Context: an optimization exercise on an open-source flow, tuned for small area, a short achievable clock period and few clock cycles. The choices shown serve that exercise and are no tape-out recipe. RTL that was checked went through simulation tests only; none was proved equivalent to the original. Some runs may be left out. An edit can pass the tests and still lose a function that they never use. Function not checked in runs 5, 6, 12 and 13: the RTL went through the layout flow alone.

## flow/config.mk

```make
export PLATFORM = sky130hd
export DESIGN_NAME = sha_top
export DESIGN_NICKNAME = sha_top
export VERILOG_FILES = /design/flow/design.v
export SDC_FILE = /design/flow/constraint.sdc
export NUM_CORES = 4
export LEC_CHECK = 0
export CAP_MARGIN = 20
export CORE_MARGIN = 2
export CORE_UTILIZATION = 45
export PLACE_DENSITY = 0.6
export SLEW_MARGIN = 20
```

## flow/constraint.sdc

```tcl
create_clock -name core_clock -period 13.0 [get_ports {clk}]
set_input_delay 2.6000 -clock core_clock [delete_from_list [all_inputs] [get_ports {clk}]]
set_output_delay 2.6000 -clock core_clock [all_outputs]
set_load 0.01 [all_outputs]
```

## flow/design.v

```verilog
module sha_top
(
  input                 clk,
  input                 rst,
  input  logic [32-1:0] stop_sig,
  input  logic [8-1:0]  datain,
  output logic [32-1:0] st_tra,
  output logic          FINISH_FLAG,
  output logic [255:0]  hash
);
function automatic logic [31:0] k(input logic [5:0] n);
  case (n)
    6'd0: k = 32'h428a2f98;
    6'd1: k = 32'h71374491;
    6'd2: k = 32'hb5c0fbcf;
    6'd3: k = 32'he9b5dba5;
    6'd4: k = 32'h3956c25b;
    6'd5: k = 32'h59f111f1;
    6'd6: k = 32'h923f82a4;
    6'd7: k = 32'hab1c5ed5;
    6'd8: k = 32'hd807aa98;
    6'd9: k = 32'h12835b01;
    6'd10: k = 32'h243185be;
    6'd11: k = 32'h550c7dc3;
    6'd12: k = 32'h72be5d74;
    6'd13: k = 32'h80deb1fe;
    6'd14: k = 32'h9bdc06a7;
    6'd15: k = 32'hc19bf174;
    6'd16: k = 32'he49b69c1;
    6'd17: k = 32'hefbe4786;
    6'd18: k = 32'h0fc19dc6;
    6'd19: k = 32'h240ca1cc;
    6'd20: k = 32'h2de92c6f;
    6'd21: k = 32'h4a7484aa;
    6'd22: k = 32'h5cb0a9dc;
    6'd23: k = 32'h76f988da;
    6'd24: k = 32'h983e5152;
    6'd25: k = 32'ha831c66d;
    6'd26: k = 32'hb00327c8;
    6'd27: k = 32'hbf597fc7;
    6'd28: k = 32'hc6e00bf3;
    6'd29: k = 32'hd5a79147;
    6'd30: k = 32'h06ca6351;
    6'd31: k = 32'h14292967;
    6'd32: k = 32'h27b70a85;
    6'd33: k = 32'h2e1b2138;
    6'd34: k = 32'h4d2c6dfc;
    6'd35: k = 32'h53380d13;
    6'd36: k = 32'h650a7354;
    6'd37: k = 32'h766a0abb;
    6'd38: k = 32'h81c2c92e;
    6'd39: k = 32'h92722c85;
    6'd40: k = 32'ha2bfe8a1;
    6'd41: k = 32'ha81a664b;
    6'd42: k = 32'hc24b8b70;
    6'd43: k = 32'hc76c51a3;
    6'd44: k = 32'hd192e819;
    6'd45: k = 32'hd6990624;
    6'd46: k = 32'hf40e3585;
    6'd47: k = 32'h106aa070;
    6'd48: k = 32'h19a4c116;
    6'd49: k = 32'h1e376c08;
    6'd50: k = 32'h2748774c;
    6'd51: k = 32'h34b0bcb5;
    6'd52: k = 32'h391c0cb3;
    6'd53: k = 32'h4ed8aa4a;
    6'd54: k = 32'h5b9cca4f;
    6'd55: k = 32'h682e6ff3;
    6'd56: k = 32'h748f82ee;
    6'd57: k = 32'h78a5636f;
    6'd58: k = 32'h84c87814;
    6'd59: k = 32'h8cc70208;
    6'd60: k = 32'h90befffa;
    6'd61: k = 32'ha4506ceb;
    6'd62: k = 32'hbef9a3f7;
    6'd63: k = 32'hc67178f2;
    default: k = 32'h0;
  endcase
endfunction
function automatic logic [63:0] csa(input logic [31:0] x, input logic [31:0] y, input logic [31:0] z);
  logic [31:0] s, c;
  s = x ^ y ^ z;
  c = (x & y) | (x & z) | (y & z);
  csa = {s, c[30:0], 1'b0};
endfunction
logic       in_byte, in_fin;
logic [7:0] in_data;
always_ff @(posedge clk) begin
  if (rst) begin
    in_byte <= 1'b0;
    in_fin  <= 1'b0;
  end else begin
    in_byte <= (stop_sig == 32'd0);
    in_fin  <= (stop_sig == 32'd2);
  end
  in_data <= datain;
end
logic [60:0] cnt;         
logic [23:0] wbuf;        
logic        padm;        
logic        pwdone;      
logic        nolen;       
logic        final_blk;   
logic        padding;
logic        src_valid;
logic [31:0] src_word;
logic [31:0] padword;
assign padding = padm | in_fin;
always_comb begin
  case (cnt[1:0])
    2'd0: padword = 32'h8000_0000;
    2'd1: padword = {wbuf[7:0], 24'h80_0000};
    2'd2: padword = {wbuf[15:0], 16'h8000};
    default: padword = {wbuf[23:0], 8'h80};
  endcase
end
logic [5:0]  t0;           
logic [0:15][31:0] win;    
logic        blk_busy;     
logic        fin_act;      
logic [1:0]  fin_cnt;
logic        init;         
logic        acc;          
logic        v1, l1, v2, l2;
logic [5:0]  kidx;
logic [31:0] p, q;
logic [31:0] a, b, c, d, e, f, g, h;
logic [0:3][31:0] ha, he;  
logic        fin_last;
logic        s0_adv;
logic [31:0] wnew, wsched;
assign fin_last = fin_act & (fin_cnt == 2'd3);
always_comb begin
  if (!padding) begin
    src_valid = in_byte & (cnt[1:0] == 2'd3);
    src_word  = {wbuf, in_data};
  end else begin
    src_valid = !final_blk;
    if (!pwdone)                              src_word = padword;
    else if (t0[3:0] == 4'd14 && !nolen)      src_word = cnt[60:29];
    else if (t0[3:0] == 4'd15 && !nolen)      src_word = {cnt[28:0], 3'b000};
    else                                      src_word = 32'd0;
  end
end
logic [31:0] sg0, sg1;
logic [63:0] ws1, ws2;
assign sg0 = {win[1][6:0], win[1][31:7]} ^ {win[1][17:0], win[1][31:18]} ^ {3'b000, win[1][31:3]};
assign sg1 = {win[14][16:0], win[14][31:17]} ^ {win[14][18:0], win[14][31:19]} ^ {10'b0, win[14][31:10]};
assign ws1 = csa(win[0], win[9], sg0);
assign ws2 = csa(ws1[63:32], ws1[31:0], sg1);
assign wsched = ws2[63:32] + ws2[31:0];
assign s0_adv = t0[5] | t0[4] |
                (src_valid & ((t0 != 6'd0) | !blk_busy | fin_last));
assign wnew = (t0[5] | t0[4]) ? wsched : src_word;
logic [31:0] hsel, dsel, kv;
logic [63:0] ps1, qs2;
assign hsel = v2 ? g : h;
assign dsel = v2 ? c : d;
assign kv   = k(kidx);
assign ps1  = csa(win[15], kv, hsel);
assign qs2  = csa(ps1[63:32], ps1[31:0], dsel);
logic [31:0] bs1, bs0, ch, maj, anew, enew;
logic [63:0] ac1, ac2, ac3, ec1;
assign bs1 = {e[5:0], e[31:6]} ^ {e[10:0], e[31:11]} ^ {e[24:0], e[31:25]};
assign bs0 = {a[1:0], a[31:2]} ^ {a[12:0], a[31:13]} ^ {a[21:0], a[31:22]};
assign ch  = (e & f) ^ (~e & g);
assign maj = (a & b) ^ (a & c) ^ (b & c);
assign ec1 = csa(q, bs1, ch);
assign enew = ec1[63:32] + ec1[31:0];
assign ac1 = csa(p, ch, maj);
assign ac2 = csa(ac1[63:32], bs1, bs0);
assign ac3 = csa(ac1[31:0], ac2[63:32], ac2[31:0]);
assign anew = ac3[63:32] + ac3[31:0];
logic [31:0] suma, sume;
assign suma = ha[0] + (init ? 32'd0 : d);
assign sume = he[0] + (init ? 32'd0 : h);
always_ff @(posedge clk) begin
  if (rst) begin
    cnt       <= '0;
    padm      <= 1'b0;
    pwdone    <= 1'b0;
    nolen     <= 1'b0;
    final_blk <= 1'b0;
    t0        <= 6'd0;
    blk_busy  <= 1'b1;
    fin_act   <= 1'b1;
    fin_cnt   <= 2'd0;
    init      <= 1'b1;
    acc       <= 1'b0;
    v1 <= 1'b0; l1 <= 1'b0; v2 <= 1'b0; l2 <= 1'b0;
    FINISH_FLAG <= 1'b0;
    ha <= {32'ha54ff53a, 32'h3c6ef372, 32'hbb67ae85, 32'h6a09e667};
    he <= {32'h5be0cd19, 32'h1f83d9ab, 32'h9b05688c, 32'h510e527f};
  end else begin
    if (in_byte) begin
      cnt  <= cnt + 61'd1;
      acc  <= 1'b0;
    end
    if (in_fin) padm <= 1'b1;
    if (s0_adv) begin
      t0 <= t0 + 6'd1;
      if (t0 == 6'd63) begin
        blk_busy <= 1'b1;
        acc      <= 1'b1;
        nolen    <= 1'b0;
      end
      if (padding && !(t0[5] | t0[4])) begin
        if (!pwdone) begin
          pwdone <= 1'b1;
          if (t0[3:1] == 3'b111) nolen <= 1'b1;
        end else if (t0[3:0] == 4'd15 && !nolen) begin
          final_blk <= 1'b1;
        end
      end
    end
    v1 <= s0_adv;
    l1 <= s0_adv & (t0 == 6'd63);
    v2 <= v1;
    l2 <= l1;
    if (v2 & l2) begin
      fin_act <= 1'b1;
      fin_cnt <= 2'd0;
    end else if (fin_act) begin
      fin_cnt <= fin_cnt + 2'd1;
      if (fin_last) begin
        fin_act  <= 1'b0;
        init     <= 1'b0;
        blk_busy <= 1'b0;
        if (final_blk) FINISH_FLAG <= 1'b1;
      end
    end
    if (fin_act) begin
      ha <= {ha[1], ha[2], ha[3], suma};
      he <= {he[1], he[2], he[3], sume};
    end
  end
end
always_ff @(posedge clk) begin
  if (in_byte) wbuf <= {wbuf[15:0], in_data};
  if (s0_adv) win <= {win[1:15], wnew};
  kidx <= t0;
  p <= ps1[63:32] + ps1[31:0];
  q <= qs2[63:32] + qs2[31:0];
  if (v2) begin
    a <= anew; b <= a; c <= b; d <= c;
    e <= enew; f <= e; g <= f; h <= g;
  end else if (fin_act) begin
    a <= suma; b <= a; c <= b; d <= c;
    e <= sume; f <= e; g <= f; h <= g;
  end
end
assign st_tra = {30'd0, acc, acc};
assign hash = {ha[3], ha[2], ha[1], ha[0], he[3], he[2], he[1], he[0]};
endmodule
```

## flow/run.sh

```bash
#!/bin/bash
# synth_recipe.tcl (not shown) runs the flow's synth.tcl, then flattens the netlist and writes it again
# the make line also repeats each setting of config.mk as NAME=value (left out here)
make -C /OpenROAD-flow-scripts/flow DESIGN_CONFIG=/design/flow/config.mk WORK_HOME=/design/flow/orfs CLKGATE_MAP_FILE= SYNTH_SCRIPT=/design/flow/synth_recipe.tcl finish
```

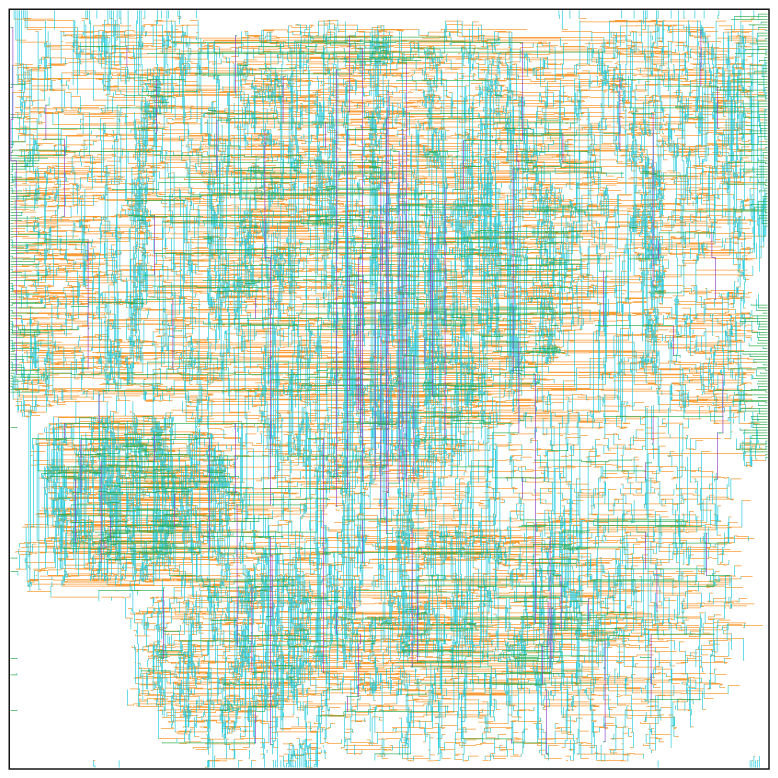
*Signal wires by layer, run 1*
Drawn at 2 px/um.
legend:
  met2:
    color: cyan
    wire_length: 76.3 mm
  met1:
    color: orange
    wire_length: 89.7 mm
  met3:
    color: green
    wire_length: 15000 um
  met4:
    color: purple
    wire_length: 5100 um
Total Routing Usage GR: 25.9%
vias: 42300
total wirelength of the detailed-routed design: 186000 um
per-cell routed wire length: 24.1 um

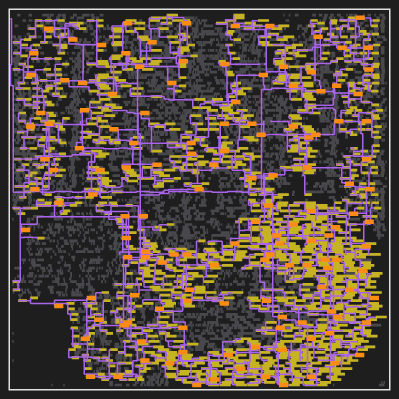
*Clock network drawn from the DEF, run 1*
Drawn at 1 px/um.
legend:
  flip-flops:
    color: yellow
    count: 1236
  cells driving clock nets:
    color: orange
    count: 139
  clock wires:
    color: purple
    length: 16100 um
flops lie: all over the die
routed clock nets: 140
insertion delay to the later sink of the worst-skew pair: 780 ps

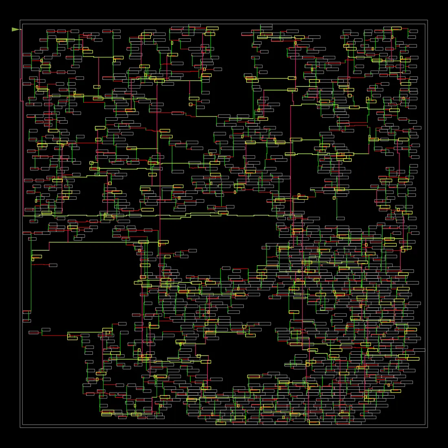
*Clock routing, run 1*
number of buffers inserted during clock tree synthesis: 139
clk_skew: 33.3 ps
sequential cell count of the final layout: 1236
number of clock buffer instances in the layout: 188

==> results.json, run 1 <==
{
  "worst_slew_pin_slew_ps": 1100,
  "fraction_of_final_layout_cells_sized_beyond_drive_strength_1_pct": 5.65,
  "synth.top_cells.by_count": "edfxtp_1 (792), dfxtp_1 (444), inv_1 (435)",
  "floorplan.die_area_um2": 144000,
  "yosys.cell_count.top_type": "edfxtp_1",
  "rsz0062_at_grt": "no",
  "final_core_density_pct": 52.2,
  "post_cts_resize_count": 0,
  "hold_ws_ps": 408,
  "synth.lib_cells_used.distinct": 88,
  "synth-xor-area-share_pct": 6.81,
  "drtIter0Drc": 4571,
  "synth_async_sr_flop_share_pct": 0,
  "io_buffers": 300,
  "gp_congestion": 1.03,
  "layout.cells.most_common": "edfxtp_1",
  "x_dimension_of_the_die_um": 379,
  "setup_viols_final": 0,
  "class_of_the_most_critical_hold_timing_path": "flip-flop to flip-flop",
  "critical_path.cell_chain": "buf_4 > mux2i_1 > fa_1 > inv_1 > fa_1 > ha_1 > inv_1 > fa_1 > nor2b_1 > o31a_1 > o311ai_1 > a21oi_1 > o31ai_1 > o21ai_0 > nand4b_1 > a2111o_1 > o211ai_1",
  "clock-root-buffer": "clkbuf_16",
  "dpl_cell_area_um2": 68100,
  "yosys.area_share.adder_pct": 12.7,
  "placement_rows": 137,
  "initial_core_utilization_pct": 45.4,
  "cp_max_fo": 44,
  "synth_simple_gate_area_share_pct": 8.82,
  "critical-path-max-stage-delay_ps": 880,
  "setup.worst_path.end_class": "flip-flop",
  "post_cts_hold_buffer_count": 0,
  "grt_overflow": 0,
  "final_min_period_over_clock_period_pct": 47.0,
  "synth_mux_area_share_pct": 5.61,
  "finish.net_count": 6259,
  "reg2reg_depth": 17,
  "synth-edff-count": 792,
  "count_of_state_elements_after_synthesis": 1236,
  "synth.top_cell.area_share_pct": 37.6,
  "gate_count_after_technology_mapping": 5452,
  "largest_net_degree_at_the_start_of_global_routing": 201,
  "cell_type_with_the_highest_aggregate_area_in_the_netlist": "edfxtp_1",
  "worst_slew_margin_relative_to_its_limit_pct": 24.8,
  "final-max-slew-violation-count": 0,
  "cap_viol_max_count": 0,
  "mostFrequentLayoutCells": "edfxtp_1 (792), dfxtp_1 (437), inv_1 (434)",
  "gate_family_responsible_for_the_most_delay_along_the_worst_path": "compound AO/OA/AOI/OAI gates",
  "synth.cell_area_um2": 63300,
  "synth_compound_gate_area_share_pct": 10.3,
  "cpMostUsedCell": "fa_1",
  "yosys_warnings": 1,
  "boundaryPins": 331,
  "slowest_stage": "dfxtp_4",
  "drt_drc_violations_left": 0,
  "global_route_wire_length_before_repair_um": 273000,
  "dominantRegCellSynth": "edfxtp_1",
  "drt_pass1_iterations": 6,
  "ctsHtreeMaxLevel": 4,
  "period_minus_slack_ps": 6110,
  "syn_avg_cell_area_um2": 11.6,
  "finalSetupTns_ps": 0,
  "drt.antenna.violating_nets": 0,
  "worst_hold_path.num_cells": 0,
  "critPathLaunchType": "flip-flop",
  "core_region_area_um2": 140000,
  "maxClockFrequency_mhz": 164,
  "synth_top_family_by_area": "adder cells",
  "post_cts_setup_buffer_count": 0,
  "worst_ep_required_time_ps": 13700,
  "synth.area.top_cells": "edfxtp_1 (38%), dfxtp_1 (14%), fa_1 (8.0%)",
  "critical_path_buf_inv_count": 3,
  "clockBufferDepth": 3,
  "worst_ep_arrival_time_ps": 6810,
  "vias_per_cell": 5.48,
  "layout_setup_ws_ps": 6890,
  "run_status": "complete, no violations",
  "worst-path-stages": 17,
  "timing.setup.critical_path_class": "flip-flop to flip-flop"
}
Testbench counts for the RTL of run 1, summed over its fixed seeds: cycles 63,908.
-- run 1: final cells by class --
cell class	count	area, um2
Antenna cell	1	2.50
Clock buffer	188	3820
Clock inverter	63	848
Fill cell	12300	66700
Inverter	440	1660
Multi-Input combinational cell	3574	28100
Sequential cell	1236	32700
Tap cell	1876	2350
Timing Repair Buffer	335	3290
-- run 1: routing by layer --
layer  track usage [%]  wire [um]  part of all wire, %
met5                 0          0                    0
met4              7.62       5100                  2.7
met3              5.81      15000                  8.0
met2              36.3      76300                   41
met1              39.8      89700                   48
-- run 1: cell families after synthesis --
logic type,count (synthesis)
compound gates,1014
xor+xnor,492
fa+ha+maj,492
buf+inv,671
flops,1236
mux,341
other cells,1
simple gates,1205
-- run 1: sequential cells by signal (all words and copies together) (netlist names), 2 cells and up --
signal	count
he	128
a	32
win	512
fin_cnt	2
e	32
cnt	61
wbuf	24
f	32
t0	6
kv	32
q	32
b	32
g	32
in_data	8
ha	128
d	32
p	32
c	32
h	32
-- run 1: path summary, 6_finish.rpt --
kind	startpoint	slack [ps]	endpoint
worst min register to register	win[323]	410	win[355]
worst min-delay path	win[323]	410	win[355]
worst max-delay path	v2	6890	q[31]
worst max register to register	v2	6890	q[31]
==> run 2, diff against run 1 <==
--- a/flow/config.mk
+++ b/flow/config.mk
@@ -6,4 +6,5 @@
 export NUM_CORES = 4
 export LEC_CHECK = 0
+export ABC_CLOCK_PERIOD_IN_PS = 3000
 export CAP_MARGIN = 20
 export CORE_MARGIN = 2
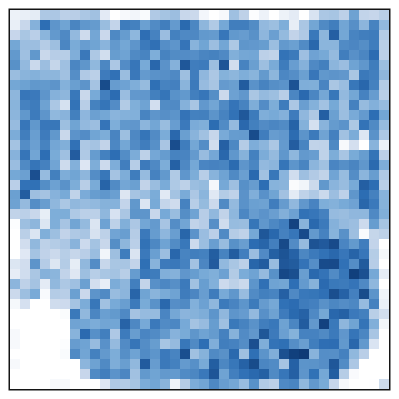
*Placement density heat map, run 2*
Drawn at 1 px/um. 38 x 38 tiles, from white (low) to dark blue (high), 0 to 100% covered.
emptiest ninth of the die: south-west
tiles over 75% full: 7.6%
nearly empty tiles: 5.1%
standard cell core area: 140000 um2
initial core utilization: 45.4%
Final Core Density: 52.2%

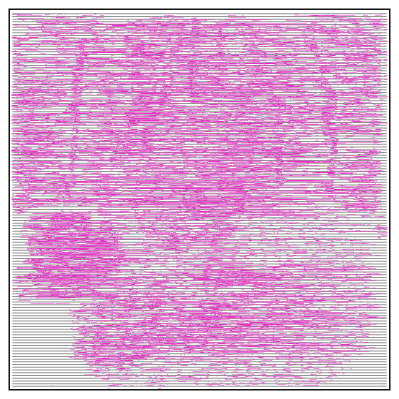
*Met1 routing, run 2*
Drawn at 1 px/um. Supply wires on this layer in gray.
nets with wire on the layer: 5931
main direction: horizontal
fraction of met1 tracks used by global routing: 39.8%

==> run 2 against run 1 <==
Against the previous run:
- final area unchanged
- critical endpoint unchanged
- highest routed layer unchanged
- core utilization stayed put
- still clean on timing, DRC and antenna
- largest cell class unchanged
- maximum frequency is the same
- via count unchanged
- non-clock buffer count did not move
- worst setup slack is the same
==> results.json, run 2 <==
{
  "run_status": "complete, no violations",
  "fraction_of_final_layout_cells_sized_beyond_drive_strength_1_pct": 5.65,
  "multi_input_logic_portion_of_the_cell_area_pct": 38.6,
  "multiInputGateArea_um2": 28100,
  "largest_class": "sequential cells",
  "synth.area.top_cells": "edfxtp_1 (38%), dfxtp_1 (14%), fa_1 (8.0%)",
  "setup.worst_path.end_class": "flip-flop",
  "count_of_state_elements_after_synthesis": 1236,
  "grt_usage_pct": 25.9,
  "clock-root-buffer": "clkbuf_16",
  "synth_async_sr_flop_share_pct": 0,
  "layout_top_registers": "win: 512 flops, ha: 128 flops, he: 128 flops",
  "worst-r2r-setup-slack_ps": 6890,
  "critPathLaunchType": "flip-flop",
  "clkLatencyLatePin_ps": 780,
  "fillers": 12300,
  "post_cts_hold_buffer_count": 0,
  "x_dimension_of_the_die_um": 379,
  "final_min_period_over_clock_period_pct": 47.0,
  "syn_avg_cell_area_um2": 11.6,
  "synth-edff-count": 792,
  "synth.lib_cells_used.distinct": 88,
  "layout.cells.most_common": "edfxtp_1",
  "nNonClkBuffers": 335,
  "critical-path-max-stage-delay_ps": 880,
  "synth_top_family_by_area": "adder cells",
  "critical_path.cell_chain": "buf_4 > mux2i_1 > fa_1 > inv_1 > fa_1 > ha_1 > inv_1 > fa_1 > nor2b_1 > o31a_1 > o311ai_1 > a21oi_1 > o31ai_1 > o21ai_0 > nand4b_1 > a2111o_1 > o211ai_1",
  "drt.antenna.violating_nets": 0,
  "drtIter0Drc": 4571,
  "dpl_cell_area_um2": 68100,
  "class_of_the_most_critical_hold_timing_path": "flip-flop to flip-flop",
  "drt_drc_violations_left": 0,
  "synth.top_cells.by_count": "edfxtp_1 (792), dfxtp_1 (444), inv_1 (435)",
  "ant_cells": 1,
  "cpMostUsedCell": "fa_1",
  "num_vias": 42300,
  "final.signal_inverter_count": 440,
  "cell_type_with_the_highest_aggregate_area_in_the_netlist": "edfxtp_1",
  "worst_slew_pin_slew_ps": 1100,
  "global_route_wire_length_before_repair_um": 273000,
  "synth.cell_area_um2": 63300,
  "worst_slew_margin_relative_to_its_limit_pct": 24.8,
  "reg_area_um2": 32700,
  "drt_pass1_iterations": 6,
  "cap_viol_max_count": 0,
  "vias_per_cell": 5.48,
  "gate_count_after_technology_mapping": 5452,
  "io_buffers": 300,
  "synth-xor-area-share_pct": 6.81,
  "setup_viols_final": 0,
  "post_cts_setup_buffer_count": 0,
  "clockBufferCount": 188,
  "placement_rows": 137,
  "clockBufferDepth": 3,
  "synth.top_cell.area_share_pct": 37.6,
  "period_minus_slack_ps": 6110,
  "synth_compound_gate_area_share_pct": 10.3,
  "yosys.cell_count.top_type": "edfxtp_1",
  "mostFrequentLayoutCells": "edfxtp_1 (792), dfxtp_1 (437), inv_1 (434)",
  "seq_area_share_pct": 44.9,
  "taps": 1876,
  "gp_congestion": 1.03,
  "yosys.area_share.adder_pct": 12.7,
  "ctsHtreeMaxLevel": 4,
  "worst_ep_arrival_time_ps": 6810,
  "buffer_area_share_pct": 4.53,
  "dominantRegCellSynth": "edfxtp_1",
  "grt_overflow": 0,
  "final-max-slew-violation-count": 0,
  "drt-total-wl_um": 186000,
  "maxClockFrequency_mhz": 164,
  "cts_made_buffers": 139,
  "clock_area_share_pct": 6.41,
  "finalSetupTns_ps": 0,
  "finish.net_count": 6259
}
run 2: cell counts in the layout (fill, tap and decap cells not counted):
No cell type changed its count.
run 2: per-layer routing:
metal / wire length (um) / up-vias / part of all wire [%] / track usage [%]
li1: - / 19700 / - / -
met1: 89700 / 20800 / 48 / 39.8
met2: 76300 / 1523 / 41 / 36.3
met3: 15000 / 222 / 8.0 / 5.81
met4: 5100 / 0 / 2.7 / 7.62
met5: 0 / - / 0 / 0
run 2: stage by stage:
| step | hold slack, ps | utilization (%) |
|---|---|---|
| floorplan | 400 | - |
| global placement | 400 | 48.8 |
| detailed placement | 405 | 48.8 |
| CTS | 405 | 52.2 |
| global route | 412 | 52.2 |
| finish | 408 | 52.2 |
run 2: worst paths after layout:
| path | endpoint | depth (start not counted) | from |
|---|---|---|---|
| max | q[31] | 17 | v2 |
| min | win[355] | 0 | win[323] |
| max reg2reg | q[31] | 17 | v2 |
| min reg2reg | win[355] | 0 | win[323] |
run 2: worst max-delay path: cells and delay by family, from the launching register on:
kind,cells,cell delay [ps]
flops,1,880
buf+inv,3,790
fa+ha+maj,4,1280
compound gates,7,2460
simple gates,2,340
mux,1,240
==> run 3, diff against run 2 <==
==> flow/flow/run.sh (new file) <==
#!/bin/bash
# Standard ORFS layout, with timing repair aimed at a setup slack margin of 7 ns
# (the clock period and constraints are unchanged).
set -euo pipefail
bash standard.sh SETUP_SLACK_MARGIN=7 finish > standard_flow.log 2>&1
==> flow/standard.sh (new file) <==
#!/bin/bash
# synth_recipe.tcl (not shown) runs the flow's synth.tcl, then flattens the netlist and writes it again
# the make line also repeats each setting of config.mk as NAME=value (left out here)
make -C /OpenROAD-flow-scripts/flow DESIGN_CONFIG=/design/flow/config.mk WORK_HOME=/design/flow/orfs CLKGATE_MAP_FILE= SYNTH_SCRIPT=/design/flow/synth_recipe.tcl "${@:-finish}"
--- a/flow/config.mk
+++ b/flow/config.mk
@@ -6,5 +6,4 @@
 export NUM_CORES = 4
 export LEC_CHECK = 0
-export ABC_CLOCK_PERIOD_IN_PS = 3000
 export CAP_MARGIN = 20
 export CORE_MARGIN = 2
removed: flow/run.sh
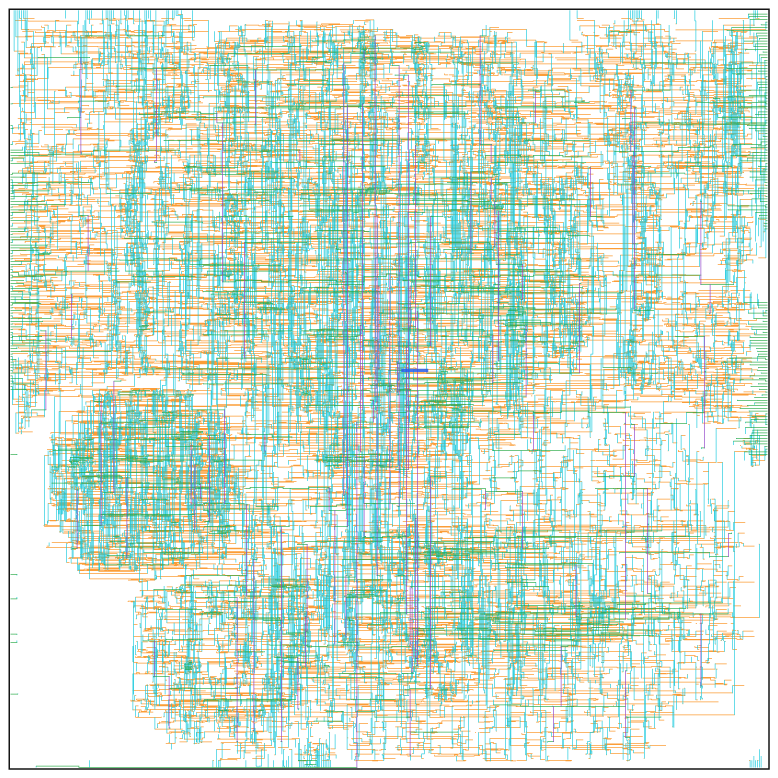
*Signal wires by layer, run 3*
Drawn at 2 px/um.
legend:
  met2:
    color: cyan
    wire_length: 77.0 mm
  met1:
    color: orange
    wire_length: 89.0 mm
  met5:
    color: blue
    wire_length: 12.0 um
  met4:
    color: purple
    wire_length: 4920 um
  met3:
    color: green
    wire_length: 14300 um
Total Routing Usage GR: 25.8%
vias: 42300
per-cell routed wire length: 24.0 um
total wirelength of the detailed-routed design: 185000 um

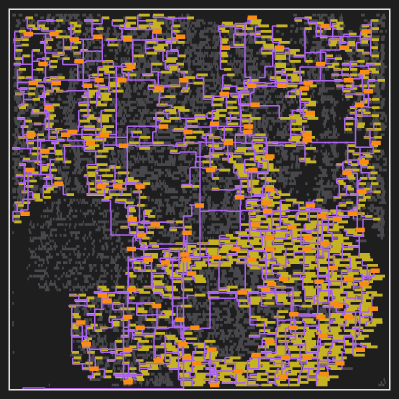
*Clock network drawn from the DEF, run 3*
Drawn at 1 px/um.
legend:
  clock wires:
    color: purple
    length: 16200 um
  flip-flops:
    color: yellow
    count: 1236
  cells driving clock nets:
    color: orange
    count: 139
flops lie: all over the die
routed clock nets: 140
insertion delay to the later sink of the worst-skew pair: 810 ps
clk_skew: 60.4 ps

==> run 3 against run 2 <==
Against the previous run:
- still clean
- flip-flop and latch count unchanged
- non-clock buffer count increased by 1
- cell count about the same
==> results.json, run 3 <==
{
  "synth-edff-count": 792,
  "clockBufferCount": 173,
  "setup.worst_path.end_class": "flip-flop",
  "finish.net_count": 6260,
  "synth.area.top_cells": "edfxtp_1 (38%), dfxtp_1 (14%), fa_1 (8.0%)",
  "worst_slew_pin_slew_ps": 1080,
  "syn_avg_cell_area_um2": 11.6,
  "synth.cell_area_um2": 63300,
  "multi_input_logic_portion_of_the_cell_area_pct": 38.6,
  "worst_hold_path.num_cells": 0,
  "final.signal_inverter_count": 440,
  "drt.antenna.violating_nets": 0,
  "gate_family_responsible_for_the_most_delay_along_the_worst_path": "compound AO/OA/AOI/OAI gates",
  "seq_area_share_pct": 44.8,
  "layout_top_registers": "win: 512 flops, ha: 128 flops, he: 128 flops",
  "worst_ep_arrival_time_ps": 6440,
  "final_min_period_over_clock_period_pct": 44.1,
  "reg_area_um2": 32700,
  "synth-xor-area-share_pct": 6.81,
  "period_minus_slack_ps": 5730,
  "drt_drc_violations_left": 0,
  "class_of_the_most_critical_hold_timing_path": "flip-flop to flip-flop",
  "clock-root-buffer": "clkbuf_16",
  "finalSetupTns_ps": 0,
  "count_of_state_elements_after_synthesis": 1236,
  "run_status": "complete, no violations",
  "mostFrequentLayoutCells": "edfxtp_1 (792), dfxtp_1 (436), inv_1 (434)",
  "synth_async_sr_flop_share_pct": 0,
  "dominantRegCellSynth": "edfxtp_1",
  "initial_core_utilization_pct": 45.4,
  "post_cts_setup_buffer_count": 0,
  "gate_count_after_technology_mapping": 5452,
  "global_route_wire_length_before_repair_um": 272000,
  "reg2reg_depth": 17,
  "cpMostUsedCell": "fa_1",
  "cap_viol_max_count": 0,
  "x_dimension_of_the_die_um": 379,
  "fillers": 12200,
  "drt_pass1_iterations": 5,
  "vias_per_cell": 5.48,
  "critical_path_buf_inv_count": 3,
  "ctsHtreeMaxLevel": 4,
  "taps": 1876,
  "critical-path-max-stage-delay_ps": 780,
  "synth_compound_gate_area_share_pct": 10.3,
  "critPathLaunchType": "flip-flop",
  "fraction_of_final_layout_cells_sized_beyond_drive_strength_1_pct": 5.91,
  "cell_type_with_the_highest_aggregate_area_in_the_netlist": "edfxtp_1",
  "io_buffers": 300,
  "clockBufferDepth": 3,
  "post_cts_hold_buffer_count": 0,
  "nNonClkBuffers": 336,
  "grt_overflow": 0,
  "worst-path-stages": 17,
  "worst_slew_margin_relative_to_its_limit_pct": 27.7,
  "setup_viols_final": 0,
  "layout.cells.most_common": "edfxtp_1",
  "critical_path.cell_chain": "buf_16 > mux2i_1 > fa_1 > inv_1 > fa_1 > ha_1 > inv_1 > fa_1 > nor2b_1 > o31a_1 > o311ai_1 > a21oi_1 > o31ai_2 > o21ai_0 > nand4b_1 > a2111o_1 > o211ai_1",
  "final-max-slew-violation-count": 0,
  "drtIter0Drc": 4328,
  "placement_rows": 137,
  "clock_area_share_pct": 6.47,
  "yosys.area_share.adder_pct": 12.7,
  "floorplan.die_area_um2": 144000,
  "synth.top_cells.by_count": "edfxtp_1 (792), dfxtp_1 (444), inv_1 (435)",
  "synth.lib_cells_used.distinct": 88,
  "gp_congestion": 0.973,
  "largest_class": "sequential cells",
  "buffer_area_share_pct": 4.56
}
run 3: what timing repair did:
action / 4_1_cts / 5_1_grt
resized for setup: 2 / 1
endpoints found under the hold margin: 0 / 0
endpoints found under the setup margin: 1 / 4
run 3: routing by layer:
| metal | vias to the layer above | track usage [%] | share of wire (%) |
|---|---|---|---|
| met5 | - | 0 | 0.0059 |
| met4 | 2 | 7.31 | 2.7 |
| met3 | 210 | 4.92 | 7.7 |
| met2 | 1536 | 36.7 | 42 |
| met1 | 20900 | 39.7 | 48 |
| li1 | 19700 | - | - |
run 3: final timing paths:
check                                 to    start  slack [ps]
worst max register to register     q[31]       v2        7270
worst max-delay path               q[31]       v2        7270
worst min register to register  win[124]  win[92]         380
worst min-delay path            win[124]  win[92]         380
run 3: per-stage QoR:
step	std cells	util [%]	cell area [um2]	hold slack [ps]
5_1_grt	7718	52.3	72900	379
6_report	7718	52.3	72900	383
2_1_floorplan	5481	-	63500	400
3_5_place_dp	7461	48.9	68200	405
4_1_cts	7717	52.2	72900	374
3_3_place_gp	7461	48.9	68200	400
==> run 4, diff against run 3 <==
==> flow/flow/run.sh (replaced) <==
#!/bin/bash
# Standard ORFS layout, with timing repair aimed at a setup slack margin of 8.5 ns
# (the clock period and constraints are unchanged).
set -euo pipefail
bash standard.sh SETUP_SLACK_MARGIN=8.5 finish > standard_flow.log 2>&1
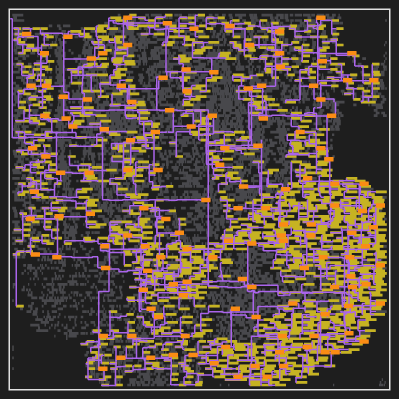
*Clock network drawn from the DEF, run 4*
Drawn at 1 px/um.
clk_skew: 65.9 ps

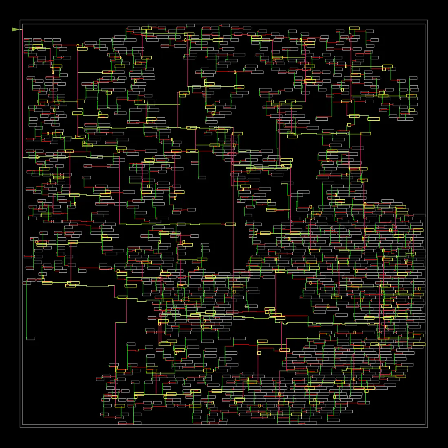
*Clock routing, run 4*
Sinks on Clock Net: 1236
number of clock buffer instances in the layout: 185
number of buffers inserted during clock tree synthesis: 138

==> run 4 against run 3 <==
Against the previous run:
- global-route usage up 0.30 points
- first-iteration DRC count up 2.5%
- highest routed layer is now met4
- critical endpoint is now a[28]
- still clean on timing, DRC and antenna
- core utilization rose by 2.4 points
==> results.json, run 4 <==
{
  "run_status": "complete, no violations",
  "fraction_of_final_layout_cells_sized_beyond_drive_strength_1_pct": 12.8,
  "setup_viols_final": 0,
  "dpl_cell_area_um2": 68300,
  "worst-r2r-setup-slack_ps": 8310,
  "yosys_warnings": 1,
  "reg_area_um2": 32700,
  "met2WireLength_um": 82100,
  "gr_busiest_metal": "met1",
  "num_vias": 43500,
  "x_dimension_of_the_die_um": 379,
  "clkLatencyLatePin_ps": 810,
  "layout.cells.most_common": "edfxtp_1",
  "die_height_um": 379,
  "clk_pin_slew_worst_paths_ps": 60,
  "worst_ep_required_time_ps": 13540,
  "worst_hold_path.num_cells": 0,
  "gr-usage-met1_pct": 39.1,
  "vias_per_cell": 5.50,
  "worst_slew_pin_slew_ps": 1120,
  "grt_antenna_before_repair": 6,
  "final_core_density_pct": 54.7,
  "slowest_stage": "edfxtp_1",
  "worst_slew_margin_relative_to_its_limit_pct": 24.5,
  "grt_usage_pct": 26.1,
  "synth.lib_cells_used.distinct": 88,
  "syn_avg_cell_area_um2": 11.6,
  "cap_viol_max_count": 0,
  "ctsHtreeMaxLevel": 4,
  "critical-path-max-stage-delay_ps": 660,
  "post_cts_setup_buffer_count": 123,
  "drt-total-wl_um": 190000,
  "layout-area-overhead-vs-synth_pct": 20.5,
  "gate_family_responsible_for_the_most_delay_along_the_worst_path": "adder cells",
  "multiInputGateArea_um2": 30000,
  "boundaryPins": 331,
  "regMostFlops": "win",
  "regToRegStartpoint": "e[23]",
  "drt_pass1_iterations": 6,
  "final_min_period_over_clock_period_pct": 36.1,
  "global_route_wire_length_before_repair_um": 278000,
  "worst_ep_arrival_time_ps": 5230,
  "gate_count_after_technology_mapping": 5452,
  "synth-edff-count": 792,
  "floorplan.die_area_um2": 144000,
  "cp_max_fo": 5,
  "cpMostUsedCell": "fa_1",
  "grt_use_met2_pct": 38.3,
  "reg2reg_depth": 12,
  "wl_met1_um": 88100,
  "class_of_the_most_critical_hold_timing_path": "flip-flop to flip-flop",
  "wire_per_inst_um": 24.0,
  "post_cts_hold_buffer_count": 0,
  "worst-path-stages": 12,
  "startpoint": "e[23]",
  "clock-root-buffer": "clkbuf_16",
  "drt.antenna.violating_nets": 0,
  "cts_tree": "yes",
  "synth.cell_area_um2": 63300,
  "synth.area.top_cells": "edfxtp_1 (38%), dfxtp_1 (14%), fa_1 (8.0%)",
  "met3_wirelength_um": 13600,
  "placement_rows": 137,
  "dominantRegCellSynth": "edfxtp_1",
  "finalHoldViolations": 0,
  "rsz0062_at_grt": "yes",
  "synth-seq-area-share_pct": 51.6,
  "cell_type_with_the_highest_aggregate_area_in_the_netlist": "edfxtp_1",
  "critPathLaunchType": "flip-flop",
  "initial_core_utilization_pct": 45.4,
  "grt_overflow": 0,
  "drtIter0Drc": 4436,
  "timing.setup.critical_path_class": "flip-flop to flip-flop",
  "finish.net_count": 6455,
  "io_buffers": 300,
  "period_minus_slack_ps": 4690,
  "synth.top_cells.by_count": "edfxtp_1 (792), dfxtp_1 (444), inv_1 (435)",
  "highest-signal-layer": "met4",
  "count_of_state_elements_after_synthesis": 1236,
  "fillers": 12000,
  "final-max-slew-violation-count": 0,
  "setup.worst_path.end_class": "flip-flop",
  "gp_congestion": 0.945,
  "mostFrequentLayoutCells": "edfxtp_1 (792), dfxtp_1 (434), inv_1 (427)",
  "synth_async_sr_flop_share_pct": 0,
  "design_area_um2": 76300,
  "layout_top_registers": "win: 512 flops, ha: 128 flops, he: 128 flops",
  "largest_reg_flops": 512,
  "yosys.cell_count.top_type": "edfxtp_1",
  "core_region_area_um2": 140000,
  "globalRouteMet3Util_pct": 4.93,
  "largest_net_degree_at_the_start_of_global_routing": 191,
  "maxClockFrequency_mhz": 213,
  "critical_path_buf_inv_count": 1,
  "synth.top_cell.area_share_pct": 37.6,
  "hold_ws_ps": 405,
  "critical_path.cell_chain": "mux2i_2 > fa_1 > inv_1 > fa_1 > fa_1 > ha_1 > a21o_1 > a211oi_1 > o21ai_2 > a41oi_2 > xnor2_1 > mux2_2",
  "clockBufferDepth": 3,
  "finalSetupTns_ps": 0,
  "grt_pass1_vias": 42000,
  "post_cts_resize_count": 209,
  "min-delay-start": "win[147]",
  "detailed_place_hpwl_um": 139000,
  "drt_drc_violations_left": 0
}
[run 4: cell count changes in the layout (fill, tap and decap cells not counted), moves of 19 or more]
cell,previous run,this run
ha_4,1,27
mux2i_1,304,263
mux2i_4,0,29
buf_4,33,204
o21ai_0,263,212
xnor2_2,0,51
ha_1,238,203
fa_1,252,233
xnor2_1,338,285
o21ai_1,5,35
fa_2,0,19
[run 4: area by class of cell]
class | instances | share of cell area (%)
well taps | 1876 | 3.08
multi-input cells | 3574 | 39.3
diodes | 4 | 0.0131
repair buffers | 532 | 6.58
clock buffers | 185 | 4.92
flip-flops and latches | 1236 | 42.8
inverters | 440 | 2.19
clock inverters | 67 | 1.11
[run 4: metrics by stage]
step	std cells	worst slack, ps
floorplan	5481	3410
global placement	7465	7380
detailed placement	7465	7330
CTS	7842	8380
global route	7910	8140
finish	7914	8310
[run 4: kinds of logic after synthesis]
family	synth area share, %
other cells	0.00592
mux	5.61
simple gates	8.82
compound gates	10.3
flops	51.6
xor+xnor	6.81
buf+inv	4.17
fa+ha+maj	12.7
[run 4: worst paths after layout]
check             end
min          win[179]
max reg2reg     a[28]
max             a[28]
min reg2reg  win[179]
==> run 5, diff against run 4 <==
--- a/flow/design.v
+++ b/flow/design.v
@@ -124,5 +124,6 @@
 logic        v1, l1, v2, l2;
 logic [5:0]  kidx;
-logic [31:0] p, q;
+logic [31:0] p;
+logic        hsl;          
 logic [31:0] a, b, c, d, e, f, g, h;
 logic [0:3][31:0] ha, he;  
@@ -151,28 +152,35 @@
 assign wsched = ws2[63:32] + ws2[31:0];
 assign s0_adv = t0[5] | t0[4] |
-                (src_valid & ((t0 != 6'd0) | !blk_busy | fin_last));
+                (src_valid & ((t0 != 6'd0) | !blk_busy | (fin_act & fin_cnt[1])));
 assign wnew = (t0[5] | t0[4]) ? wsched : src_word;
-logic [31:0] hsel, dsel, kv;
-logic [63:0] ps1, qs2;
-assign hsel = v2 ? g : h;
-assign dsel = v2 ? c : d;
+logic [31:0] hsel, kv;
+logic [63:0] ps1;
+assign hsel = hsl ? g : h;
 assign kv   = k(kidx);
 assign ps1  = csa(win[15], kv, hsel);
-assign qs2  = csa(ps1[63:32], ps1[31:0], dsel);
 logic [31:0] bs1, bs0, ch, maj, anew, enew;
-logic [63:0] ac1, ac2, ac3, ec1;
+logic [63:0] ac1, ac2, ac3, ec1, ec2;
 assign bs1 = {e[5:0], e[31:6]} ^ {e[10:0], e[31:11]} ^ {e[24:0], e[31:25]};
 assign bs0 = {a[1:0], a[31:2]} ^ {a[12:0], a[31:13]} ^ {a[21:0], a[31:22]};
 assign ch  = (e & f) ^ (~e & g);
 assign maj = (a & b) ^ (a & c) ^ (b & c);
-assign ec1 = csa(q, bs1, ch);
-assign enew = ec1[63:32] + ec1[31:0];
+assign ec1 = csa(p, d, ch);
+assign ec2 = csa(ec1[63:32], ec1[31:0], bs1);
+assign enew = ec2[63:32] + ec2[31:0];
 assign ac1 = csa(p, ch, maj);
 assign ac2 = csa(ac1[63:32], bs1, bs0);
 assign ac3 = csa(ac1[31:0], ac2[63:32], ac2[31:0]);
 assign anew = ac3[63:32] + ac3[31:0];
-logic [31:0] suma, sume;
-assign suma = ha[0] + (init ? 32'd0 : d);
-assign sume = he[0] + (init ? 32'd0 : h);
+logic [31:0] suma, sume, iva, ive;
+always_comb begin
+  case (fin_cnt)
+    2'd0: begin iva = 32'ha54ff53a; ive = 32'h5be0cd19; end
+    2'd1: begin iva = 32'h3c6ef372; ive = 32'h1f83d9ab; end
+    2'd2: begin iva = 32'hbb67ae85; ive = 32'h9b05688c; end
+    default: begin iva = 32'h6a09e667; ive = 32'h510e527f; end
+  endcase
+end
+assign suma = init ? iva : ha[0] + d;
+assign sume = init ? ive : he[0] + h;
 always_ff @(posedge clk) begin
   if (rst) begin
@@ -190,6 +198,5 @@
     v1 <= 1'b0; l1 <= 1'b0; v2 <= 1'b0; l2 <= 1'b0;
     FINISH_FLAG <= 1'b0;
-    ha <= {32'ha54ff53a, 32'h3c6ef372, 32'hbb67ae85, 32'h6a09e667};
-    he <= {32'h5be0cd19, 32'h1f83d9ab, 32'h9b05688c, 32'h510e527f};
+    hsl       <= 1'b1;
   end else begin
     if (in_byte) begin
@@ -200,7 +207,7 @@
     if (s0_adv) begin
       t0 <= t0 + 6'd1;
+      if (t0 == 6'd62) acc <= 1'b1;
       if (t0 == 6'd63) begin
         blk_busy <= 1'b1;
-        acc      <= 1'b1;
         nolen    <= 1'b0;
       end
@@ -230,8 +237,5 @@
       end
     end
-    if (fin_act) begin
-      ha <= {ha[1], ha[2], ha[3], suma};
-      he <= {he[1], he[2], he[3], sume};
-    end
+    hsl <= v1 | (v2 & l2) | (fin_act & !fin_last);
   end
 end
@@ -241,5 +245,8 @@
   kidx <= t0;
   p <= ps1[63:32] + ps1[31:0];
-  q <= qs2[63:32] + qs2[31:0];
+  if (fin_act) begin
+    ha <= {ha[1], ha[2], ha[3], suma};
+    he <= {he[1], he[2], he[3], sume};
+  end
   if (v2) begin
     a <= anew; b <= a; c <= b; d <= c;
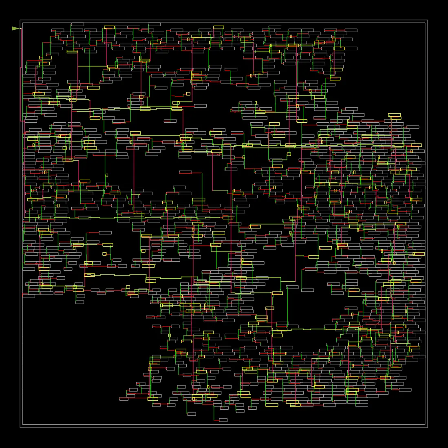
*Clock routing, run 5*
number of clock buffer instances in the layout: 164
sequential cell count of the final layout: 1205

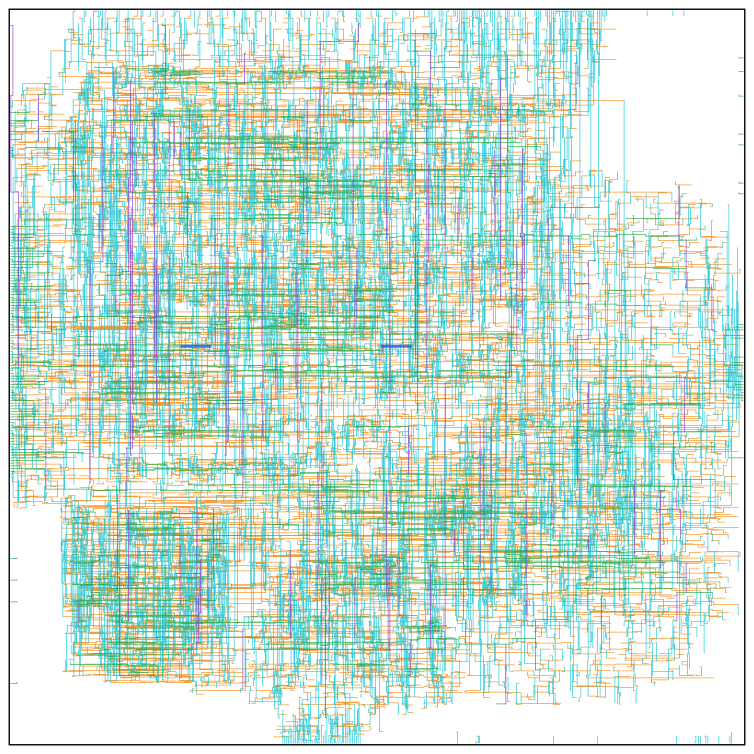
*Signal wires by layer, run 5*
Drawn at 2 px/um.
legend:
  met1:
    color: orange
    wire_length: 73.0 mm
  met2:
    color: cyan
    wire_length: 78.1 mm
  met4:
    color: purple
    wire_length: 5910 um
  met3:
    color: green
    wire_length: 14100 um
  met5:
    color: blue
    wire_length: 27.6 um
total wirelength of the detailed-routed design: 171000 um
per-cell routed wire length: 25.2 um
vias: 37700

==> run 5 against run 4 <==
Against the previous run:
- area after synthesis decreased by 6.3%
- worst setup slack got worse by 180 ps
==> results.json, run 5 <==
{
  "synth_top_family_by_area": "adder cells",
  "yosys.area_share.adder_pct": 13.1,
  "gr_busiest_metal": "met2",
  "drt.antenna.violating_nets": 0,
  "syn_avg_cell_area_um2": 13.4,
  "reg2reg_depth": 16,
  "met2WireLength_um": 78100,
  "whs_endpoint": "win[340]",
  "post_cts_resize_count": 151,
  "startpoint": "win[468]",
  "post_cts_hold_buffer_count": 0,
  "grt_usage_pct": 25.2,
  "layout.cells.most_common": "edfxtp_1",
  "grt_overflow": 0,
  "cts_made_buffers": 132,
  "synth-seq-area-share_pct": 58.4,
  "detailed_place_hpwl_um": 124000,
  "setup.worst_path.end_class": "flip-flop",
  "boundaryPins": 331,
  "largest_reg_flops": 512,
  "die_height_um": 367,
  "worst-r2r-setup-slack_ps": 8130,
  "cp_max_fo": 4,
  "synth.cell_area_um2": 59300,
  "timing.setup.critical_path_class": "flip-flop to flip-flop",
  "layout_setup_ws_ps": 8130,
  "ctsHtreeMaxLevel": 4,
  "final_min_period_over_clock_period_pct": 37.5,
  "worst_ep_arrival_time_ps": 5360,
  "regToRegStartpoint": "win[468]",
  "cts_tree": "yes",
  "post_cts_setup_buffer_count": 119,
  "globalRouteMet3Util_pct": 6.22,
  "gp_congestion": 0.917,
  "cap_viol_max_count": 0,
  "finish.net_count": 5442,
  "highest-signal-layer": "met5",
  "largest_net_degree_at_the_start_of_global_routing": 190,
  "synth_simple_gate_area_share_pct": 6.26,
  "yosys_warnings": 1,
  "met3_wirelength_um": 14100,
  "vias_per_cell": 5.56,
  "placement_rows": 133,
  "synth.lib_cells_used.distinct": 100,
  "floorplan.die_area_um2": 135000,
  "synth.top_cell.area_share_pct": 53.1,
  "gr-usage-met1_pct": 35.1,
  "regMostFlops": "win",
  "cell_type_with_the_highest_aggregate_area_in_the_netlist": "edfxtp_1",
  "clk_pin_slew_worst_paths_ps": 60,
  "grt_use_met2_pct": 38.6,
  "finalSetupTns_ps": 0,
  "run_status": "complete, no violations",
  "fin_skew_ps": 35.4,
  "post-place-ws_ps": 7600,
  "yosys.cell_count.top_type": "edfxtp_1",
  "clockBufferDepth": 3,
  "fillers": 11000,
  "synth-edff-count": 1048
}
-- run 5: changes by cell type after synthesis, moves of 75 or more --
| cell | delta |
|---|---|
| inv_1 | -150 |
| dfxtp_1 | -287 |
| nor2_1 | -75 |
| nand2_1 | -207 |
| edfxtp_1 | +256 |
| mux2i_1 | -259 |
-- run 5: worst max-delay path: stages (launching register included) --
cell and delay [ps]:
edfxtp_1 520, xnor2_2 220, xnor2_2 170, fa_1 560
fa_2 610, ha_4 210, a211oi_1 260, nor2_1 130
o31a_1 400, a31oi_4 260, o21ai_4 90, a31oi_4 230
nor3_2 60, or3_1 330, a31oi_1 200, xor2_1 230
o21ai_1 90
-- run 5: cell type report --
class                   instances  area, um2  area share, %
flip-flops and latches       1205      34600           48.5
multi-input cells            2797      24300           34.0
repair buffers                507       4700           6.57
clock buffers                 164       3510           4.91
well taps                    1755       2200           3.07
inverters                     288       1090           1.52
clock inverters                75       1020           1.42
repair inverters                1       5.00        0.00700
diodes                          1       2.50        0.00350
-- run 5: metrics by stage --
stage / instance area, um2 / std cells
floorplan: 59500 / 4470
global placement: 64200 / 6380
detailed placement: 64200 / 6380
CTS: 70500 / 6739
global route: 71500 / 6792
finish: 71500 / 6793
==> run 6, diff against run 5 <==
==> flow/flow/run.sh (replaced) <==
#!/bin/bash
# Standard ORFS layout, with timing repair aimed at a setup slack margin of 9.5 ns
# (the clock period and constraints are unchanged).
set -euo pipefail
bash standard.sh SETUP_SLACK_MARGIN=9.5 finish > standard_flow.log 2>&1
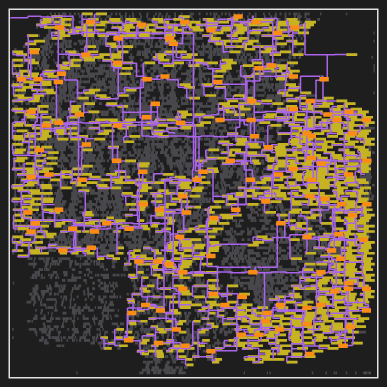
*Clock network drawn from the DEF, run 6*
Drawn at 1 px/um.
insertion delay to the later sink of the worst-skew pair: 790 ps
clk_skew: 47.4 ps

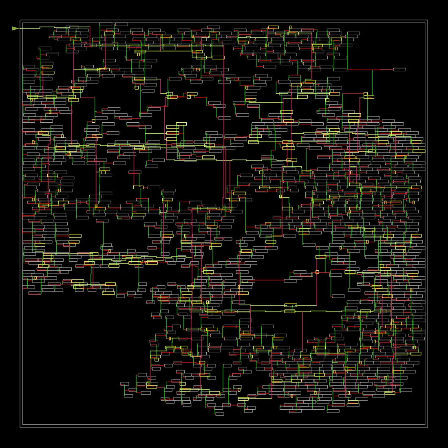
*Clock routing, run 6*
Sinks on Clock Net: 1205
number of clock buffer instances in the layout: 167
number of buffers inserted during clock tree synthesis: 131

==> run 6 against run 5 <==
Against the previous run:
- wire length increased by 3.1%
- cell count increased by 3.2%
- via count grew 2.4%
- worst setup slack gained 40 ps
- sequential share of layout area shrank 1.2 points
- worst hold slack better by 9.4 ps
- non-clock buffer count is 215 higher
- clock skew increased by 12 ps
- maximum frequency increased by 0.82%
- critical path type unchanged
- critical endpoint is now a[31]
- core utilization grew 1.4 points
==> results.json, run 6 <==
{
  "run_status": "complete, no violations",
  "grt_pass1_vias": 37700,
  "num_vias": 38600,
  "finalSetupTns_ps": 0,
  "gp_congestion": 0.922,
  "finish.net_count": 5657,
  "worst-r2r-setup-slack_ps": 8160,
  "multiInputGateArea_um2": 25400,
  "clk_pin_slew_worst_paths_ps": 60,
  "dpl_cell_area_um2": 64300,
  "placement_rows": 133,
  "floorplan.die_area_um2": 135000,
  "final-max-slew-violation-count": 0,
  "worst_slew_pin_slew_ps": 1170,
  "drt-total-wl_um": 176000,
  "post-place-ws_ps": 7810,
  "met2WireLength_um": 82100,
  "grt_usage_pct": 25.7,
  "largest_reg_flops": 512,
  "detailed_place_hpwl_um": 124000,
  "synth-edff-count": 1048,
  "worst_ep_arrival_time_ps": 5370,
  "yosys.cell_count.top_type": "edfxtp_1",
  "worst_ep_required_time_ps": 13530,
  "timing.setup.critical_path_class": "flip-flop to flip-flop",
  "wire_per_inst_um": 25.2,
  "boundaryPins": 331,
  "synth_simple_gate_area_share_pct": 6.26,
  "cell_type_with_the_highest_aggregate_area_in_the_netlist": "edfxtp_1",
  "largest_net_degree_at_the_start_of_global_routing": 96,
  "post_cts_setup_buffer_count": 245,
  "yosys.area_share.adder_pct": 13.1,
  "met3_wirelength_um": 13400,
  "syn_avg_cell_area_um2": 13.4,
  "reg_area_um2": 34600,
  "synth.cell_area_um2": 59300,
  "synth_top_family_by_area": "adder cells",
  "setup.worst_path.end_class": "flip-flop",
  "grt_overflow": 0,
  "synth.lib_cells_used.distinct": 100,
  "layout.cells.most_common": "edfxtp_1",
  "min-delay-start": "win[72]",
  "worst_slew_margin_relative_to_its_limit_pct": 21.4,
  "whs_endpoint": "win[104]",
  "period_minus_slack_ps": 4840,
  "setup_viols_final": 0,
  "startpoint": "a[30]",
  "reg2reg_depth": 18,
  "post_cts_hold_buffer_count": 0,
  "grt_antenna_before_repair": 8,
  "worst_hold_path.num_cells": 0,
  "die_height_um": 367,
  "vias_per_cell": 5.51,
  "cts_tree": "yes",
  "fillers": 10900,
  "cap_viol_max_count": 0,
  "ctsHtreeMaxLevel": 4,
  "hold_ws_ps": 409,
  "cp_max_fo": 5,
  "regMostFlops": "win",
  "final_min_period_over_clock_period_pct": 37.2,
  "clockBufferDepth": 3,
  "yosys_warnings": 1,
  "synth.top_cell.area_share_pct": 53.1,
  "finalHoldViolations": 0,
  "post_cts_resize_count": 1354,
  "highest-signal-layer": "met5",
  "layout-area-overhead-vs-synth_pct": 23.7,
  "layout_setup_ws_ps": 8160,
  "regToRegStartpoint": "a[30]",
  "place_inst": 6383,
  "drt.antenna.violating_nets": 0,
  "design_area_um2": 73400,
  "fin_cells": 7009,
  "synth-seq-area-share_pct": 58.4
}
## run 6: changes by cell type in the layout (fill, tap and decap cells not counted), moves of 10 or more
cell / change
buf_4: +180
clkdlybuf4s50_1: -258
a21oi_2: +31
o21ai_0: -23
ha_1: -21
buf_6: +63
o21ai_2: +12
clkinv_1: -10
buf_2: +222
ha_4: +16
a21oi_1: -37
mux2_4: +10
mux2_2: -10
## run 6: cell type report
class                      instances  area share (%)
multi-input combinational       2798            34.6
sequential                      1205            47.2
clock inverter                    71            1.33
timing repair buffer             722            7.50
tap                             1755            2.99
clock buffer                     167            4.82
inverter                         288            1.48
timing repair inverter             1         0.00682
antenna                            2         0.00682
## run 6: per-layer routing
layer / vias up / global-route usage, %
met3: 224 / 5.44
met2: 1442 / 39.9
li1: 17400 / -
met5: - / 0
met1: 19500 / 36.6
met4: 2 / 7.16
## run 6: critical path, stage by stage (launching register included)
cell and delay [ps]:
edfxtp_1 580, xnor2_1 430, xnor2_1 160, fa_1 570, inv_1 60, fa_1 500, inv_1 40, ha_1 320
o21a_1 160, o211ai_1 100, a21o_1 250, o21ai_4 220, a31oi_4 130, a2bb2oi_4 200, a41oi_2 190, o21ai_1 190
a21o_1 150, xnor2_1 60, mux2_2 270
==> run 7, diff against run 6 <==
--- a/flow/design.v
+++ b/flow/design.v
@@ -86,4 +86,5 @@
 logic       in_byte, in_fin;
 logic [7:0] in_data;
+logic       rst_q;
 always_ff @(posedge clk) begin
   if (rst) begin
@@ -95,4 +96,5 @@
   end
   in_data <= datain;
+  rst_q   <= rst;
 end
 logic [60:0] cnt;         
@@ -154,4 +156,11 @@
                 (src_valid & ((t0 != 6'd0) | !blk_busy | (fin_act & fin_cnt[1])));
 assign wnew = (t0[5] | t0[4]) ? wsched : src_word;
+logic        sel_sched, sel_src, sel_whold;
+logic [31:0] win15_d;
+assign sel_sched = t0[5] | t0[4];
+assign sel_src   = s0_adv & !sel_sched;
+assign sel_whold = !s0_adv;
+assign win15_d = ({32{sel_sched}} & wsched) | ({32{sel_src}} & src_word) |
+                 ({32{sel_whold}} & win[15]);
 logic [31:0] hsel, kv;
 logic [63:0] ps1;
@@ -183,6 +192,13 @@
 assign suma = init ? iva : ha[0] + d;
 assign sume = init ? ive : he[0] + h;
-always_ff @(posedge clk) begin
-  if (rst) begin
+logic        sel_rnd, sel_fin, sel_hold;
+logic [31:0] a_d, e_d;
+assign sel_rnd  = v2;
+assign sel_fin  = fin_act & !v2;
+assign sel_hold = !v2 & !fin_act;
+assign a_d = ({32{sel_rnd}} & anew) | ({32{sel_fin}} & suma) | ({32{sel_hold}} & a);
+assign e_d = ({32{sel_rnd}} & enew) | ({32{sel_fin}} & sume) | ({32{sel_hold}} & e);
+always_ff @(posedge clk) begin
+  if (rst_q) begin
     cnt       <= '0;
     padm      <= 1'b0;
@@ -197,5 +213,4 @@
     acc       <= 1'b0;
     v1 <= 1'b0; l1 <= 1'b0; v2 <= 1'b0; l2 <= 1'b0;
-    FINISH_FLAG <= 1'b0;
     hsl       <= 1'b1;
   end else begin
@@ -234,5 +249,4 @@
         init     <= 1'b0;
         blk_busy <= 1'b0;
-        if (final_blk) FINISH_FLAG <= 1'b1;
       end
     end
@@ -241,6 +255,11 @@
 end
 always_ff @(posedge clk) begin
+  if (rst) FINISH_FLAG <= 1'b0;
+  else if (!rst_q && fin_last && final_blk) FINISH_FLAG <= 1'b1;
+end
+always_ff @(posedge clk) begin
   if (in_byte) wbuf <= {wbuf[15:0], in_data};
-  if (s0_adv) win <= {win[1:15], wnew};
+  if (s0_adv) win[0:14] <= win[1:15];
+  win[15] <= win15_d;
   kidx <= t0;
   p <= ps1[63:32] + ps1[31:0];
@@ -249,10 +268,9 @@
     he <= {he[1], he[2], he[3], sume};
   end
-  if (v2) begin
-    a <= anew; b <= a; c <= b; d <= c;
-    e <= enew; f <= e; g <= f; h <= g;
-  end else if (fin_act) begin
-    a <= suma; b <= a; c <= b; d <= c;
-    e <= sume; f <= e; g <= f; h <= g;
+  a <= a_d;
+  e <= e_d;
+  if (v2 | fin_act) begin
+    b <= a; c <= b; d <= c;
+    f <= e; g <= f; h <= g;
   end
 end
==> flow/flow/run.sh (replaced) <==
#!/bin/bash
# Standard ORFS layout, with timing repair aimed at a setup slack margin of 9 ns
# (the clock period and constraints are unchanged).
set -euo pipefail
bash standard.sh SETUP_SLACK_MARGIN=9 finish > standard_flow.log 2>&1
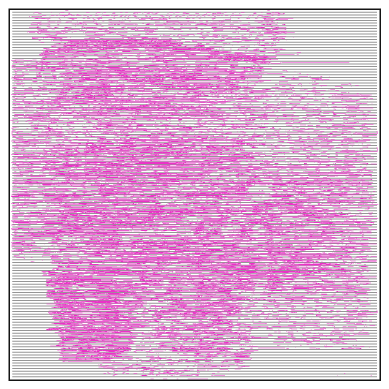
*Met1 routing, run 7*
Drawn at 1 px/um. Supply wires on this layer in gray.
vias: 40500
fraction of met1 tracks used by global routing: 36.9%
total wirelength of the detailed-routed design: 182000 um

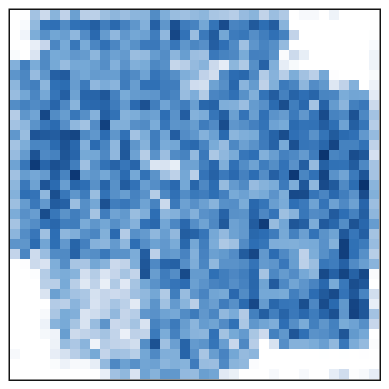
*Placement density heat map, run 7*
Drawn at 1 px/um. 37 x 37 tiles, from white (low) to dark blue (high), 0 to 100% covered.
initial core utilization: 45.2%
Final Core Density: 53.7%
standard cell core area: 133000 um2

==> run 7 against run 6 <==
Against the previous run:
- global-route usage rose by 0.64 points
- critical endpoint is now a[24]
- clock-buffer cell count rose by 6
- core utilization fell by 2.2 points
==> results.json, run 7 <==
{
  "maxClockFrequency_mhz": 205,
  "worst_slew_pin_slew_ps": 1220,
  "cap_viol_max_count": 0,
  "synth.lib_cells_used.distinct": 92,
  "cts_made_buffers": 135,
  "finish.net_count": 5777,
  "mostFrequentLayoutCells": "edfxtp_1 (952), xnor2_1 (298), inv_1 (281)",
  "synth-seq-area-share_pct": 56.0,
  "layout.cells.most_common": "edfxtp_1",
  "layout-area-overhead-vs-synth_pct": 18.9,
  "worst_ep_arrival_time_ps": 5500,
  "final_min_period_over_clock_period_pct": 37.5,
  "min-delay-start": "win[391]",
  "cp_max_fo": 3,
  "gate_family_responsible_for_the_most_delay_along_the_worst_path": "adder cells",
  "run_status": "complete, no violations",
  "synth-xor-area-share_pct": 6.62,
  "grt_antenna_before_repair": 6,
  "dominantRegCellSynth": "edfxtp_1",
  "synth_async_sr_flop_share_pct": 0,
  "die_height_um": 369,
  "clock-root-buffer": "clkbuf_16",
  "setup.worst_path.end_class": "flip-flop",
  "post_cts_setup_buffer_count": 175,
  "post_cts_hold_buffer_count": 0,
  "final-max-slew-violation-count": 0,
  "finalHoldViolations": 0,
  "cell_type_with_the_highest_aggregate_area_in_the_netlist": "edfxtp_1",
  "critPathLaunchType": "flip-flop",
  "clock-sinks": 1206,
  "layout_setup_ws_ps": 8120,
  "synth_simple_gate_area_share_pct": 7.13,
  "drt_drc_violations_left": 0,
  "regToRegStartpoint": "b[2]",
  "drt.antenna.violating_nets": 0,
  "setup_viols_final": 0,
  "clockBufferDepth": 3,
  "boundaryPins": 331,
  "grt_overflow": 0,
  "vias_per_cell": 5.67,
  "place_inst": 6687,
  "largest_reg_flops": 512,
  "synth_mux_area_share_pct": 2.24,
  "grt_pass1_vias": 39200,
  "synth_compound_gate_area_share_pct": 11.5,
  "yosys_warnings": 1,
  "clk_pin_slew_worst_paths_ps": 60,
  "worst_ep_required_time_ps": 13620,
  "hold_ws_ps": 410,
  "fin_skew_ps": 29.8,
  "largest_net_degree_at_the_start_of_global_routing": 184,
  "fraction_of_final_layout_cells_sized_beyond_drive_strength_1_pct": 19.7,
  "rsz0062_at_grt": "yes",
  "synth.area.top_cells": "edfxtp_1 (48%), dfxtp_1 (8.5%), fa_1 (8.4%)",
  "x_dimension_of_the_die_um": 369,
  "synth-edff-count": 952,
  "timing.setup.critical_path_class": "flip-flop to flip-flop",
  "synth.cell_area_um2": 60100,
  "class_of_the_most_critical_hold_timing_path": "flip-flop to flip-flop",
  "count_of_state_elements_after_synthesis": 1206,
  "synth_top_family_by_area": "adder cells",
  "synth.top_cells.by_count": "edfxtp_1 (952), xnor2_1 (319), o21ai_0 (294)",
  "finalSetupTns_ps": 0,
  "critical_path_buf_inv_count": 4,
  "drt_pass1_iterations": 8,
  "period_minus_slack_ps": 4880,
  "critical_path.cell_chain": "a21o_1 > o21ai_2 > fa_1 > inv_1 > fa_1 > inv_2 > fa_1 > inv_2 > ha_4 > inv_2 > fa_2 > nand2b_4 > a21oi_4 > o31a_1 > or4b_4 > a21oi_4 > nor2_1 > o21a_1 > o21ai_2 > mux2i_1 > a31oi_1",
  "io_buffers": 300,
  "cts_tree": "yes",
  "placement_rows": 134,
  "wire_per_inst_um": 25.4,
  "startpoint": "b[2]",
  "slowest_stage": "fa_1",
  "fillers": 11300,
  "grt_usage_pct": 26.3,
  "detailed_place_hpwl_um": 132000,
  "global_route_wire_length_before_repair_um": 263000,
  "ctsHtreeMaxLevel": 4,
  "post-place-ws_ps": 7440,
  "design_area_um2": 71500,
  "worst-r2r-setup-slack_ps": 8120,
  "worst_slew_margin_relative_to_its_limit_pct": 18.3,
  "dpl_cell_area_um2": 64800,
  "critical-path-max-stage-delay_ps": 540,
  "layout_top_registers": "win: 512 flops, ha: 128 flops, he: 128 flops",
  "floorplan.die_area_um2": 136000,
  "yosys.cell_count.top_type": "edfxtp_1",
  "regMostFlops": "win",
  "post_cts_resize_count": 1373,
  "yosys.area_share.adder_pct": 12.8,
  "clkLatencyLatePin_ps": 780,
  "gp_congestion": 0.939,
  "synth.top_cell.area_share_pct": 47.6,
  "gate_count_after_technology_mapping": 4794,
  "fin_cells": 7150,
  "syn_avg_cell_area_um2": 12.5,
  "drtIter0Drc": 4421
}
Testbench counts for the RTL of run 7, summed over its fixed seeds: cycles 63,502.
## run 7: final cells by class
| type | instances | area, um2 | area share (%) |
|---|---|---|---|
| Inverter | 294 | 1120 | 1.57 |
| Antenna cell | 3 | 7.51 | 0.0105 |
| Timing Repair inverter | 2 | 12.5 | 0.0175 |
| Sequential cell | 1206 | 33800 | 47.3 |
| Timing Repair Buffer | 566 | 4030 | 5.64 |
| Tap cell | 1768 | 2210 | 3.10 |
| Clock inverter | 68 | 728 | 1.02 |
| Multi-Input combinational cell | 3070 | 25900 | 36.2 |
| Clock buffer | 173 | 3670 | 5.13 |
## run 7: final timing paths
path	end	cells after the start
hold reg to reg	win[423]	0
hold / removal	win[423]	0
setup / recovery	a[24]	21
setup reg to reg	a[24]	21
## run 7: per-layer routing
| metal | GRT usage [%] | share of wire (%) |
|---|---|---|
| met1 | 36.9 | 43 |
| met2 | 41.6 | 47 |
| met3 | 4.77 | 7.1 |
| met4 | 8.23 | 3.2 |
| met5 | 0 | 0.0071 |
==> run 8, diff against run 7 <==
==> flow/flow/run.sh (replaced) <==
#!/bin/bash
# Standard ORFS layout, with timing repair aimed at a setup slack margin of 8.5 ns
# (the clock period and constraints are unchanged).
set -euo pipefail
bash standard.sh SETUP_SLACK_MARGIN=8.5 finish > standard_flow.log 2>&1
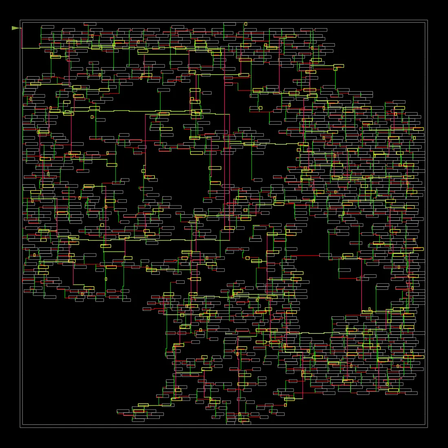
*Clock routing, run 8*
number of clock buffer instances in the layout: 173
number of buffers inserted during clock tree synthesis: 135
Sinks on Clock Net: 1206
sequential cell count of the final layout: 1206

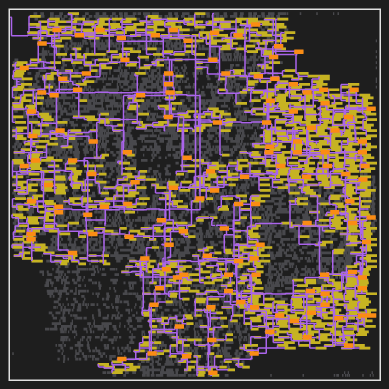
*Clock network drawn from the DEF, run 8*
Drawn at 1 px/um.
clk_skew: 27.0 ps
insertion delay to the later sink of the worst-skew pair: 770 ps

==> run 8 against run 7 <==
Against the previous run:
- area after synthesis stayed put
- sequential share of layout area increased by 0.33 points
- global-route usage down 0.29 points
- maximum frequency up 0.31%
- register-to-register slack hardly changed
- critical path type unchanged
==> results.json, run 8 <==
{
  "run_status": "complete, no violations",
  "clockBufferDepth": 3,
  "gate_count_after_technology_mapping": 4794,
  "gp_congestion": 0.939,
  "yosys.cell_count.top_type": "edfxtp_1",
  "finalHoldViolations": 0,
  "finish.net_count": 5645,
  "worst_r2r_endpoint": "a[24]",
  "grt_usage_pct": 26.0,
  "timing.setup.critical_path_class": "flip-flop to flip-flop",
  "slowest_stage": "fa_1",
  "drt_drc_violations_left": 0,
  "gr-usage-met1_pct": 36.4,
  "worst-r2r-setup-slack_ps": 8140,
  "boundaryPins": 331,
  "globalRouteMet3Util_pct": 5.25,
  "multiInputGateArea_um2": 25200,
  "grt_antenna_before_repair": 8,
  "worst_ep_required_time_ps": 13620,
  "synth_simple_gate_area_share_pct": 7.13,
  "layout_top_registers": "win: 512 flops, ha: 128 flops, he: 128 flops",
  "syn_avg_cell_area_um2": 12.5,
  "met2WireLength_um": 83300,
  "class_of_the_most_critical_hold_timing_path": "flip-flop to flip-flop",
  "x_dimension_of_the_die_um": 369,
  "synth.lib_cells_used.distinct": 92,
  "drtIter0Drc": 4238,
  "layout_setup_ws_ps": 8140,
  "mostFrequentLayoutCells": "edfxtp_1 (952), xnor2_1 (306), clkdlybuf4s50_1 (296)",
  "critical_path.cell_chain": "a21o_1 > o21ai_2 > fa_1 > inv_1 > fa_1 > inv_2 > fa_1 > inv_2 > ha_4 > inv_2 > fa_2 > nand2b_4 > a21oi_4 > o31a_1 > or4b_4 > a21oi_4 > nor2_1 > o21a_1 > o21ai_2 > mux2i_1 > a31oi_1",
  "place_inst": 6687,
  "synth.top_cells.by_count": "edfxtp_1 (952), xnor2_1 (319), o21ai_0 (294)",
  "synth_top_family_by_area": "adder cells",
  "synth-edff-count": 952,
  "fin_cells": 7021,
  "drt-total-wl_um": 180000,
  "die_height_um": 369,
  "worst_ep_arrival_time_ps": 5480,
  "wl_met1_um": 77200,
  "dpl_cell_area_um2": 64800,
  "largest_net_degree_at_the_start_of_global_routing": 184,
  "layout-area-overhead-vs-synth_pct": 17.9,
  "grt_overflow": 0,
  "post-place-ws_ps": 7440,
  "synth_compound_gate_area_share_pct": 11.5,
  "synth_mux_area_share_pct": 2.24,
  "detailed_place_hpwl_um": 132000,
  "gate_family_responsible_for_the_most_delay_along_the_worst_path": "adder cells",
  "maxClockFrequency_mhz": 206,
  "placement_rows": 134,
  "count_of_state_elements_after_synthesis": 1206,
  "wire_per_inst_um": 25.6,
  "finalSetupTns_ps": 0,
  "drt_pass1_iterations": 7,
  "num_vias": 39900,
  "setup_viols_final": 0,
  "met3_wirelength_um": 13400,
  "io_buffers": 300,
  "yosys_warnings": 1,
  "fraction_of_final_layout_cells_sized_beyond_drive_strength_1_pct": 10.8,
  "synth.cell_area_um2": 60100,
  "yosys.area_share.adder_pct": 12.8,
  "worst_slew_pin_slew_ps": 1310,
  "critical-path-max-stage-delay_ps": 540,
  "cell_type_with_the_highest_aggregate_area_in_the_netlist": "edfxtp_1",
  "clock-root-buffer": "clkbuf_16",
  "floorplan.die_area_um2": 136000,
  "initial_core_utilization_pct": 45.2,
  "synth-xor-area-share_pct": 6.62,
  "regToRegStartpoint": "b[2]",
  "rsz0062_at_grt": "yes",
  "cp_max_fo": 3,
  "final_min_period_over_clock_period_pct": 37.4,
  "clk_pin_slew_worst_paths_ps": 60,
  "fillers": 11300,
  "synth.area.top_cells": "edfxtp_1 (48%), dfxtp_1 (8.5%), fa_1 (8.4%)",
  "final_core_density_pct": 53.3,
  "cts_tree": "yes",
  "synth_async_sr_flop_share_pct": 0,
  "critical_path_buf_inv_count": 4,
  "global_route_wire_length_before_repair_um": 260000,
  "ctsHtreeMaxLevel": 4,
  "regMostFlops": "win",
  "worst_hold_path.num_cells": 0,
  "drt.antenna.violating_nets": 0,
  "reg_area_um2": 33800,
  "design_area_um2": 70900,
  "min-delay-start": "win[391]",
  "core_region_area_um2": 133000,
  "reg2reg_depth": 21,
  "final-max-slew-violation-count": 0,
  "critPathLaunchType": "flip-flop",
  "whs_endpoint": "win[423]",
  "cap_viol_max_count": 0,
  "vias_per_cell": 5.68,
  "dominantRegCellSynth": "edfxtp_1",
  "grt_pass1_vias": 38500,
  "layout.cells.most_common": "edfxtp_1",
  "gr_busiest_metal": "met2",
  "synth.top_cell.area_share_pct": 47.6,
  "grt_use_met2_pct": 41.0,
  "largest_reg_flops": 512,
  "highest-signal-layer": "met5",
  "synth-seq-area-share_pct": 56.0,
  "worst_slew_margin_relative_to_its_limit_pct": 12.0,
  "period_minus_slack_ps": 4860,
  "setup.worst_path.end_class": "flip-flop"
}
run 8: metrics by stage:
step	hold slack [ps]
floorplan	400
global placement	400
detailed placement	405
CTS	412
global route	418
finish	409
run 8: repair_timing:
action | in CTS | in global routing
endpoints found under the setup margin | 517 | 332
buffers inserted | 52 | 31
resized for setup | 156 | 88
pin swaps | 38 | 51
hold buffers | 0 | 0
gates cloned | 2 | 1
run 8: how the worst max path moves through the flow:
stage | start | to | slack, ps | depth (start not counted)
floorplan | fin_act | win[100] | 3090 | 7
global placement | t0[1] | win[297] | 7580 | 11
CTS | b[2] | a[28] | 8060 | 21
detailed placement | t0[1] | win[297] | 7440 | 11
global route | b[2] | a[24] | 8030 | 21
finish | b[2] | a[24] | 8140 | 21
run 8: layout make-up:
cell class / instances / share of cell area [%]
timing repair buffer: 434 / 5.89
multi-input combinational: 3070 / 35.5
sequential: 1206 / 47.7
clock inverter: 68 / 1.03
inverter: 294 / 1.58
tap: 1768 / 3.12
timing repair inverter: 2 / 0.0141
antenna: 6 / 0.0212
clock buffer: 173 / 5.17
==> run 9, diff against run 8 <==
--- a/flow/config.mk
+++ b/flow/config.mk
@@ -8,5 +8,5 @@
 export CAP_MARGIN = 20
 export CORE_MARGIN = 2
-export CORE_UTILIZATION = 45
-export PLACE_DENSITY = 0.6
+export CORE_UTILIZATION = 60
+export PLACE_DENSITY = 0.75
 export SLEW_MARGIN = 20
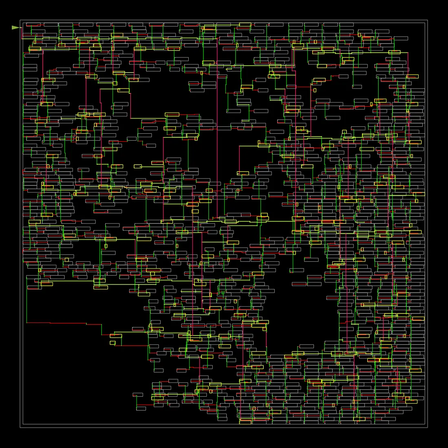
*Clock routing, run 9*
number of clock buffer instances in the layout: 168
insertion delay to the later sink of the worst-skew pair: 750 ps
number of buffers inserted during clock tree synthesis: 130

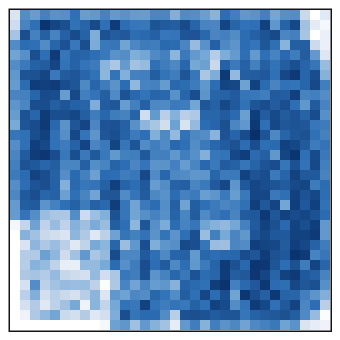
*Placement density heat map, run 9*
Drawn at 1 px/um. 32 x 32 tiles, from white (low) to dark blue (high), 0 to 100% covered.
initial core utilization: 60.3%
standard cell core area: 99700 um2
Final Core Density: 70.3%

==> run 9 against run 8 <==
Against the previous run:
- still clean
- area after synthesis did not move
- worst setup slack got worse by 86 ps
- critical endpoint is now win[29]
- largest cell class unchanged
==> results.json, run 9 <==
{
  "run_status": "complete, no violations",
  "period_minus_slack_ps": 4950,
  "drtIter0Drc": 5275,
  "synth.top_cell.area_share_pct": 47.6,
  "yosys.area_share.adder_pct": 12.8,
  "final-max-slew-violation-count": 0,
  "setup_viols_final": 0,
  "worst_ep_required_time_ps": 13610,
  "gp_congestion": 0.965,
  "clockBufferDepth": 3,
  "finalSetupTns_ps": 0,
  "fillers": 6821,
  "clock-root-buffer": "clkbuf_16",
  "setup.worst_path.end": "win[29]",
  "synth.area.top_cells": "edfxtp_1 (48%), dfxtp_1 (8.5%), fa_1 (8.4%)",
  "wire_per_inst_um": 27.4,
  "largest_net_degree_at_the_start_of_global_routing": 143,
  "largest_reg_flops": 512,
  "num_vias": 40900,
  "cts_tree": "yes",
  "detailed_place_hpwl_um": 127000,
  "worst_slew_margin_relative_to_its_limit_pct": 17.1,
  "grt_pass1_vias": 39400,
  "min-delay-start": "win[287]",
  "globalRouteMet3Util_pct": 7.14,
  "ctsHtreeMaxLevel": 4,
  "fraction_of_final_layout_cells_sized_beyond_drive_strength_1_pct": 10.7,
  "startpoint": "win[457]",
  "met2WireLength_um": 79000,
  "post_cts_hold_buffer_count": 0,
  "synth.lib_cells_used.distinct": 92,
  "synth_top_family_by_area": "adder cells",
  "worst-r2r-setup-slack_ps": 8050,
  "yosys.cell_count.top_type": "edfxtp_1",
  "count_of_state_elements_after_synthesis": 1206,
  "synth_compound_gate_area_share_pct": 11.5,
  "regToRegStartpoint": "win[457]",
  "finish.net_count": 5619,
  "synth_mux_area_share_pct": 2.24,
  "hold_ws_ps": 407,
  "grt_use_met2_pct": 50.8,
  "synth_async_sr_flop_share_pct": 0,
  "worst_slew_pin_slew_ps": 1230,
  "grt_usage_pct": 34.4,
  "gate_count_after_technology_mapping": 4794,
  "rsz0062_at_grt": "yes",
  "synth-edff-count": 952,
  "cap_viol_max_count": 0,
  "setup.worst_path.end_class": "flip-flop",
  "drt-total-wl_um": 178000,
  "reg2reg_depth": 15,
  "gr-usage-met1_pct": 50.9,
  "highest-signal-layer": "met5",
  "worst_r2r_endpoint": "win[29]",
  "worst_hold_path.num_cells": 0,
  "cp_max_fo": 4,
  "syn_avg_cell_area_um2": 12.5,
  "final_min_period_over_clock_period_pct": 38.1,
  "drt_pass1_iterations": 7,
  "synth.cell_area_um2": 60100,
  "clk_pin_slew_worst_paths_ps": 60,
  "floorplan.die_area_um2": 103000,
  "wl_met1_um": 73800,
  "class_of_the_most_critical_hold_timing_path": "flip-flop to flip-flop",
  "mostFrequentLayoutCells": "edfxtp_1 (952), clkdlybuf4s50_1 (299), xnor2_1 (292)",
  "design_area_um2": 70100,
  "clock-sinks": 1206,
  "layout-area-overhead-vs-synth_pct": 16.6,
  "synth_simple_gate_area_share_pct": 7.13,
  "drt_drc_violations_left": 0,
  "regMostFlops": "win",
  "finalHoldViolations": 0,
  "synth.top_cells.by_count": "edfxtp_1 (952), xnor2_1 (319), o21ai_0 (294)",
  "boundaryPins": 331,
  "x_dimension_of_the_die_um": 320,
  "dominantRegCellSynth": "edfxtp_1",
  "yosys_warnings": 1,
  "placement_rows": 116,
  "grt_antenna_before_repair": 11,
  "grt_overflow": 0,
  "fin_cells": 6520,
  "maxClockFrequency_mhz": 202,
  "layout_top_registers": "win: 512 flops, ha: 128 flops, he: 128 flops",
  "drt.antenna.violating_nets": 0,
  "synth-seq-area-share_pct": 56.0,
  "dpl_cell_area_um2": 64100,
  "timing.setup.critical_path_class": "flip-flop to flip-flop",
  "place_inst": 6210,
  "die_height_um": 320,
  "met3_wirelength_um": 19100,
  "whs_endpoint": "win[319]",
  "global_route_wire_length_before_repair_um": 258000,
  "synth-xor-area-share_pct": 6.62,
  "vias_per_cell": 6.28,
  "gr_busiest_metal": "met1",
  "layout.cells.most_common": "edfxtp_1",
  "io_buffers": 300,
  "worst_ep_arrival_time_ps": 5560,
  "fin_skew_ps": 29.6,
  "critPathLaunchType": "flip-flop",
  "cell_type_with_the_highest_aggregate_area_in_the_netlist": "edfxtp_1"
}
==> run 9: repair_timing <==
| item | CTS | global route |
|---|---|---|
| setup buffers | 39 | 30 |
| gates cloned | 2 | 1 |
| resized for setup | 166 | 96 |
| endpoints found under the setup margin | 533 | 382 |
| endpoints found under the hold margin | 0 | 0 |
| pin swaps | 46 | 55 |
==> run 9: cell type report <==
class	count	area (um2)	share of cell area, %
clock buffer	168	3540	5.05
timing repair buffer	414	4020	5.74
clock inverter	66	676	0.964
tap	1298	1620	2.32
multi-input combinational	3070	25300	36.1
antenna	3	7.51	0.0107
sequential	1206	33800	48.2
inverter	294	1120	1.60
timing repair inverter	1	5.00	0.00714
==> run 9: per-stage QoR <==
step                setup slack, ps
floorplan                      3090
global placement               7490
detailed placement             7310
CTS                            8070
global route                   7950
finish                         8050
==> run 9: worst max-delay path, cell delays in order, from the launching register on <==
cell and delay, ps:
edfxtp_1 540, xnor2_2 240, xnor2_2 300, fa_1 500, fa_1 540, fa_2 390
a21o_1 200, a221oi_4 300, nand3_2 130, a31o_1 220, a31o_1 210, o41a_1 370
a221o_1 370, o21a_1 220, xnor2_2 170, a21oi_1 90
==> run 10, diff against run 9 <==
--- a/flow/design.v
+++ b/flow/design.v
@@ -84,4 +84,18 @@
   csa = {s, c[30:0], 1'b0};
 endfunction
+function automatic logic [31:0] ksadd(input logic [31:0] x, input logic [31:0] y);
+  logic [31:0] g, p, gn, pn;
+  g = x & y;
+  p = x ^ y;
+  for (int s = 1; s < 32; s = s * 2) begin
+    gn = g; pn = p;
+    for (int i = s; i < 32; i++) begin
+      gn[i] = g[i] | (p[i] & g[i-s]);
+      pn[i] = p[i] & p[i-s];
+    end
+    g = gn; p = pn;
+  end
+  ksadd = (x ^ y) ^ {g[30:0], 1'b0};
+endfunction
 logic       in_byte, in_fin;
 logic [7:0] in_data;
@@ -152,5 +166,5 @@
 assign ws1 = csa(win[0], win[9], sg0);
 assign ws2 = csa(ws1[63:32], ws1[31:0], sg1);
-assign wsched = ws2[63:32] + ws2[31:0];
+assign wsched = ksadd(ws2[63:32], ws2[31:0]);
 assign s0_adv = t0[5] | t0[4] |
                 (src_valid & ((t0 != 6'd0) | !blk_busy | (fin_act & fin_cnt[1])));
@@ -176,9 +190,9 @@
 assign ec1 = csa(p, d, ch);
 assign ec2 = csa(ec1[63:32], ec1[31:0], bs1);
-assign enew = ec2[63:32] + ec2[31:0];
+assign enew = ksadd(ec2[63:32], ec2[31:0]);
 assign ac1 = csa(p, ch, maj);
 assign ac2 = csa(ac1[63:32], bs1, bs0);
 assign ac3 = csa(ac1[31:0], ac2[63:32], ac2[31:0]);
-assign anew = ac3[63:32] + ac3[31:0];
+assign anew = ksadd(ac3[63:32], ac3[31:0]);
 logic [31:0] suma, sume, iva, ive;
 always_comb begin
@@ -263,5 +277,5 @@
   win[15] <= win15_d;
   kidx <= t0;
-  p <= ps1[63:32] + ps1[31:0];
+  p <= ksadd(ps1[63:32], ps1[31:0]);
   if (fin_act) begin
     ha <= {ha[1], ha[2], ha[3], suma};
--- a/flow/config.mk
+++ b/flow/config.mk
@@ -8,5 +8,5 @@
 export CAP_MARGIN = 20
 export CORE_MARGIN = 2
-export CORE_UTILIZATION = 60
-export PLACE_DENSITY = 0.75
+export CORE_UTILIZATION = 45
+export PLACE_DENSITY = 0.6
 export SLEW_MARGIN = 20
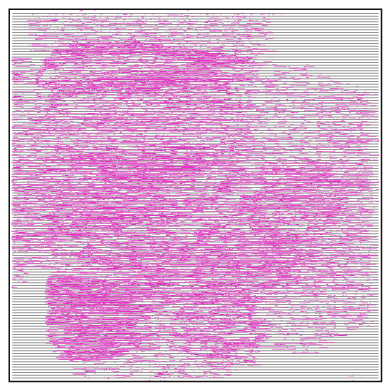
*Met1 routing, run 10*
Drawn at 1 px/um. Supply wires on this layer in gray.
vias: 39900
fraction of met1 tracks used by global routing: 36.1%
total wirelength of the detailed-routed design: 178000 um

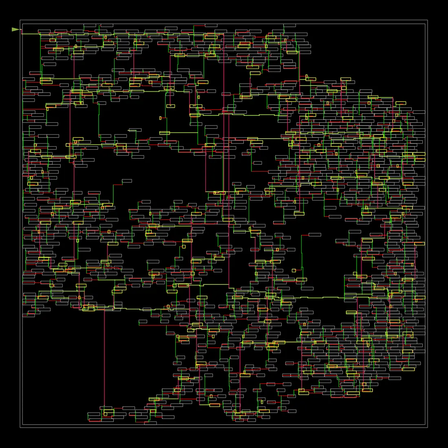
*Clock routing, run 10*
number of buffers inserted during clock tree synthesis: 133
insertion delay to the later sink of the worst-skew pair: 780 ps

==> run 10 against run 9 <==
Against the previous run:
- still clean on timing, DRC and antenna
- first-iteration DRC count shrank 19%
- worst setup slack gained 310 ps
- critical path depth increased by 4
- critical path type unchanged
- critical endpoint is now a[30]
==> results.json, run 10 <==
{
  "rsz0062_at_grt": "yes",
  "vias_per_cell": 5.62,
  "post-place-ws_ps": 7750,
  "global_route_wire_length_before_repair_um": 260000,
  "cts_tree": "yes",
  "largest_class": "sequential cells",
  "reg_area_um2": 33800,
  "dpl_cell_area_um2": 65200,
  "slowest_stage": "fa_2",
  "critical-path-max-stage-delay_ps": 570,
  "multiInputCombCellCount": 3080,
  "post_cts_hold_buffer_count": 0,
  "period_minus_slack_ps": 4640,
  "maxClockFrequency_mhz": 216,
  "initial_core_utilization_pct": 45.3,
  "multiInputGateArea_um2": 25200,
  "largest_reg_flops": 512,
  "core_region_area_um2": 133000,
  "min-delay-start": "win[278]",
  "clk_pin_slew_worst_paths_ps": 60,
  "clock_area_share_pct": 6.22,
  "synth_async_sr_flop_share_pct": 0,
  "wire_per_inst_um": 25.1,
  "fin_cells": 7093,
  "clockBufferDepth": 3,
  "hold_ws_ps": 411,
  "setup_viols_final": 0,
  "finalHoldViolations": 0,
  "synth.top_cell.area_share_pct": 47.2,
  "io_buffers": 300,
  "grt_pass1_vias": 38800,
  "numSequentialCells": 1206,
  "drt_drc_violations_left": 0,
  "worst_slew_pin_slew_ps": 1160,
  "largest_net_degree_at_the_start_of_global_routing": 152,
  "place_inst": 6773,
  "run_status": "complete, no violations",
  "ctsHtreeMaxLevel": 4,
  "cpMostUsedCell": "inv_2",
  "cp_max_fo": 3,
  "synth.top_cells.by_count": "edfxtp_1 (952), inv_1 (375), nor2_1 (291)",
  "setup.worst_path.end_class": "flip-flop",
  "dominantRegCellSynth": "edfxtp_1",
  "buffer_area_share_pct": 5.65,
  "ant_cells": 2,
  "fraction_of_final_layout_cells_sized_beyond_drive_strength_1_pct": 11.4,
  "final.signal_inverter_count": 378,
  "timing.setup.critical_path_class": "flip-flop to flip-flop",
  "layout-area-overhead-vs-synth_pct": 17.4,
  "taps": 1768,
  "nNonClkBuffers": 413,
  "clock-sinks": 1206,
  "critical_path_buf_inv_count": 3,
  "floorplan.die_area_um2": 137000,
  "cell_type_with_the_highest_aggregate_area_in_the_netlist": "edfxtp_1",
  "worst_ep_required_time_ps": 13670,
  "regToRegStartpoint": "g[2]",
  "worst_ep_arrival_time_ps": 5310
}
Testbench counts for the RTL of run 10, summed over its fixed seeds: cycles 63,502.
[run 10: kinds of logic (layout without fill, tap and decap cells)]
| group | after synthesis | after routing | share of synthesized area [%] |
|---|---|---|---|
| AOI/OAI and AO/OA | 1033 | 1033 | 10.8 |
| xor gates and xnor gates | 465 | 465 | 6.73 |
| adders and majority gates | 490 | 490 | 13.1 |
| buffers and inverters | 626 | 1037 | 4.11 |
| DFF | 1206 | 1206 | 55.6 |
| muxes | 116 | 116 | 2.15 |
| other | 1 | 32 | 0.00620 |
| and+or+nand+nor | 946 | 946 | 7.43 |
[run 10: per-layer routing]
layer  vias up  global-route usage [%]  part of all wire (%)
met3       274                    4.74                   7.0
met2      1510                    40.8                    47
met5         -                       0                0.0096
li1      18100                       -                     -
met1     20000                    36.1                    43
met4         2                    8.46                   3.2
[run 10: path summary, 6_finish.rpt]
check | endpoint | cells past startpoint
worst max-delay path | a[30] | 19
worst max register to register | a[30] | 19
worst min register to register | win[310] | 0
worst min-delay path | win[310] | 0
[run 10: repair_timing]
action | 4_1_cts | 5_1_grt
endpoints found under the setup margin | 385 | 364
gates cloned | 2 | 0
resized for setup | 117 | 97
pin swaps | 48 | 45
setup buffers | 52 | 18
==> run 11, diff against run 10 <==
==> flow/flow/run.sh (replaced) <==
#!/bin/bash
# Standard ORFS layout, with timing repair aimed at a setup slack margin of 8.5 ns
# (the clock period and constraints are unchanged) and plain buf_2 cells as the
# port buffers.
set -euo pipefail
bash standard.sh SETUP_SLACK_MARGIN=8.5 "BUFFER_PORTS_ARGS=-buffer_cell sky130_fd_sc_hd__buf_2" finish > standard_flow.log 2>&1
--- a/flow/config.mk
+++ b/flow/config.mk
@@ -9,4 +9,6 @@
 export CORE_MARGIN = 2
 export CORE_UTILIZATION = 45
+export CTS_BUF_LIST = sky130_fd_sc_hd__clkbuf_8
+export CTS_CLUSTER_SIZE = 30
 export PLACE_DENSITY = 0.6
 export SLEW_MARGIN = 20
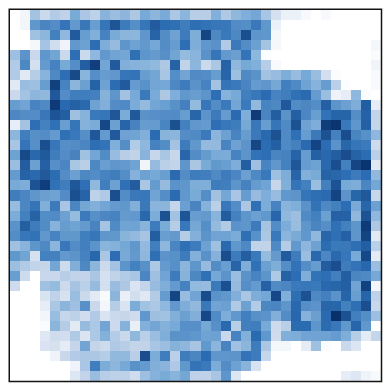
*Placement density heat map, run 11*
Drawn at 1 px/um. 37 x 37 tiles, from white (low) to dark blue (high), 0 to 100% covered.
Final Core Density: 51.6%
initial core utilization: 45.3%
standard cell core area: 133000 um2

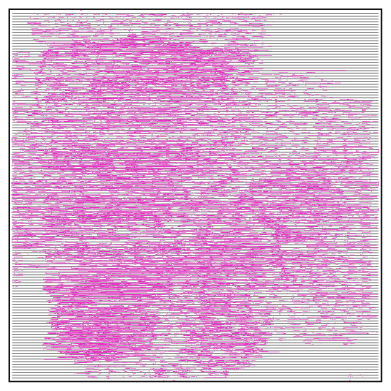
*Met1 routing, run 11*
Drawn at 1 px/um. Supply wires on this layer in gray.
longest straight run: 136 um
main direction: horizontal
nets with wire on the layer: 5452
vias: 39900
total wirelength of the detailed-routed design: 177000 um
fraction of met1 tracks used by global routing: 35.1%

==> run 11 against run 10 <==
Against the previous run:
- non-clock buffer count decreased by 17
- largest cell class unchanged
- highest routed layer is now met4
- clock skew is 34 ps higher
- sequential share of layout area rose by 1.5 points
==> results.json, run 11 <==
{
  "run_status": "complete, no violations",
  "cts_tree": "yes",
  "gr_busiest_metal": "met2",
  "cp_max_fo": 6,
  "highest-signal-layer": "met4",
  "maxClockFrequency_mhz": 215,
  "ctsHtreeMaxLevel": 4,
  "cell_type_with_the_highest_aggregate_area_in_the_netlist": "edfxtp_1",
  "worst_slew_pin_slew_ps": 1180,
  "io_buffers": 300,
  "layout_top_registers": "win: 512 flops, ha: 128 flops, he: 128 flops",
  "grt_use_met2_pct": 39.6,
  "drt.antenna.violating_nets": 0,
  "clock-sinks": 1206,
  "post_cts_resize_count": 104,
  "clkLatencyLatePin_ps": 930,
  "clk_pin_slew_worst_paths_ps": 60,
  "synth-xor-area-share_pct": 6.73,
  "reg2reg_depth": 19,
  "dpl_cell_area_um2": 63700,
  "floorplan.die_area_um2": 137000,
  "worst_ep_arrival_time_ps": 5470,
  "synth.top_cell.area_share_pct": 47.2,
  "largest_net_degree_at_the_start_of_global_routing": 209,
  "post_cts_setup_buffer_count": 34,
  "wire_per_inst_um": 24.6,
  "dominantRegCellSynth": "edfxtp_1",
  "layout-area-overhead-vs-synth_pct": 13.7,
  "regToRegStartpoint": "e[3]",
  "worst_hold_path.num_cells": 0,
  "min-delay-start": "win[365]",
  "worst_slew_margin_relative_to_its_limit_pct": 20.8,
  "vias_per_cell": 5.55,
  "setup.worst_path.end": "a[28]",
  "finalHoldViolations": 0,
  "period_minus_slack_ps": 4660,
  "timing.setup.critical_path_class": "flip-flop to flip-flop",
  "worst-r2r-setup-slack_ps": 8340,
  "yosys.area_share.adder_pct": 13.1,
  "met3_wirelength_um": 12700,
  "wl_met1_um": 76500,
  "gate_count_after_technology_mapping": 4883,
  "drt_drc_violations_left": 0,
  "clock-root-buffer": "clkbuf_8",
  "cts_made_buffers": 198,
  "fraction_of_final_layout_cells_sized_beyond_drive_strength_1_pct": 17.4,
  "post_cts_hold_buffer_count": 0,
  "class_of_the_most_critical_hold_timing_path": "flip-flop to flip-flop",
  "setup_viols_final": 0,
  "synth_mux_area_share_pct": 2.15,
  "synth_compound_gate_area_share_pct": 10.8,
  "synth_async_sr_flop_share_pct": 0,
  "worst_r2r_endpoint": "a[28]",
  "x_dimension_of_the_die_um": 371,
  "synth_top_family_by_area": "adder cells",
  "synth_simple_gate_area_share_pct": 7.43,
  "whs_endpoint": "win[397]",
  "detailed_place_hpwl_um": 130000,
  "synth-edff-count": 952,
  "grt_pass1_vias": 39300,
  "worst_ep_required_time_ps": 13810,
  "met2WireLength_um": 81600,
  "globalRouteMet3Util_pct": 5.71,
  "global_route_wire_length_before_repair_um": 259000,
  "synth.top_cells.by_count": "edfxtp_1 (952), inv_1 (375), nor2_1 (291)",
  "largest_reg_flops": 512,
  "clockBufferDepth": 3,
  "setup.worst_path.end_class": "flip-flop",
  "rsz0062_at_grt": "yes",
  "count_of_state_elements_after_synthesis": 1206
}
-- run 11: area by class of cell --
class / count / area, um2 / share of cell area (%)
Clock inverter: 154 / 988 / 1.44
Inverter: 378 / 1430 / 2.07
Clock buffer: 212 / 2920 / 4.24
Tap cell: 1768 / 2210 / 3.21
Multi-Input combinational cell: 3080 / 25100 / 36.5
Sequential cell: 1206 / 33800 / 49.1
Timing Repair Buffer: 396 / 2360 / 3.43
Antenna cell: 8 / 20.0 / 0.0291
-- run 11: critical path, stage by stage, from the launching register on --
cell and delay (ps):
dfxtp_4 390, mux2_2 390, fa_1 490, inv_1 40
fa_1 510, fa_1 460, buf_4 160, buf_6 110
fa_2 380, nand2b_4 170, a21oi_4 170, o32ai_4 110
nand3_2 120, nand3_4 100, o21a_4 250, o21ai_4 210
buf_4 150, o41ai_2 60, xnor2_1 130, a22o_1 170
-- run 11: through the flow --
step	hold slack, ps	util (%)	worst slack, ps	cells
after floorplan	400	-	3090	4912
final	399	51.6	8340	7202
after global placement	400	47.7	7730	6774
after global routing	409	51.6	8230	7196
after CTS	395	51.2	8370	7176
after detailed placement	405	47.7	7610	6775
==> run 12, diff against run 11 <==
--- a/flow/design.v
+++ b/flow/design.v
@@ -142,4 +142,5 @@
 logic [31:0] p;
 logic        hsl;          
+logic        w0ok;         
 logic [31:0] a, b, c, d, e, f, g, h;
 logic [0:3][31:0] ha, he;  
@@ -167,6 +168,5 @@
 assign ws2 = csa(ws1[63:32], ws1[31:0], sg1);
 assign wsched = ksadd(ws2[63:32], ws2[31:0]);
-assign s0_adv = t0[5] | t0[4] |
-                (src_valid & ((t0 != 6'd0) | !blk_busy | (fin_act & fin_cnt[1])));
+assign s0_adv = t0[5] | t0[4] | (src_valid & ((t0 != 6'd0) | w0ok));
 assign wnew = (t0[5] | t0[4]) ? wsched : src_word;
 logic        sel_sched, sel_src, sel_whold;
@@ -211,4 +211,9 @@
 assign sel_fin  = fin_act & !v2;
 assign sel_hold = !v2 & !fin_act;
+logic       blk_busy_n, fin_act_n;
+logic [1:0] fin_cnt_n;
+assign blk_busy_n = (t0 == 6'd63) | (blk_busy & !fin_last);
+assign fin_act_n  = (v2 & l2) | (fin_act & !fin_last);
+assign fin_cnt_n  = (v2 & l2) ? 2'd0 : fin_act ? fin_cnt + 2'd1 : fin_cnt;
 assign a_d = ({32{sel_rnd}} & anew) | ({32{sel_fin}} & suma) | ({32{sel_hold}} & a);
 assign e_d = ({32{sel_rnd}} & enew) | ({32{sel_fin}} & sume) | ({32{sel_hold}} & e);
@@ -228,4 +233,5 @@
     v1 <= 1'b0; l1 <= 1'b0; v2 <= 1'b0; l2 <= 1'b0;
     hsl       <= 1'b1;
+    w0ok      <= 1'b0;
   end else begin
     if (in_byte) begin
@@ -265,5 +271,6 @@
       end
     end
-    hsl <= v1 | (v2 & l2) | (fin_act & !fin_last);
+    hsl  <= v1 | fin_act_n;
+    w0ok <= !blk_busy_n | (fin_act_n & fin_cnt_n[1]);
   end
 end
==> flow/flow/run.sh (replaced) <==
#!/bin/bash
# Standard ORFS layout, with timing repair aimed at a setup slack margin of 8.5 ns
# (the clock period and constraints are unchanged).
set -euo pipefail
bash standard.sh SETUP_SLACK_MARGIN=8.5 finish > standard_flow.log 2>&1
--- a/flow/config.mk
+++ b/flow/config.mk
@@ -9,6 +9,4 @@
 export CORE_MARGIN = 2
 export CORE_UTILIZATION = 45
-export CTS_BUF_LIST = sky130_fd_sc_hd__clkbuf_8
-export CTS_CLUSTER_SIZE = 30
 export PLACE_DENSITY = 0.6
 export SLEW_MARGIN = 20
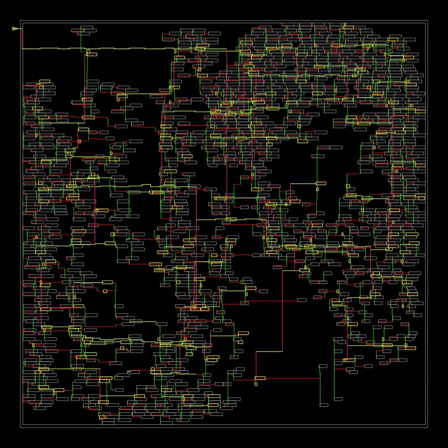
*Clock routing, run 12*
clk_skew: 47.5 ps
number of buffers inserted during clock tree synthesis: 136
number of clock buffer instances in the layout: 164
Sinks on Clock Net: 1207

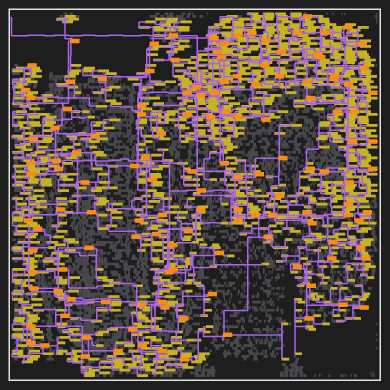
*Clock network drawn from the DEF, run 12*
Drawn at 1 px/um.

==> run 12 against run 11 <==
Against the previous run:
- maximum frequency fell by 1.1%
- worst setup slack lost 50 ps
- cell count decreased by 2.0%
- global-route usage about the same
- non-clock buffer count grew 54
- sequential share of layout area down 1.7 points
- flip-flop and latch count up 1
- largest cell class unchanged
==> results.json, run 12 <==
{
  "run_status": "complete, no violations",
  "worst-r2r-setup-slack_ps": 8290,
  "hold_ws_ps": 410,
  "core_region_area_um2": 133000,
  "nNonClkBuffers": 450,
  "layout.cells.most_common": "edfxtp_1",
  "seq_area_share_pct": 47.3,
  "drt-total-wl_um": 178000,
  "largest_class": "sequential cells",
  "drt_drc_violations_left": 0,
  "wl_met1_um": 76200,
  "period_minus_slack_ps": 4710,
  "critical_path_buf_inv_count": 4,
  "setup_viols_final": 0,
  "drt.antenna.violating_nets": 0,
  "synth.top_cells.by_count": "edfxtp_1 (952), inv_1 (368), nand2_1 (282)",
  "worst_slew_margin_relative_to_its_limit_pct": 24.0,
  "gr-usage-met1_pct": 34.6,
  "rsz0062_at_grt": "yes",
  "clock-root-buffer": "clkbuf_16",
  "highest-signal-layer": "met5",
  "grt_pass1_vias": 38600,
  "synth_async_sr_flop_share_pct": 0,
  "synth.top_cell.area_share_pct": 47.5,
  "class_of_the_most_critical_hold_timing_path": "flip-flop to flip-flop",
  "cp_max_fo": 3,
  "ant_cells": 2,
  "cell_type_with_the_highest_aggregate_area_in_the_netlist": "edfxtp_1",
  "met2WireLength_um": 83200,
  "dpl_cell_area_um2": 64900,
  "gate_family_responsible_for_the_most_delay_along_the_worst_path": "adder cells",
  "critical_path.cell_chain": "mux2_4 > fa_1 > inv_1 > fa_1 > fa_2 > inv_2 > ha_4 > a211oi_4 > o21ai_2 > a21boi_4 > o211ai_1 > buf_4 > a211o_1 > a31oi_4 > buf_6 > xor2_1 > nand2_1 > o21ai_1 > a31oi_1",
  "worst_ep_required_time_ps": 13620,
  "fraction_of_final_layout_cells_sized_beyond_drive_strength_1_pct": 12.6,
  "post_cts_hold_buffer_count": 0,
  "slowest_stage": "fa_2",
  "numSequentialCells": 1207,
  "dominantRegCellSynth": "edfxtp_1",
  "multiInputCombCellCount": 3012,
  "grt_use_met2_pct": 41.3,
  "largest_net_degree_at_the_start_of_global_routing": 175,
  "num_vias": 39400,
  "boundaryPins": 331,
  "multi_input_logic_portion_of_the_cell_area_pct": 35.0,
  "floorplan.die_area_um2": 137000,
  "vias_per_cell": 5.58,
  "layout_setup_ws_ps": 8290,
  "detailed_place_hpwl_um": 129000,
  "cpMostUsedCell": "fa_1",
  "yosys.area_share.adder_pct": 13.2,
  "globalRouteMet3Util_pct": 4.86,
  "clkLatencyLatePin_ps": 780,
  "finalHoldViolations": 0,
  "wire_per_inst_um": 25.2,
  "largest_reg_flops": 512,
  "taps": 1768,
  "met3_wirelength_um": 11500,
  "x_dimension_of_the_die_um": 370,
  "reg_area_um2": 33800,
  "finish.net_count": 5683,
  "synth-xor-area-share_pct": 6.67,
  "synth_simple_gate_area_share_pct": 7.08,
  "synth_top_family_by_area": "adder cells",
  "ctsHtreeMaxLevel": 4,
  "clk_pin_slew_worst_paths_ps": 60,
  "layout_top_registers": "win: 512 flops, ha: 128 flops, he: 128 flops",
  "count_of_state_elements_after_synthesis": 1207,
  "clock_area_share_pct": 6.57,
  "synth-edff-count": 952,
  "place_inst": 6701,
  "gr_busiest_metal": "met2",
  "global_route_wire_length_before_repair_um": 257000,
  "setup.worst_path.end_class": "flip-flop",
  "initial_core_utilization_pct": 45.2,
  "maxClockFrequency_mhz": 212,
  "worst_ep_arrival_time_ps": 5320,
  "worst_slew_pin_slew_ps": 1140,
  "final.signal_inverter_count": 374,
  "multiInputGateArea_um2": 25000,
  "synth-seq-area-share_pct": 56.0,
  "io_buffers": 300,
  "gate_count_after_technology_mapping": 4807,
  "post-place-ws_ps": 7630,
  "synth_mux_area_share_pct": 2.52,
  "timing.setup.critical_path_class": "flip-flop to flip-flop",
  "yosys.cell_count.top_type": "edfxtp_1",
  "cts_tree": "yes",
  "final_core_density_pct": 53.7,
  "layout-area-overhead-vs-synth_pct": 18.9,
  "mostFrequentLayoutCells": "edfxtp_1 (952), inv_1 (357), clkdlybuf4s50_1 (292)"
}
-- run 12: changes by cell type in the layout (fill, tap and decap cells not counted), sizes merged, moves of 16 or more --
cell	before	now
clkbuf	213	165
nor2	294	262
o211ai	47	31
nand2	256	283
mux2i	48	66
a21oi	283	266
o21ai	286	269
clkdlybuf4s50	0	292
buf	394	148
nand3	76	60
inv	460	374
-- run 12: path summary, 6_finish.rpt --
| path | to | start | depth (start not counted) |
|---|---|---|---|
| setup / recovery | a[27] | g[3] | 19 |
| hold / removal | win[388] | win[356] | 0 |
| setup reg to reg | a[27] | g[3] | 19 |
| hold reg to reg | win[388] | win[356] | 0 |
-- run 12: kinds of logic (layout without fill, tap and decap cells) --
kind of cell	count (synthesis)	after routing
other	1	32
and+or+nand+nor	908	908
buffers and inverters	617	1071
xor gates and xnor gates	458	458
muxes	135	135
AOI/OAI and AO/OA	991	991
DFF	1207	1207
adders and majority gates	490	490
-- run 12: repair_timing --
item,CTS,global route
hold endpoints to repair,0,0
cloned,3,1
pin swaps,40,98
setup endpoints to repair,517,208
setup buffers,53,53
resized for setup,125,139
==> run 13, diff against run 12 <==
--- a/flow/design.v
+++ b/flow/design.v
@@ -190,9 +190,9 @@
 assign ec1 = csa(p, d, ch);
 assign ec2 = csa(ec1[63:32], ec1[31:0], bs1);
-assign enew = ksadd(ec2[63:32], ec2[31:0]);
+cpa32 u_ecpa (.x(ec2[63:32]), .y(ec2[31:0]), .s(enew));
 assign ac1 = csa(p, ch, maj);
 assign ac2 = csa(ac1[63:32], bs1, bs0);
 assign ac3 = csa(ac1[31:0], ac2[63:32], ac2[31:0]);
-assign anew = ksadd(ac3[63:32], ac3[31:0]);
+cpa32 u_acpa (.x(ac3[63:32]), .y(ac3[31:0]), .s(anew));
 logic [31:0] suma, sume, iva, ive;
 always_comb begin
@@ -299,2 +299,22 @@
 assign hash = {ha[3], ha[2], ha[1], ha[0], he[3], he[2], he[1], he[0]};
 endmodule
+module cpa32 (input logic [31:0] x, input logic [31:0] y, output logic [31:0] s);
+  logic [31:0] g [0:5];
+  logic [31:0] p [0:5];
+  always_comb begin
+    g[0] = x & y;
+    p[0] = x ^ y;
+    for (int l = 0; l < 5; l++) begin
+      for (int i = 0; i < 32; i++) begin
+        if (i >= (1 << l)) begin
+          g[l+1][i] = g[l][i] | (p[l][i] & g[l][i-(1<<l)]);
+          p[l+1][i] = p[l][i] & p[l][i-(1<<l)];
+        end else begin
+          g[l+1][i] = g[l][i];
+          p[l+1][i] = p[l][i];
+        end
+      end
+    end
+    s = (x ^ y) ^ {g[5][30:0], 1'b0};
+  end
+endmodule
--- a/flow/config.mk
+++ b/flow/config.mk
@@ -11,2 +11,4 @@
 export PLACE_DENSITY = 0.6
 export SLEW_MARGIN = 20
+export SYNTH_HIERARCHICAL = 1
+export SYNTH_MINIMUM_KEEP_SIZE = 0
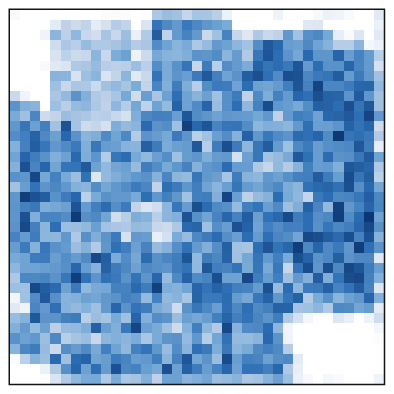
*Placement density heat map, run 13*
Drawn at 1 px/um. 37 x 37 tiles, from white (low) to dark blue (high), 0 to 100% covered.
mean over tiles: 50%
nearly empty tiles: 8.7%
emptiest ninth of the die: north-west
Final Core Density: 53.5%
standard cell core area: 136000 um2
initial core utilization: 45.3%

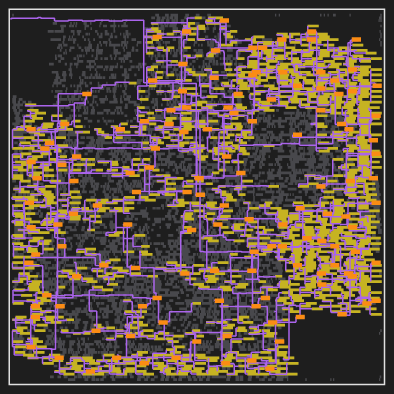
*Clock network drawn from the DEF, run 13*
Drawn at 1 px/um.
legend:
  clock wires:
    color: purple
    length: 15900 um
  cells driving clock nets:
    color: orange
    count: 134
  flip-flops:
    color: yellow
    count: 1207
flops lie: all over the die
clk_skew: 35.2 ps

==> run 13 against run 12 <==
Against the previous run:
- die area rose by 2.2%
- maximum frequency up 4.3%
- register-to-register slack improved by 190 ps
- core utilization fell by 0.16 points
- cell count grew 2.7%
- critical path type unchanged
==> results.json, run 13 <==
{
  "worst_r2r_endpoint": "a[30]",
  "finish.net_count": 5873,
  "critical_path.cell_chain": "maj3_1 > fa_1 > inv_1 > fa_1 > inv_1 > fa_1 > ha_1 > nand2_2 > nor3_2 > a221oi_1 > nand2_1 > a221o_1 > a211o_1 > o22ai_1 > a31oi_1",
  "clk_pin_slew_worst_paths_ps": 60,
  "synth_mux_area_share_pct": 2.24,
  "wire_per_inst_um": 25.0,
  "dpl_cell_area_um2": 66100,
  "synth.lib_cells_used.distinct": 95,
  "met2WireLength_um": 82300,
  "synth_simple_gate_area_share_pct": 7.22,
  "layout-area-overhead-vs-synth_pct": 18.1,
  "cap_viol_max_count": 0,
  "clkLatencyLatePin_ps": 780,
  "wl_met1_um": 81200,
  "maxClockFrequency_mhz": 221,
  "io_buffers": 300,
  "dominantRegCellSynth": "edfxtp_1",
  "timing.setup.critical_path_class": "flip-flop to flip-flop",
  "gate_family_responsible_for_the_most_delay_along_the_worst_path": "adder cells",
  "synth.top_cells.by_count": "edfxtp_1 (952), inv_1 (460), xnor2_1 (303)",
  "hold_ws_ps": 402,
  "synth.top_cell.area_share_pct": 46.5,
  "synth.area.top_cells": "edfxtp_1 (46%), dfxtp_1 (8.3%), fa_1 (8.2%)",
  "synth.cell_area_um2": 61500,
  "regMostFlops": "win",
  "x_dimension_of_the_die_um": 374,
  "startpoint": "a[24]",
  "clockBufferDepth": 3,
  "grt_usage_pct": 25.5,
  "num_vias": 41000,
  "period_minus_slack_ps": 4520,
  "cts_made_buffers": 134,
  "worst_hold_path.num_cells": 0,
  "yosys_warnings": 10,
  "drt.antenna.violating_nets": 0,
  "layout.cells.most_common": "edfxtp_1",
  "synth_async_sr_flop_share_pct": 0,
  "synth-edff-count": 952,
  "gate_count_after_technology_mapping": 5031,
  "slowest_stage": "fa_1",
  "final-max-slew-violation-count": 0,
  "die_height_um": 374,
  "yosys.area_share.adder_pct": 13.1,
  "cts_tree": "yes",
  "layout_setup_ws_ps": 8480,
  "worst_ep_arrival_time_ps": 5120,
  "met3_wirelength_um": 12800,
  "regToRegStartpoint": "a[24]",
  "drt_pass1_iterations": 6,
  "whs_endpoint": "win[102]",
  "worst_slew_pin_slew_ps": 1180,
  "yosys.cell_count.top_type": "edfxtp_1",
  "cell_type_with_the_highest_aggregate_area_in_the_netlist": "edfxtp_1",
  "drt-total-wl_um": 181000,
  "finalSetupTns_ps": 0,
  "floorplan.die_area_um2": 140000,
  "count_of_state_elements_after_synthesis": 1207,
  "critical_path_buf_inv_count": 2,
  "ctsHtreeMaxLevel": 4,
  "gp_congestion": 0.949,
  "class_of_the_most_critical_hold_timing_path": "flip-flop to flip-flop",
  "place_inst": 6917,
  "finalHoldViolations": 0,
  "fin_cells": 7251,
  "highest-signal-layer": "met5",
  "grt_pass1_vias": 39500,
  "drt_drc_violations_left": 0,
  "synth_compound_gate_area_share_pct": 11.3,
  "synth_top_family_by_area": "adder cells",
  "largest_reg_flops": 512,
  "vias_per_cell": 5.66,
  "setup.worst_path.end": "a[30]",
  "largest_net_degree_at_the_start_of_global_routing": 191,
  "post-place-ws_ps": 7940,
  "run_status": "complete, no violations",
  "rsz0062_at_grt": "yes",
  "worst_ep_required_time_ps": 13600,
  "worst_slew_margin_relative_to_its_limit_pct": 21.5,
  "drtIter0Drc": 4276,
  "design_area_um2": 72600,
  "detailed_place_hpwl_um": 133000,
  "min-delay-start": "win[70]",
  "cp_max_fo": 7,
  "grt_antenna_before_repair": 8,
  "worst-path-stages": 15,
  "critPathLaunchType": "flip-flop",
  "boundaryPins": 331,
  "clock-sinks": 1207,
  "critical-path-max-stage-delay_ps": 510,
  "worst-r2r-setup-slack_ps": 8480,
  "reg2reg_depth": 15,
  "layout_top_registers": "win: 512 flops, ha: 128 flops, he: 128 flops",
  "synth-seq-area-share_pct": 54.8,
  "mostFrequentLayoutCells": "edfxtp_1 (952), inv_1 (454), clkdlybuf4s50_1 (298)",
  "fraction_of_final_layout_cells_sized_beyond_drive_strength_1_pct": 12.1,
  "syn_avg_cell_area_um2": 12.2,
  "clock-root-buffer": "clkbuf_16",
  "grt_overflow": 0,
  "setup.worst_path.end_class": "flip-flop",
  "cpMostUsedCell": "fa_1",
  "synth-xor-area-share_pct": 6.69,
  "placement_rows": 135,
  "global_route_wire_length_before_repair_um": 264000,
  "setup_viols_final": 0,
  "final_min_period_over_clock_period_pct": 34.7
}
## run 13: area by class of cell
type | count | area (um2)
antenna | 2 | 5.00
clock buffer | 177 | 3670
clock inverter | 63 | 796
fill | 11600 | 63000
inverter | 464 | 1780
multi-input combinational | 3127 | 26200
sequential | 1207 | 33900
tap | 1781 | 2230
timing repair buffer | 430 | 4070
## run 13: timing repair
action / CTS / global route
gates cloned: 1 / 0
buffers inserted: 30 / 61
hold buffers: 0 / 0
pin swaps: 19 / 72
setup endpoints to repair: 266 / 235
gates resized for setup: 152 / 153
## run 13: worst reg2reg max path, stage by stage (launching register included)
cell and delay, ps:
dfxtp_2 420, maj3_1 420, fa_1 510, inv_1 60
fa_1 500, inv_1 50, fa_1 450, ha_1 440
nand2_2 210, nor3_2 90, a221oi_1 270, nand2_1 130
a221o_1 320, a211o_1 260, o22ai_1 150, a31oi_1 70
## run 13: cell families after synthesis
kind of cell | count (synthesis)
mux | 126
compound gates | 1059
buf+inv | 730
flops | 1207
fa+ha+maj | 499
simple gates | 939
other cells | 1
xor+xnor | 470
## run 13: per-layer routing
metal  up-vias  track usage, %
li1      18500               -
met1     20700            37.1
met2      1600            39.1
met3       251            4.55
met4         2            7.31
met5         -               0

==> notes/layouts.md <==
Pictures saved along the way, in no particular order.

Clock network drawn from the DEF.
image #1
Drawn at 1.5 px/um.
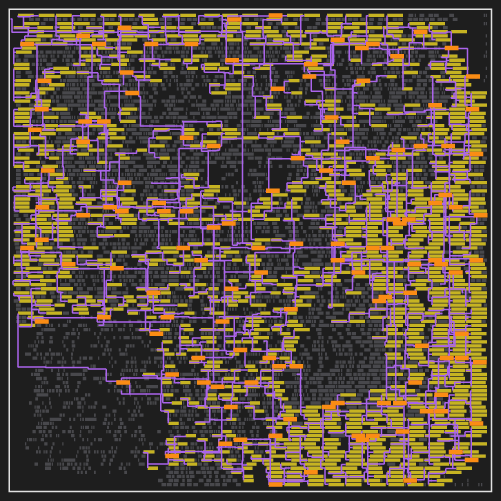
image #2
Drawn at 1 px/um.
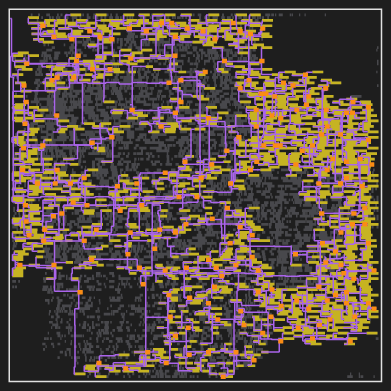
image #3
Drawn at 1 px/um.
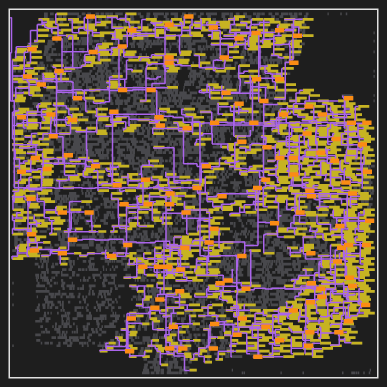
- smallest die: image #1
For run 11, see image #2.
For run 9, see image #1.
For run 5, see image #3.


==> notes/layouts.md <==
Pictures saved along the way, in no particular order.

Met1 routing.
(a)
Drawn at 1 px/um. Supply wires on this layer in gray.
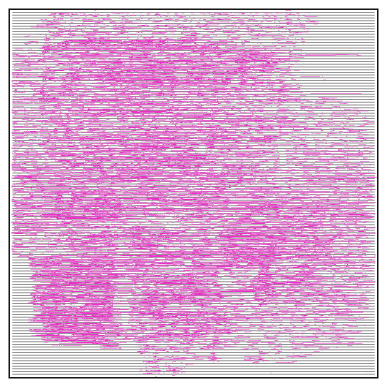
(b)
Drawn at 1 px/um. Supply wires on this layer in gray.
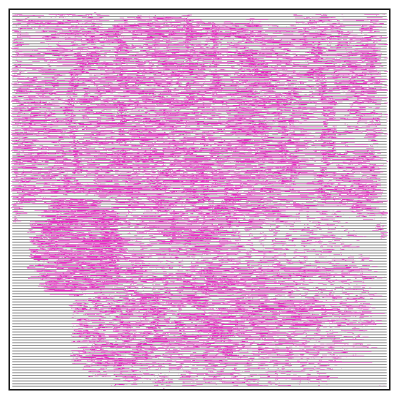
(c)
Drawn at 1 px/um. Supply wires on this layer in gray.
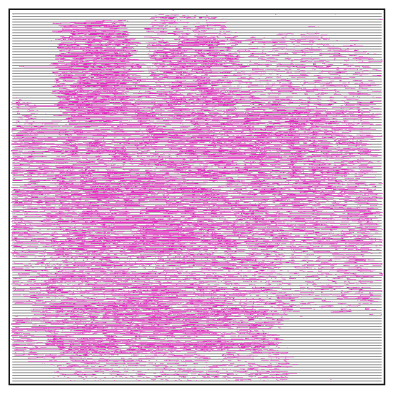
(d)
Drawn at 1 px/um. Supply wires on this layer in gray.
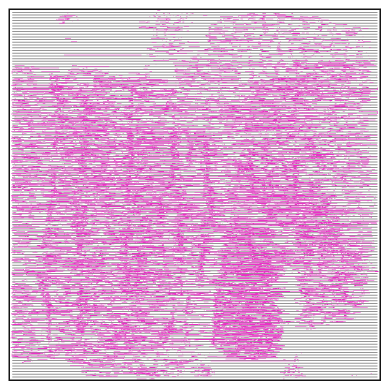
(e)
Drawn at 1 px/um. Supply wires on this layer in gray.
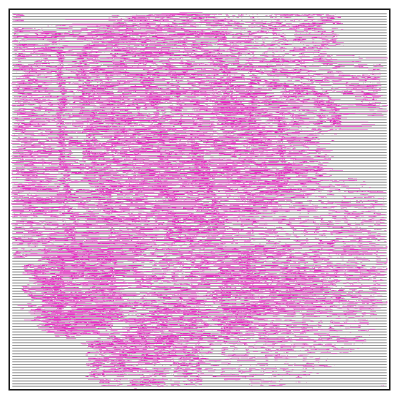
(f)
Drawn at 1.5 px/um. Supply wires on this layer in gray.
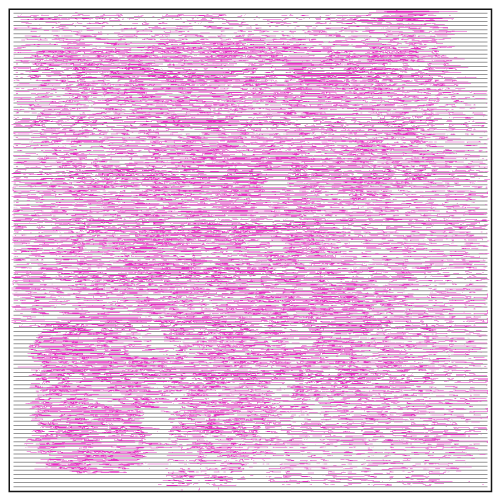
(f) is run 9.
(d) is run 12.
(e) is run 4.
(c) is run 13.
(a) is run 6.
(b) is run 3.
- smallest die: (f)

==> what the ideal ports hide <==
Ports are ideal in the flow. The routed layouts listed here were re-timed in OpenROAD. Step 1 assumes that a clkbuf_16 drives the clock port and a buf_2 every other input. Step 2 times the ports against the registers' clock, not the clock port: input delays grow and output delays shrink by t, the midpoint of the rising clock arrivals with the driver on. Slacks: no drivers / after step 1 / after step 2; pairs: no drivers / after step 1.
run | t, ns | slack for setup (ns) | worst slew at a driven data input, ns
run 1 | 0.848 | 6.889 / 6.889 / 6.889 | 0.04
run 2 | 0.848 | 6.889 / 6.889 / 6.889 | 0.04
run 3 | 0.847 | 7.268 / 7.268 / 7.268 | 0.04
run 4 | 0.865 | 8.308 / 8.308 / 7.916 | 0.04
run 5 | 0.839 | 8.125 / 8.125 / 8.125 | 0.05
run 6 | 0.847 | 8.165 / 8.165 / 8.165 | 0.05
run 7 | 0.851 | 8.123 / 8.123 / 8.123 | 0.04
run 8 | 0.847 | 8.138 / 8.138 / 8.138 | 0.04
run 9 | 0.817 | 8.053 / 8.053 / 8.053 | 0.04
run 10 | 0.853 | 8.360 / 8.360 / 8.360 | 0.04
run 11 | 0.991 | 8.341 / 8.341 / 8.341 | 0.03
run 12 | 0.834 | 8.291 / 8.291 / 8.291 | 0.05
run 13 | 0.841 | 8.485 / 8.482 / 8.485 | 0.04
After both steps setup and hold are still met in every run listed. For run 4, which loses most, drivers alone change the setup slack by 0.000 ns; drivers and shift together by -0.392 ns.
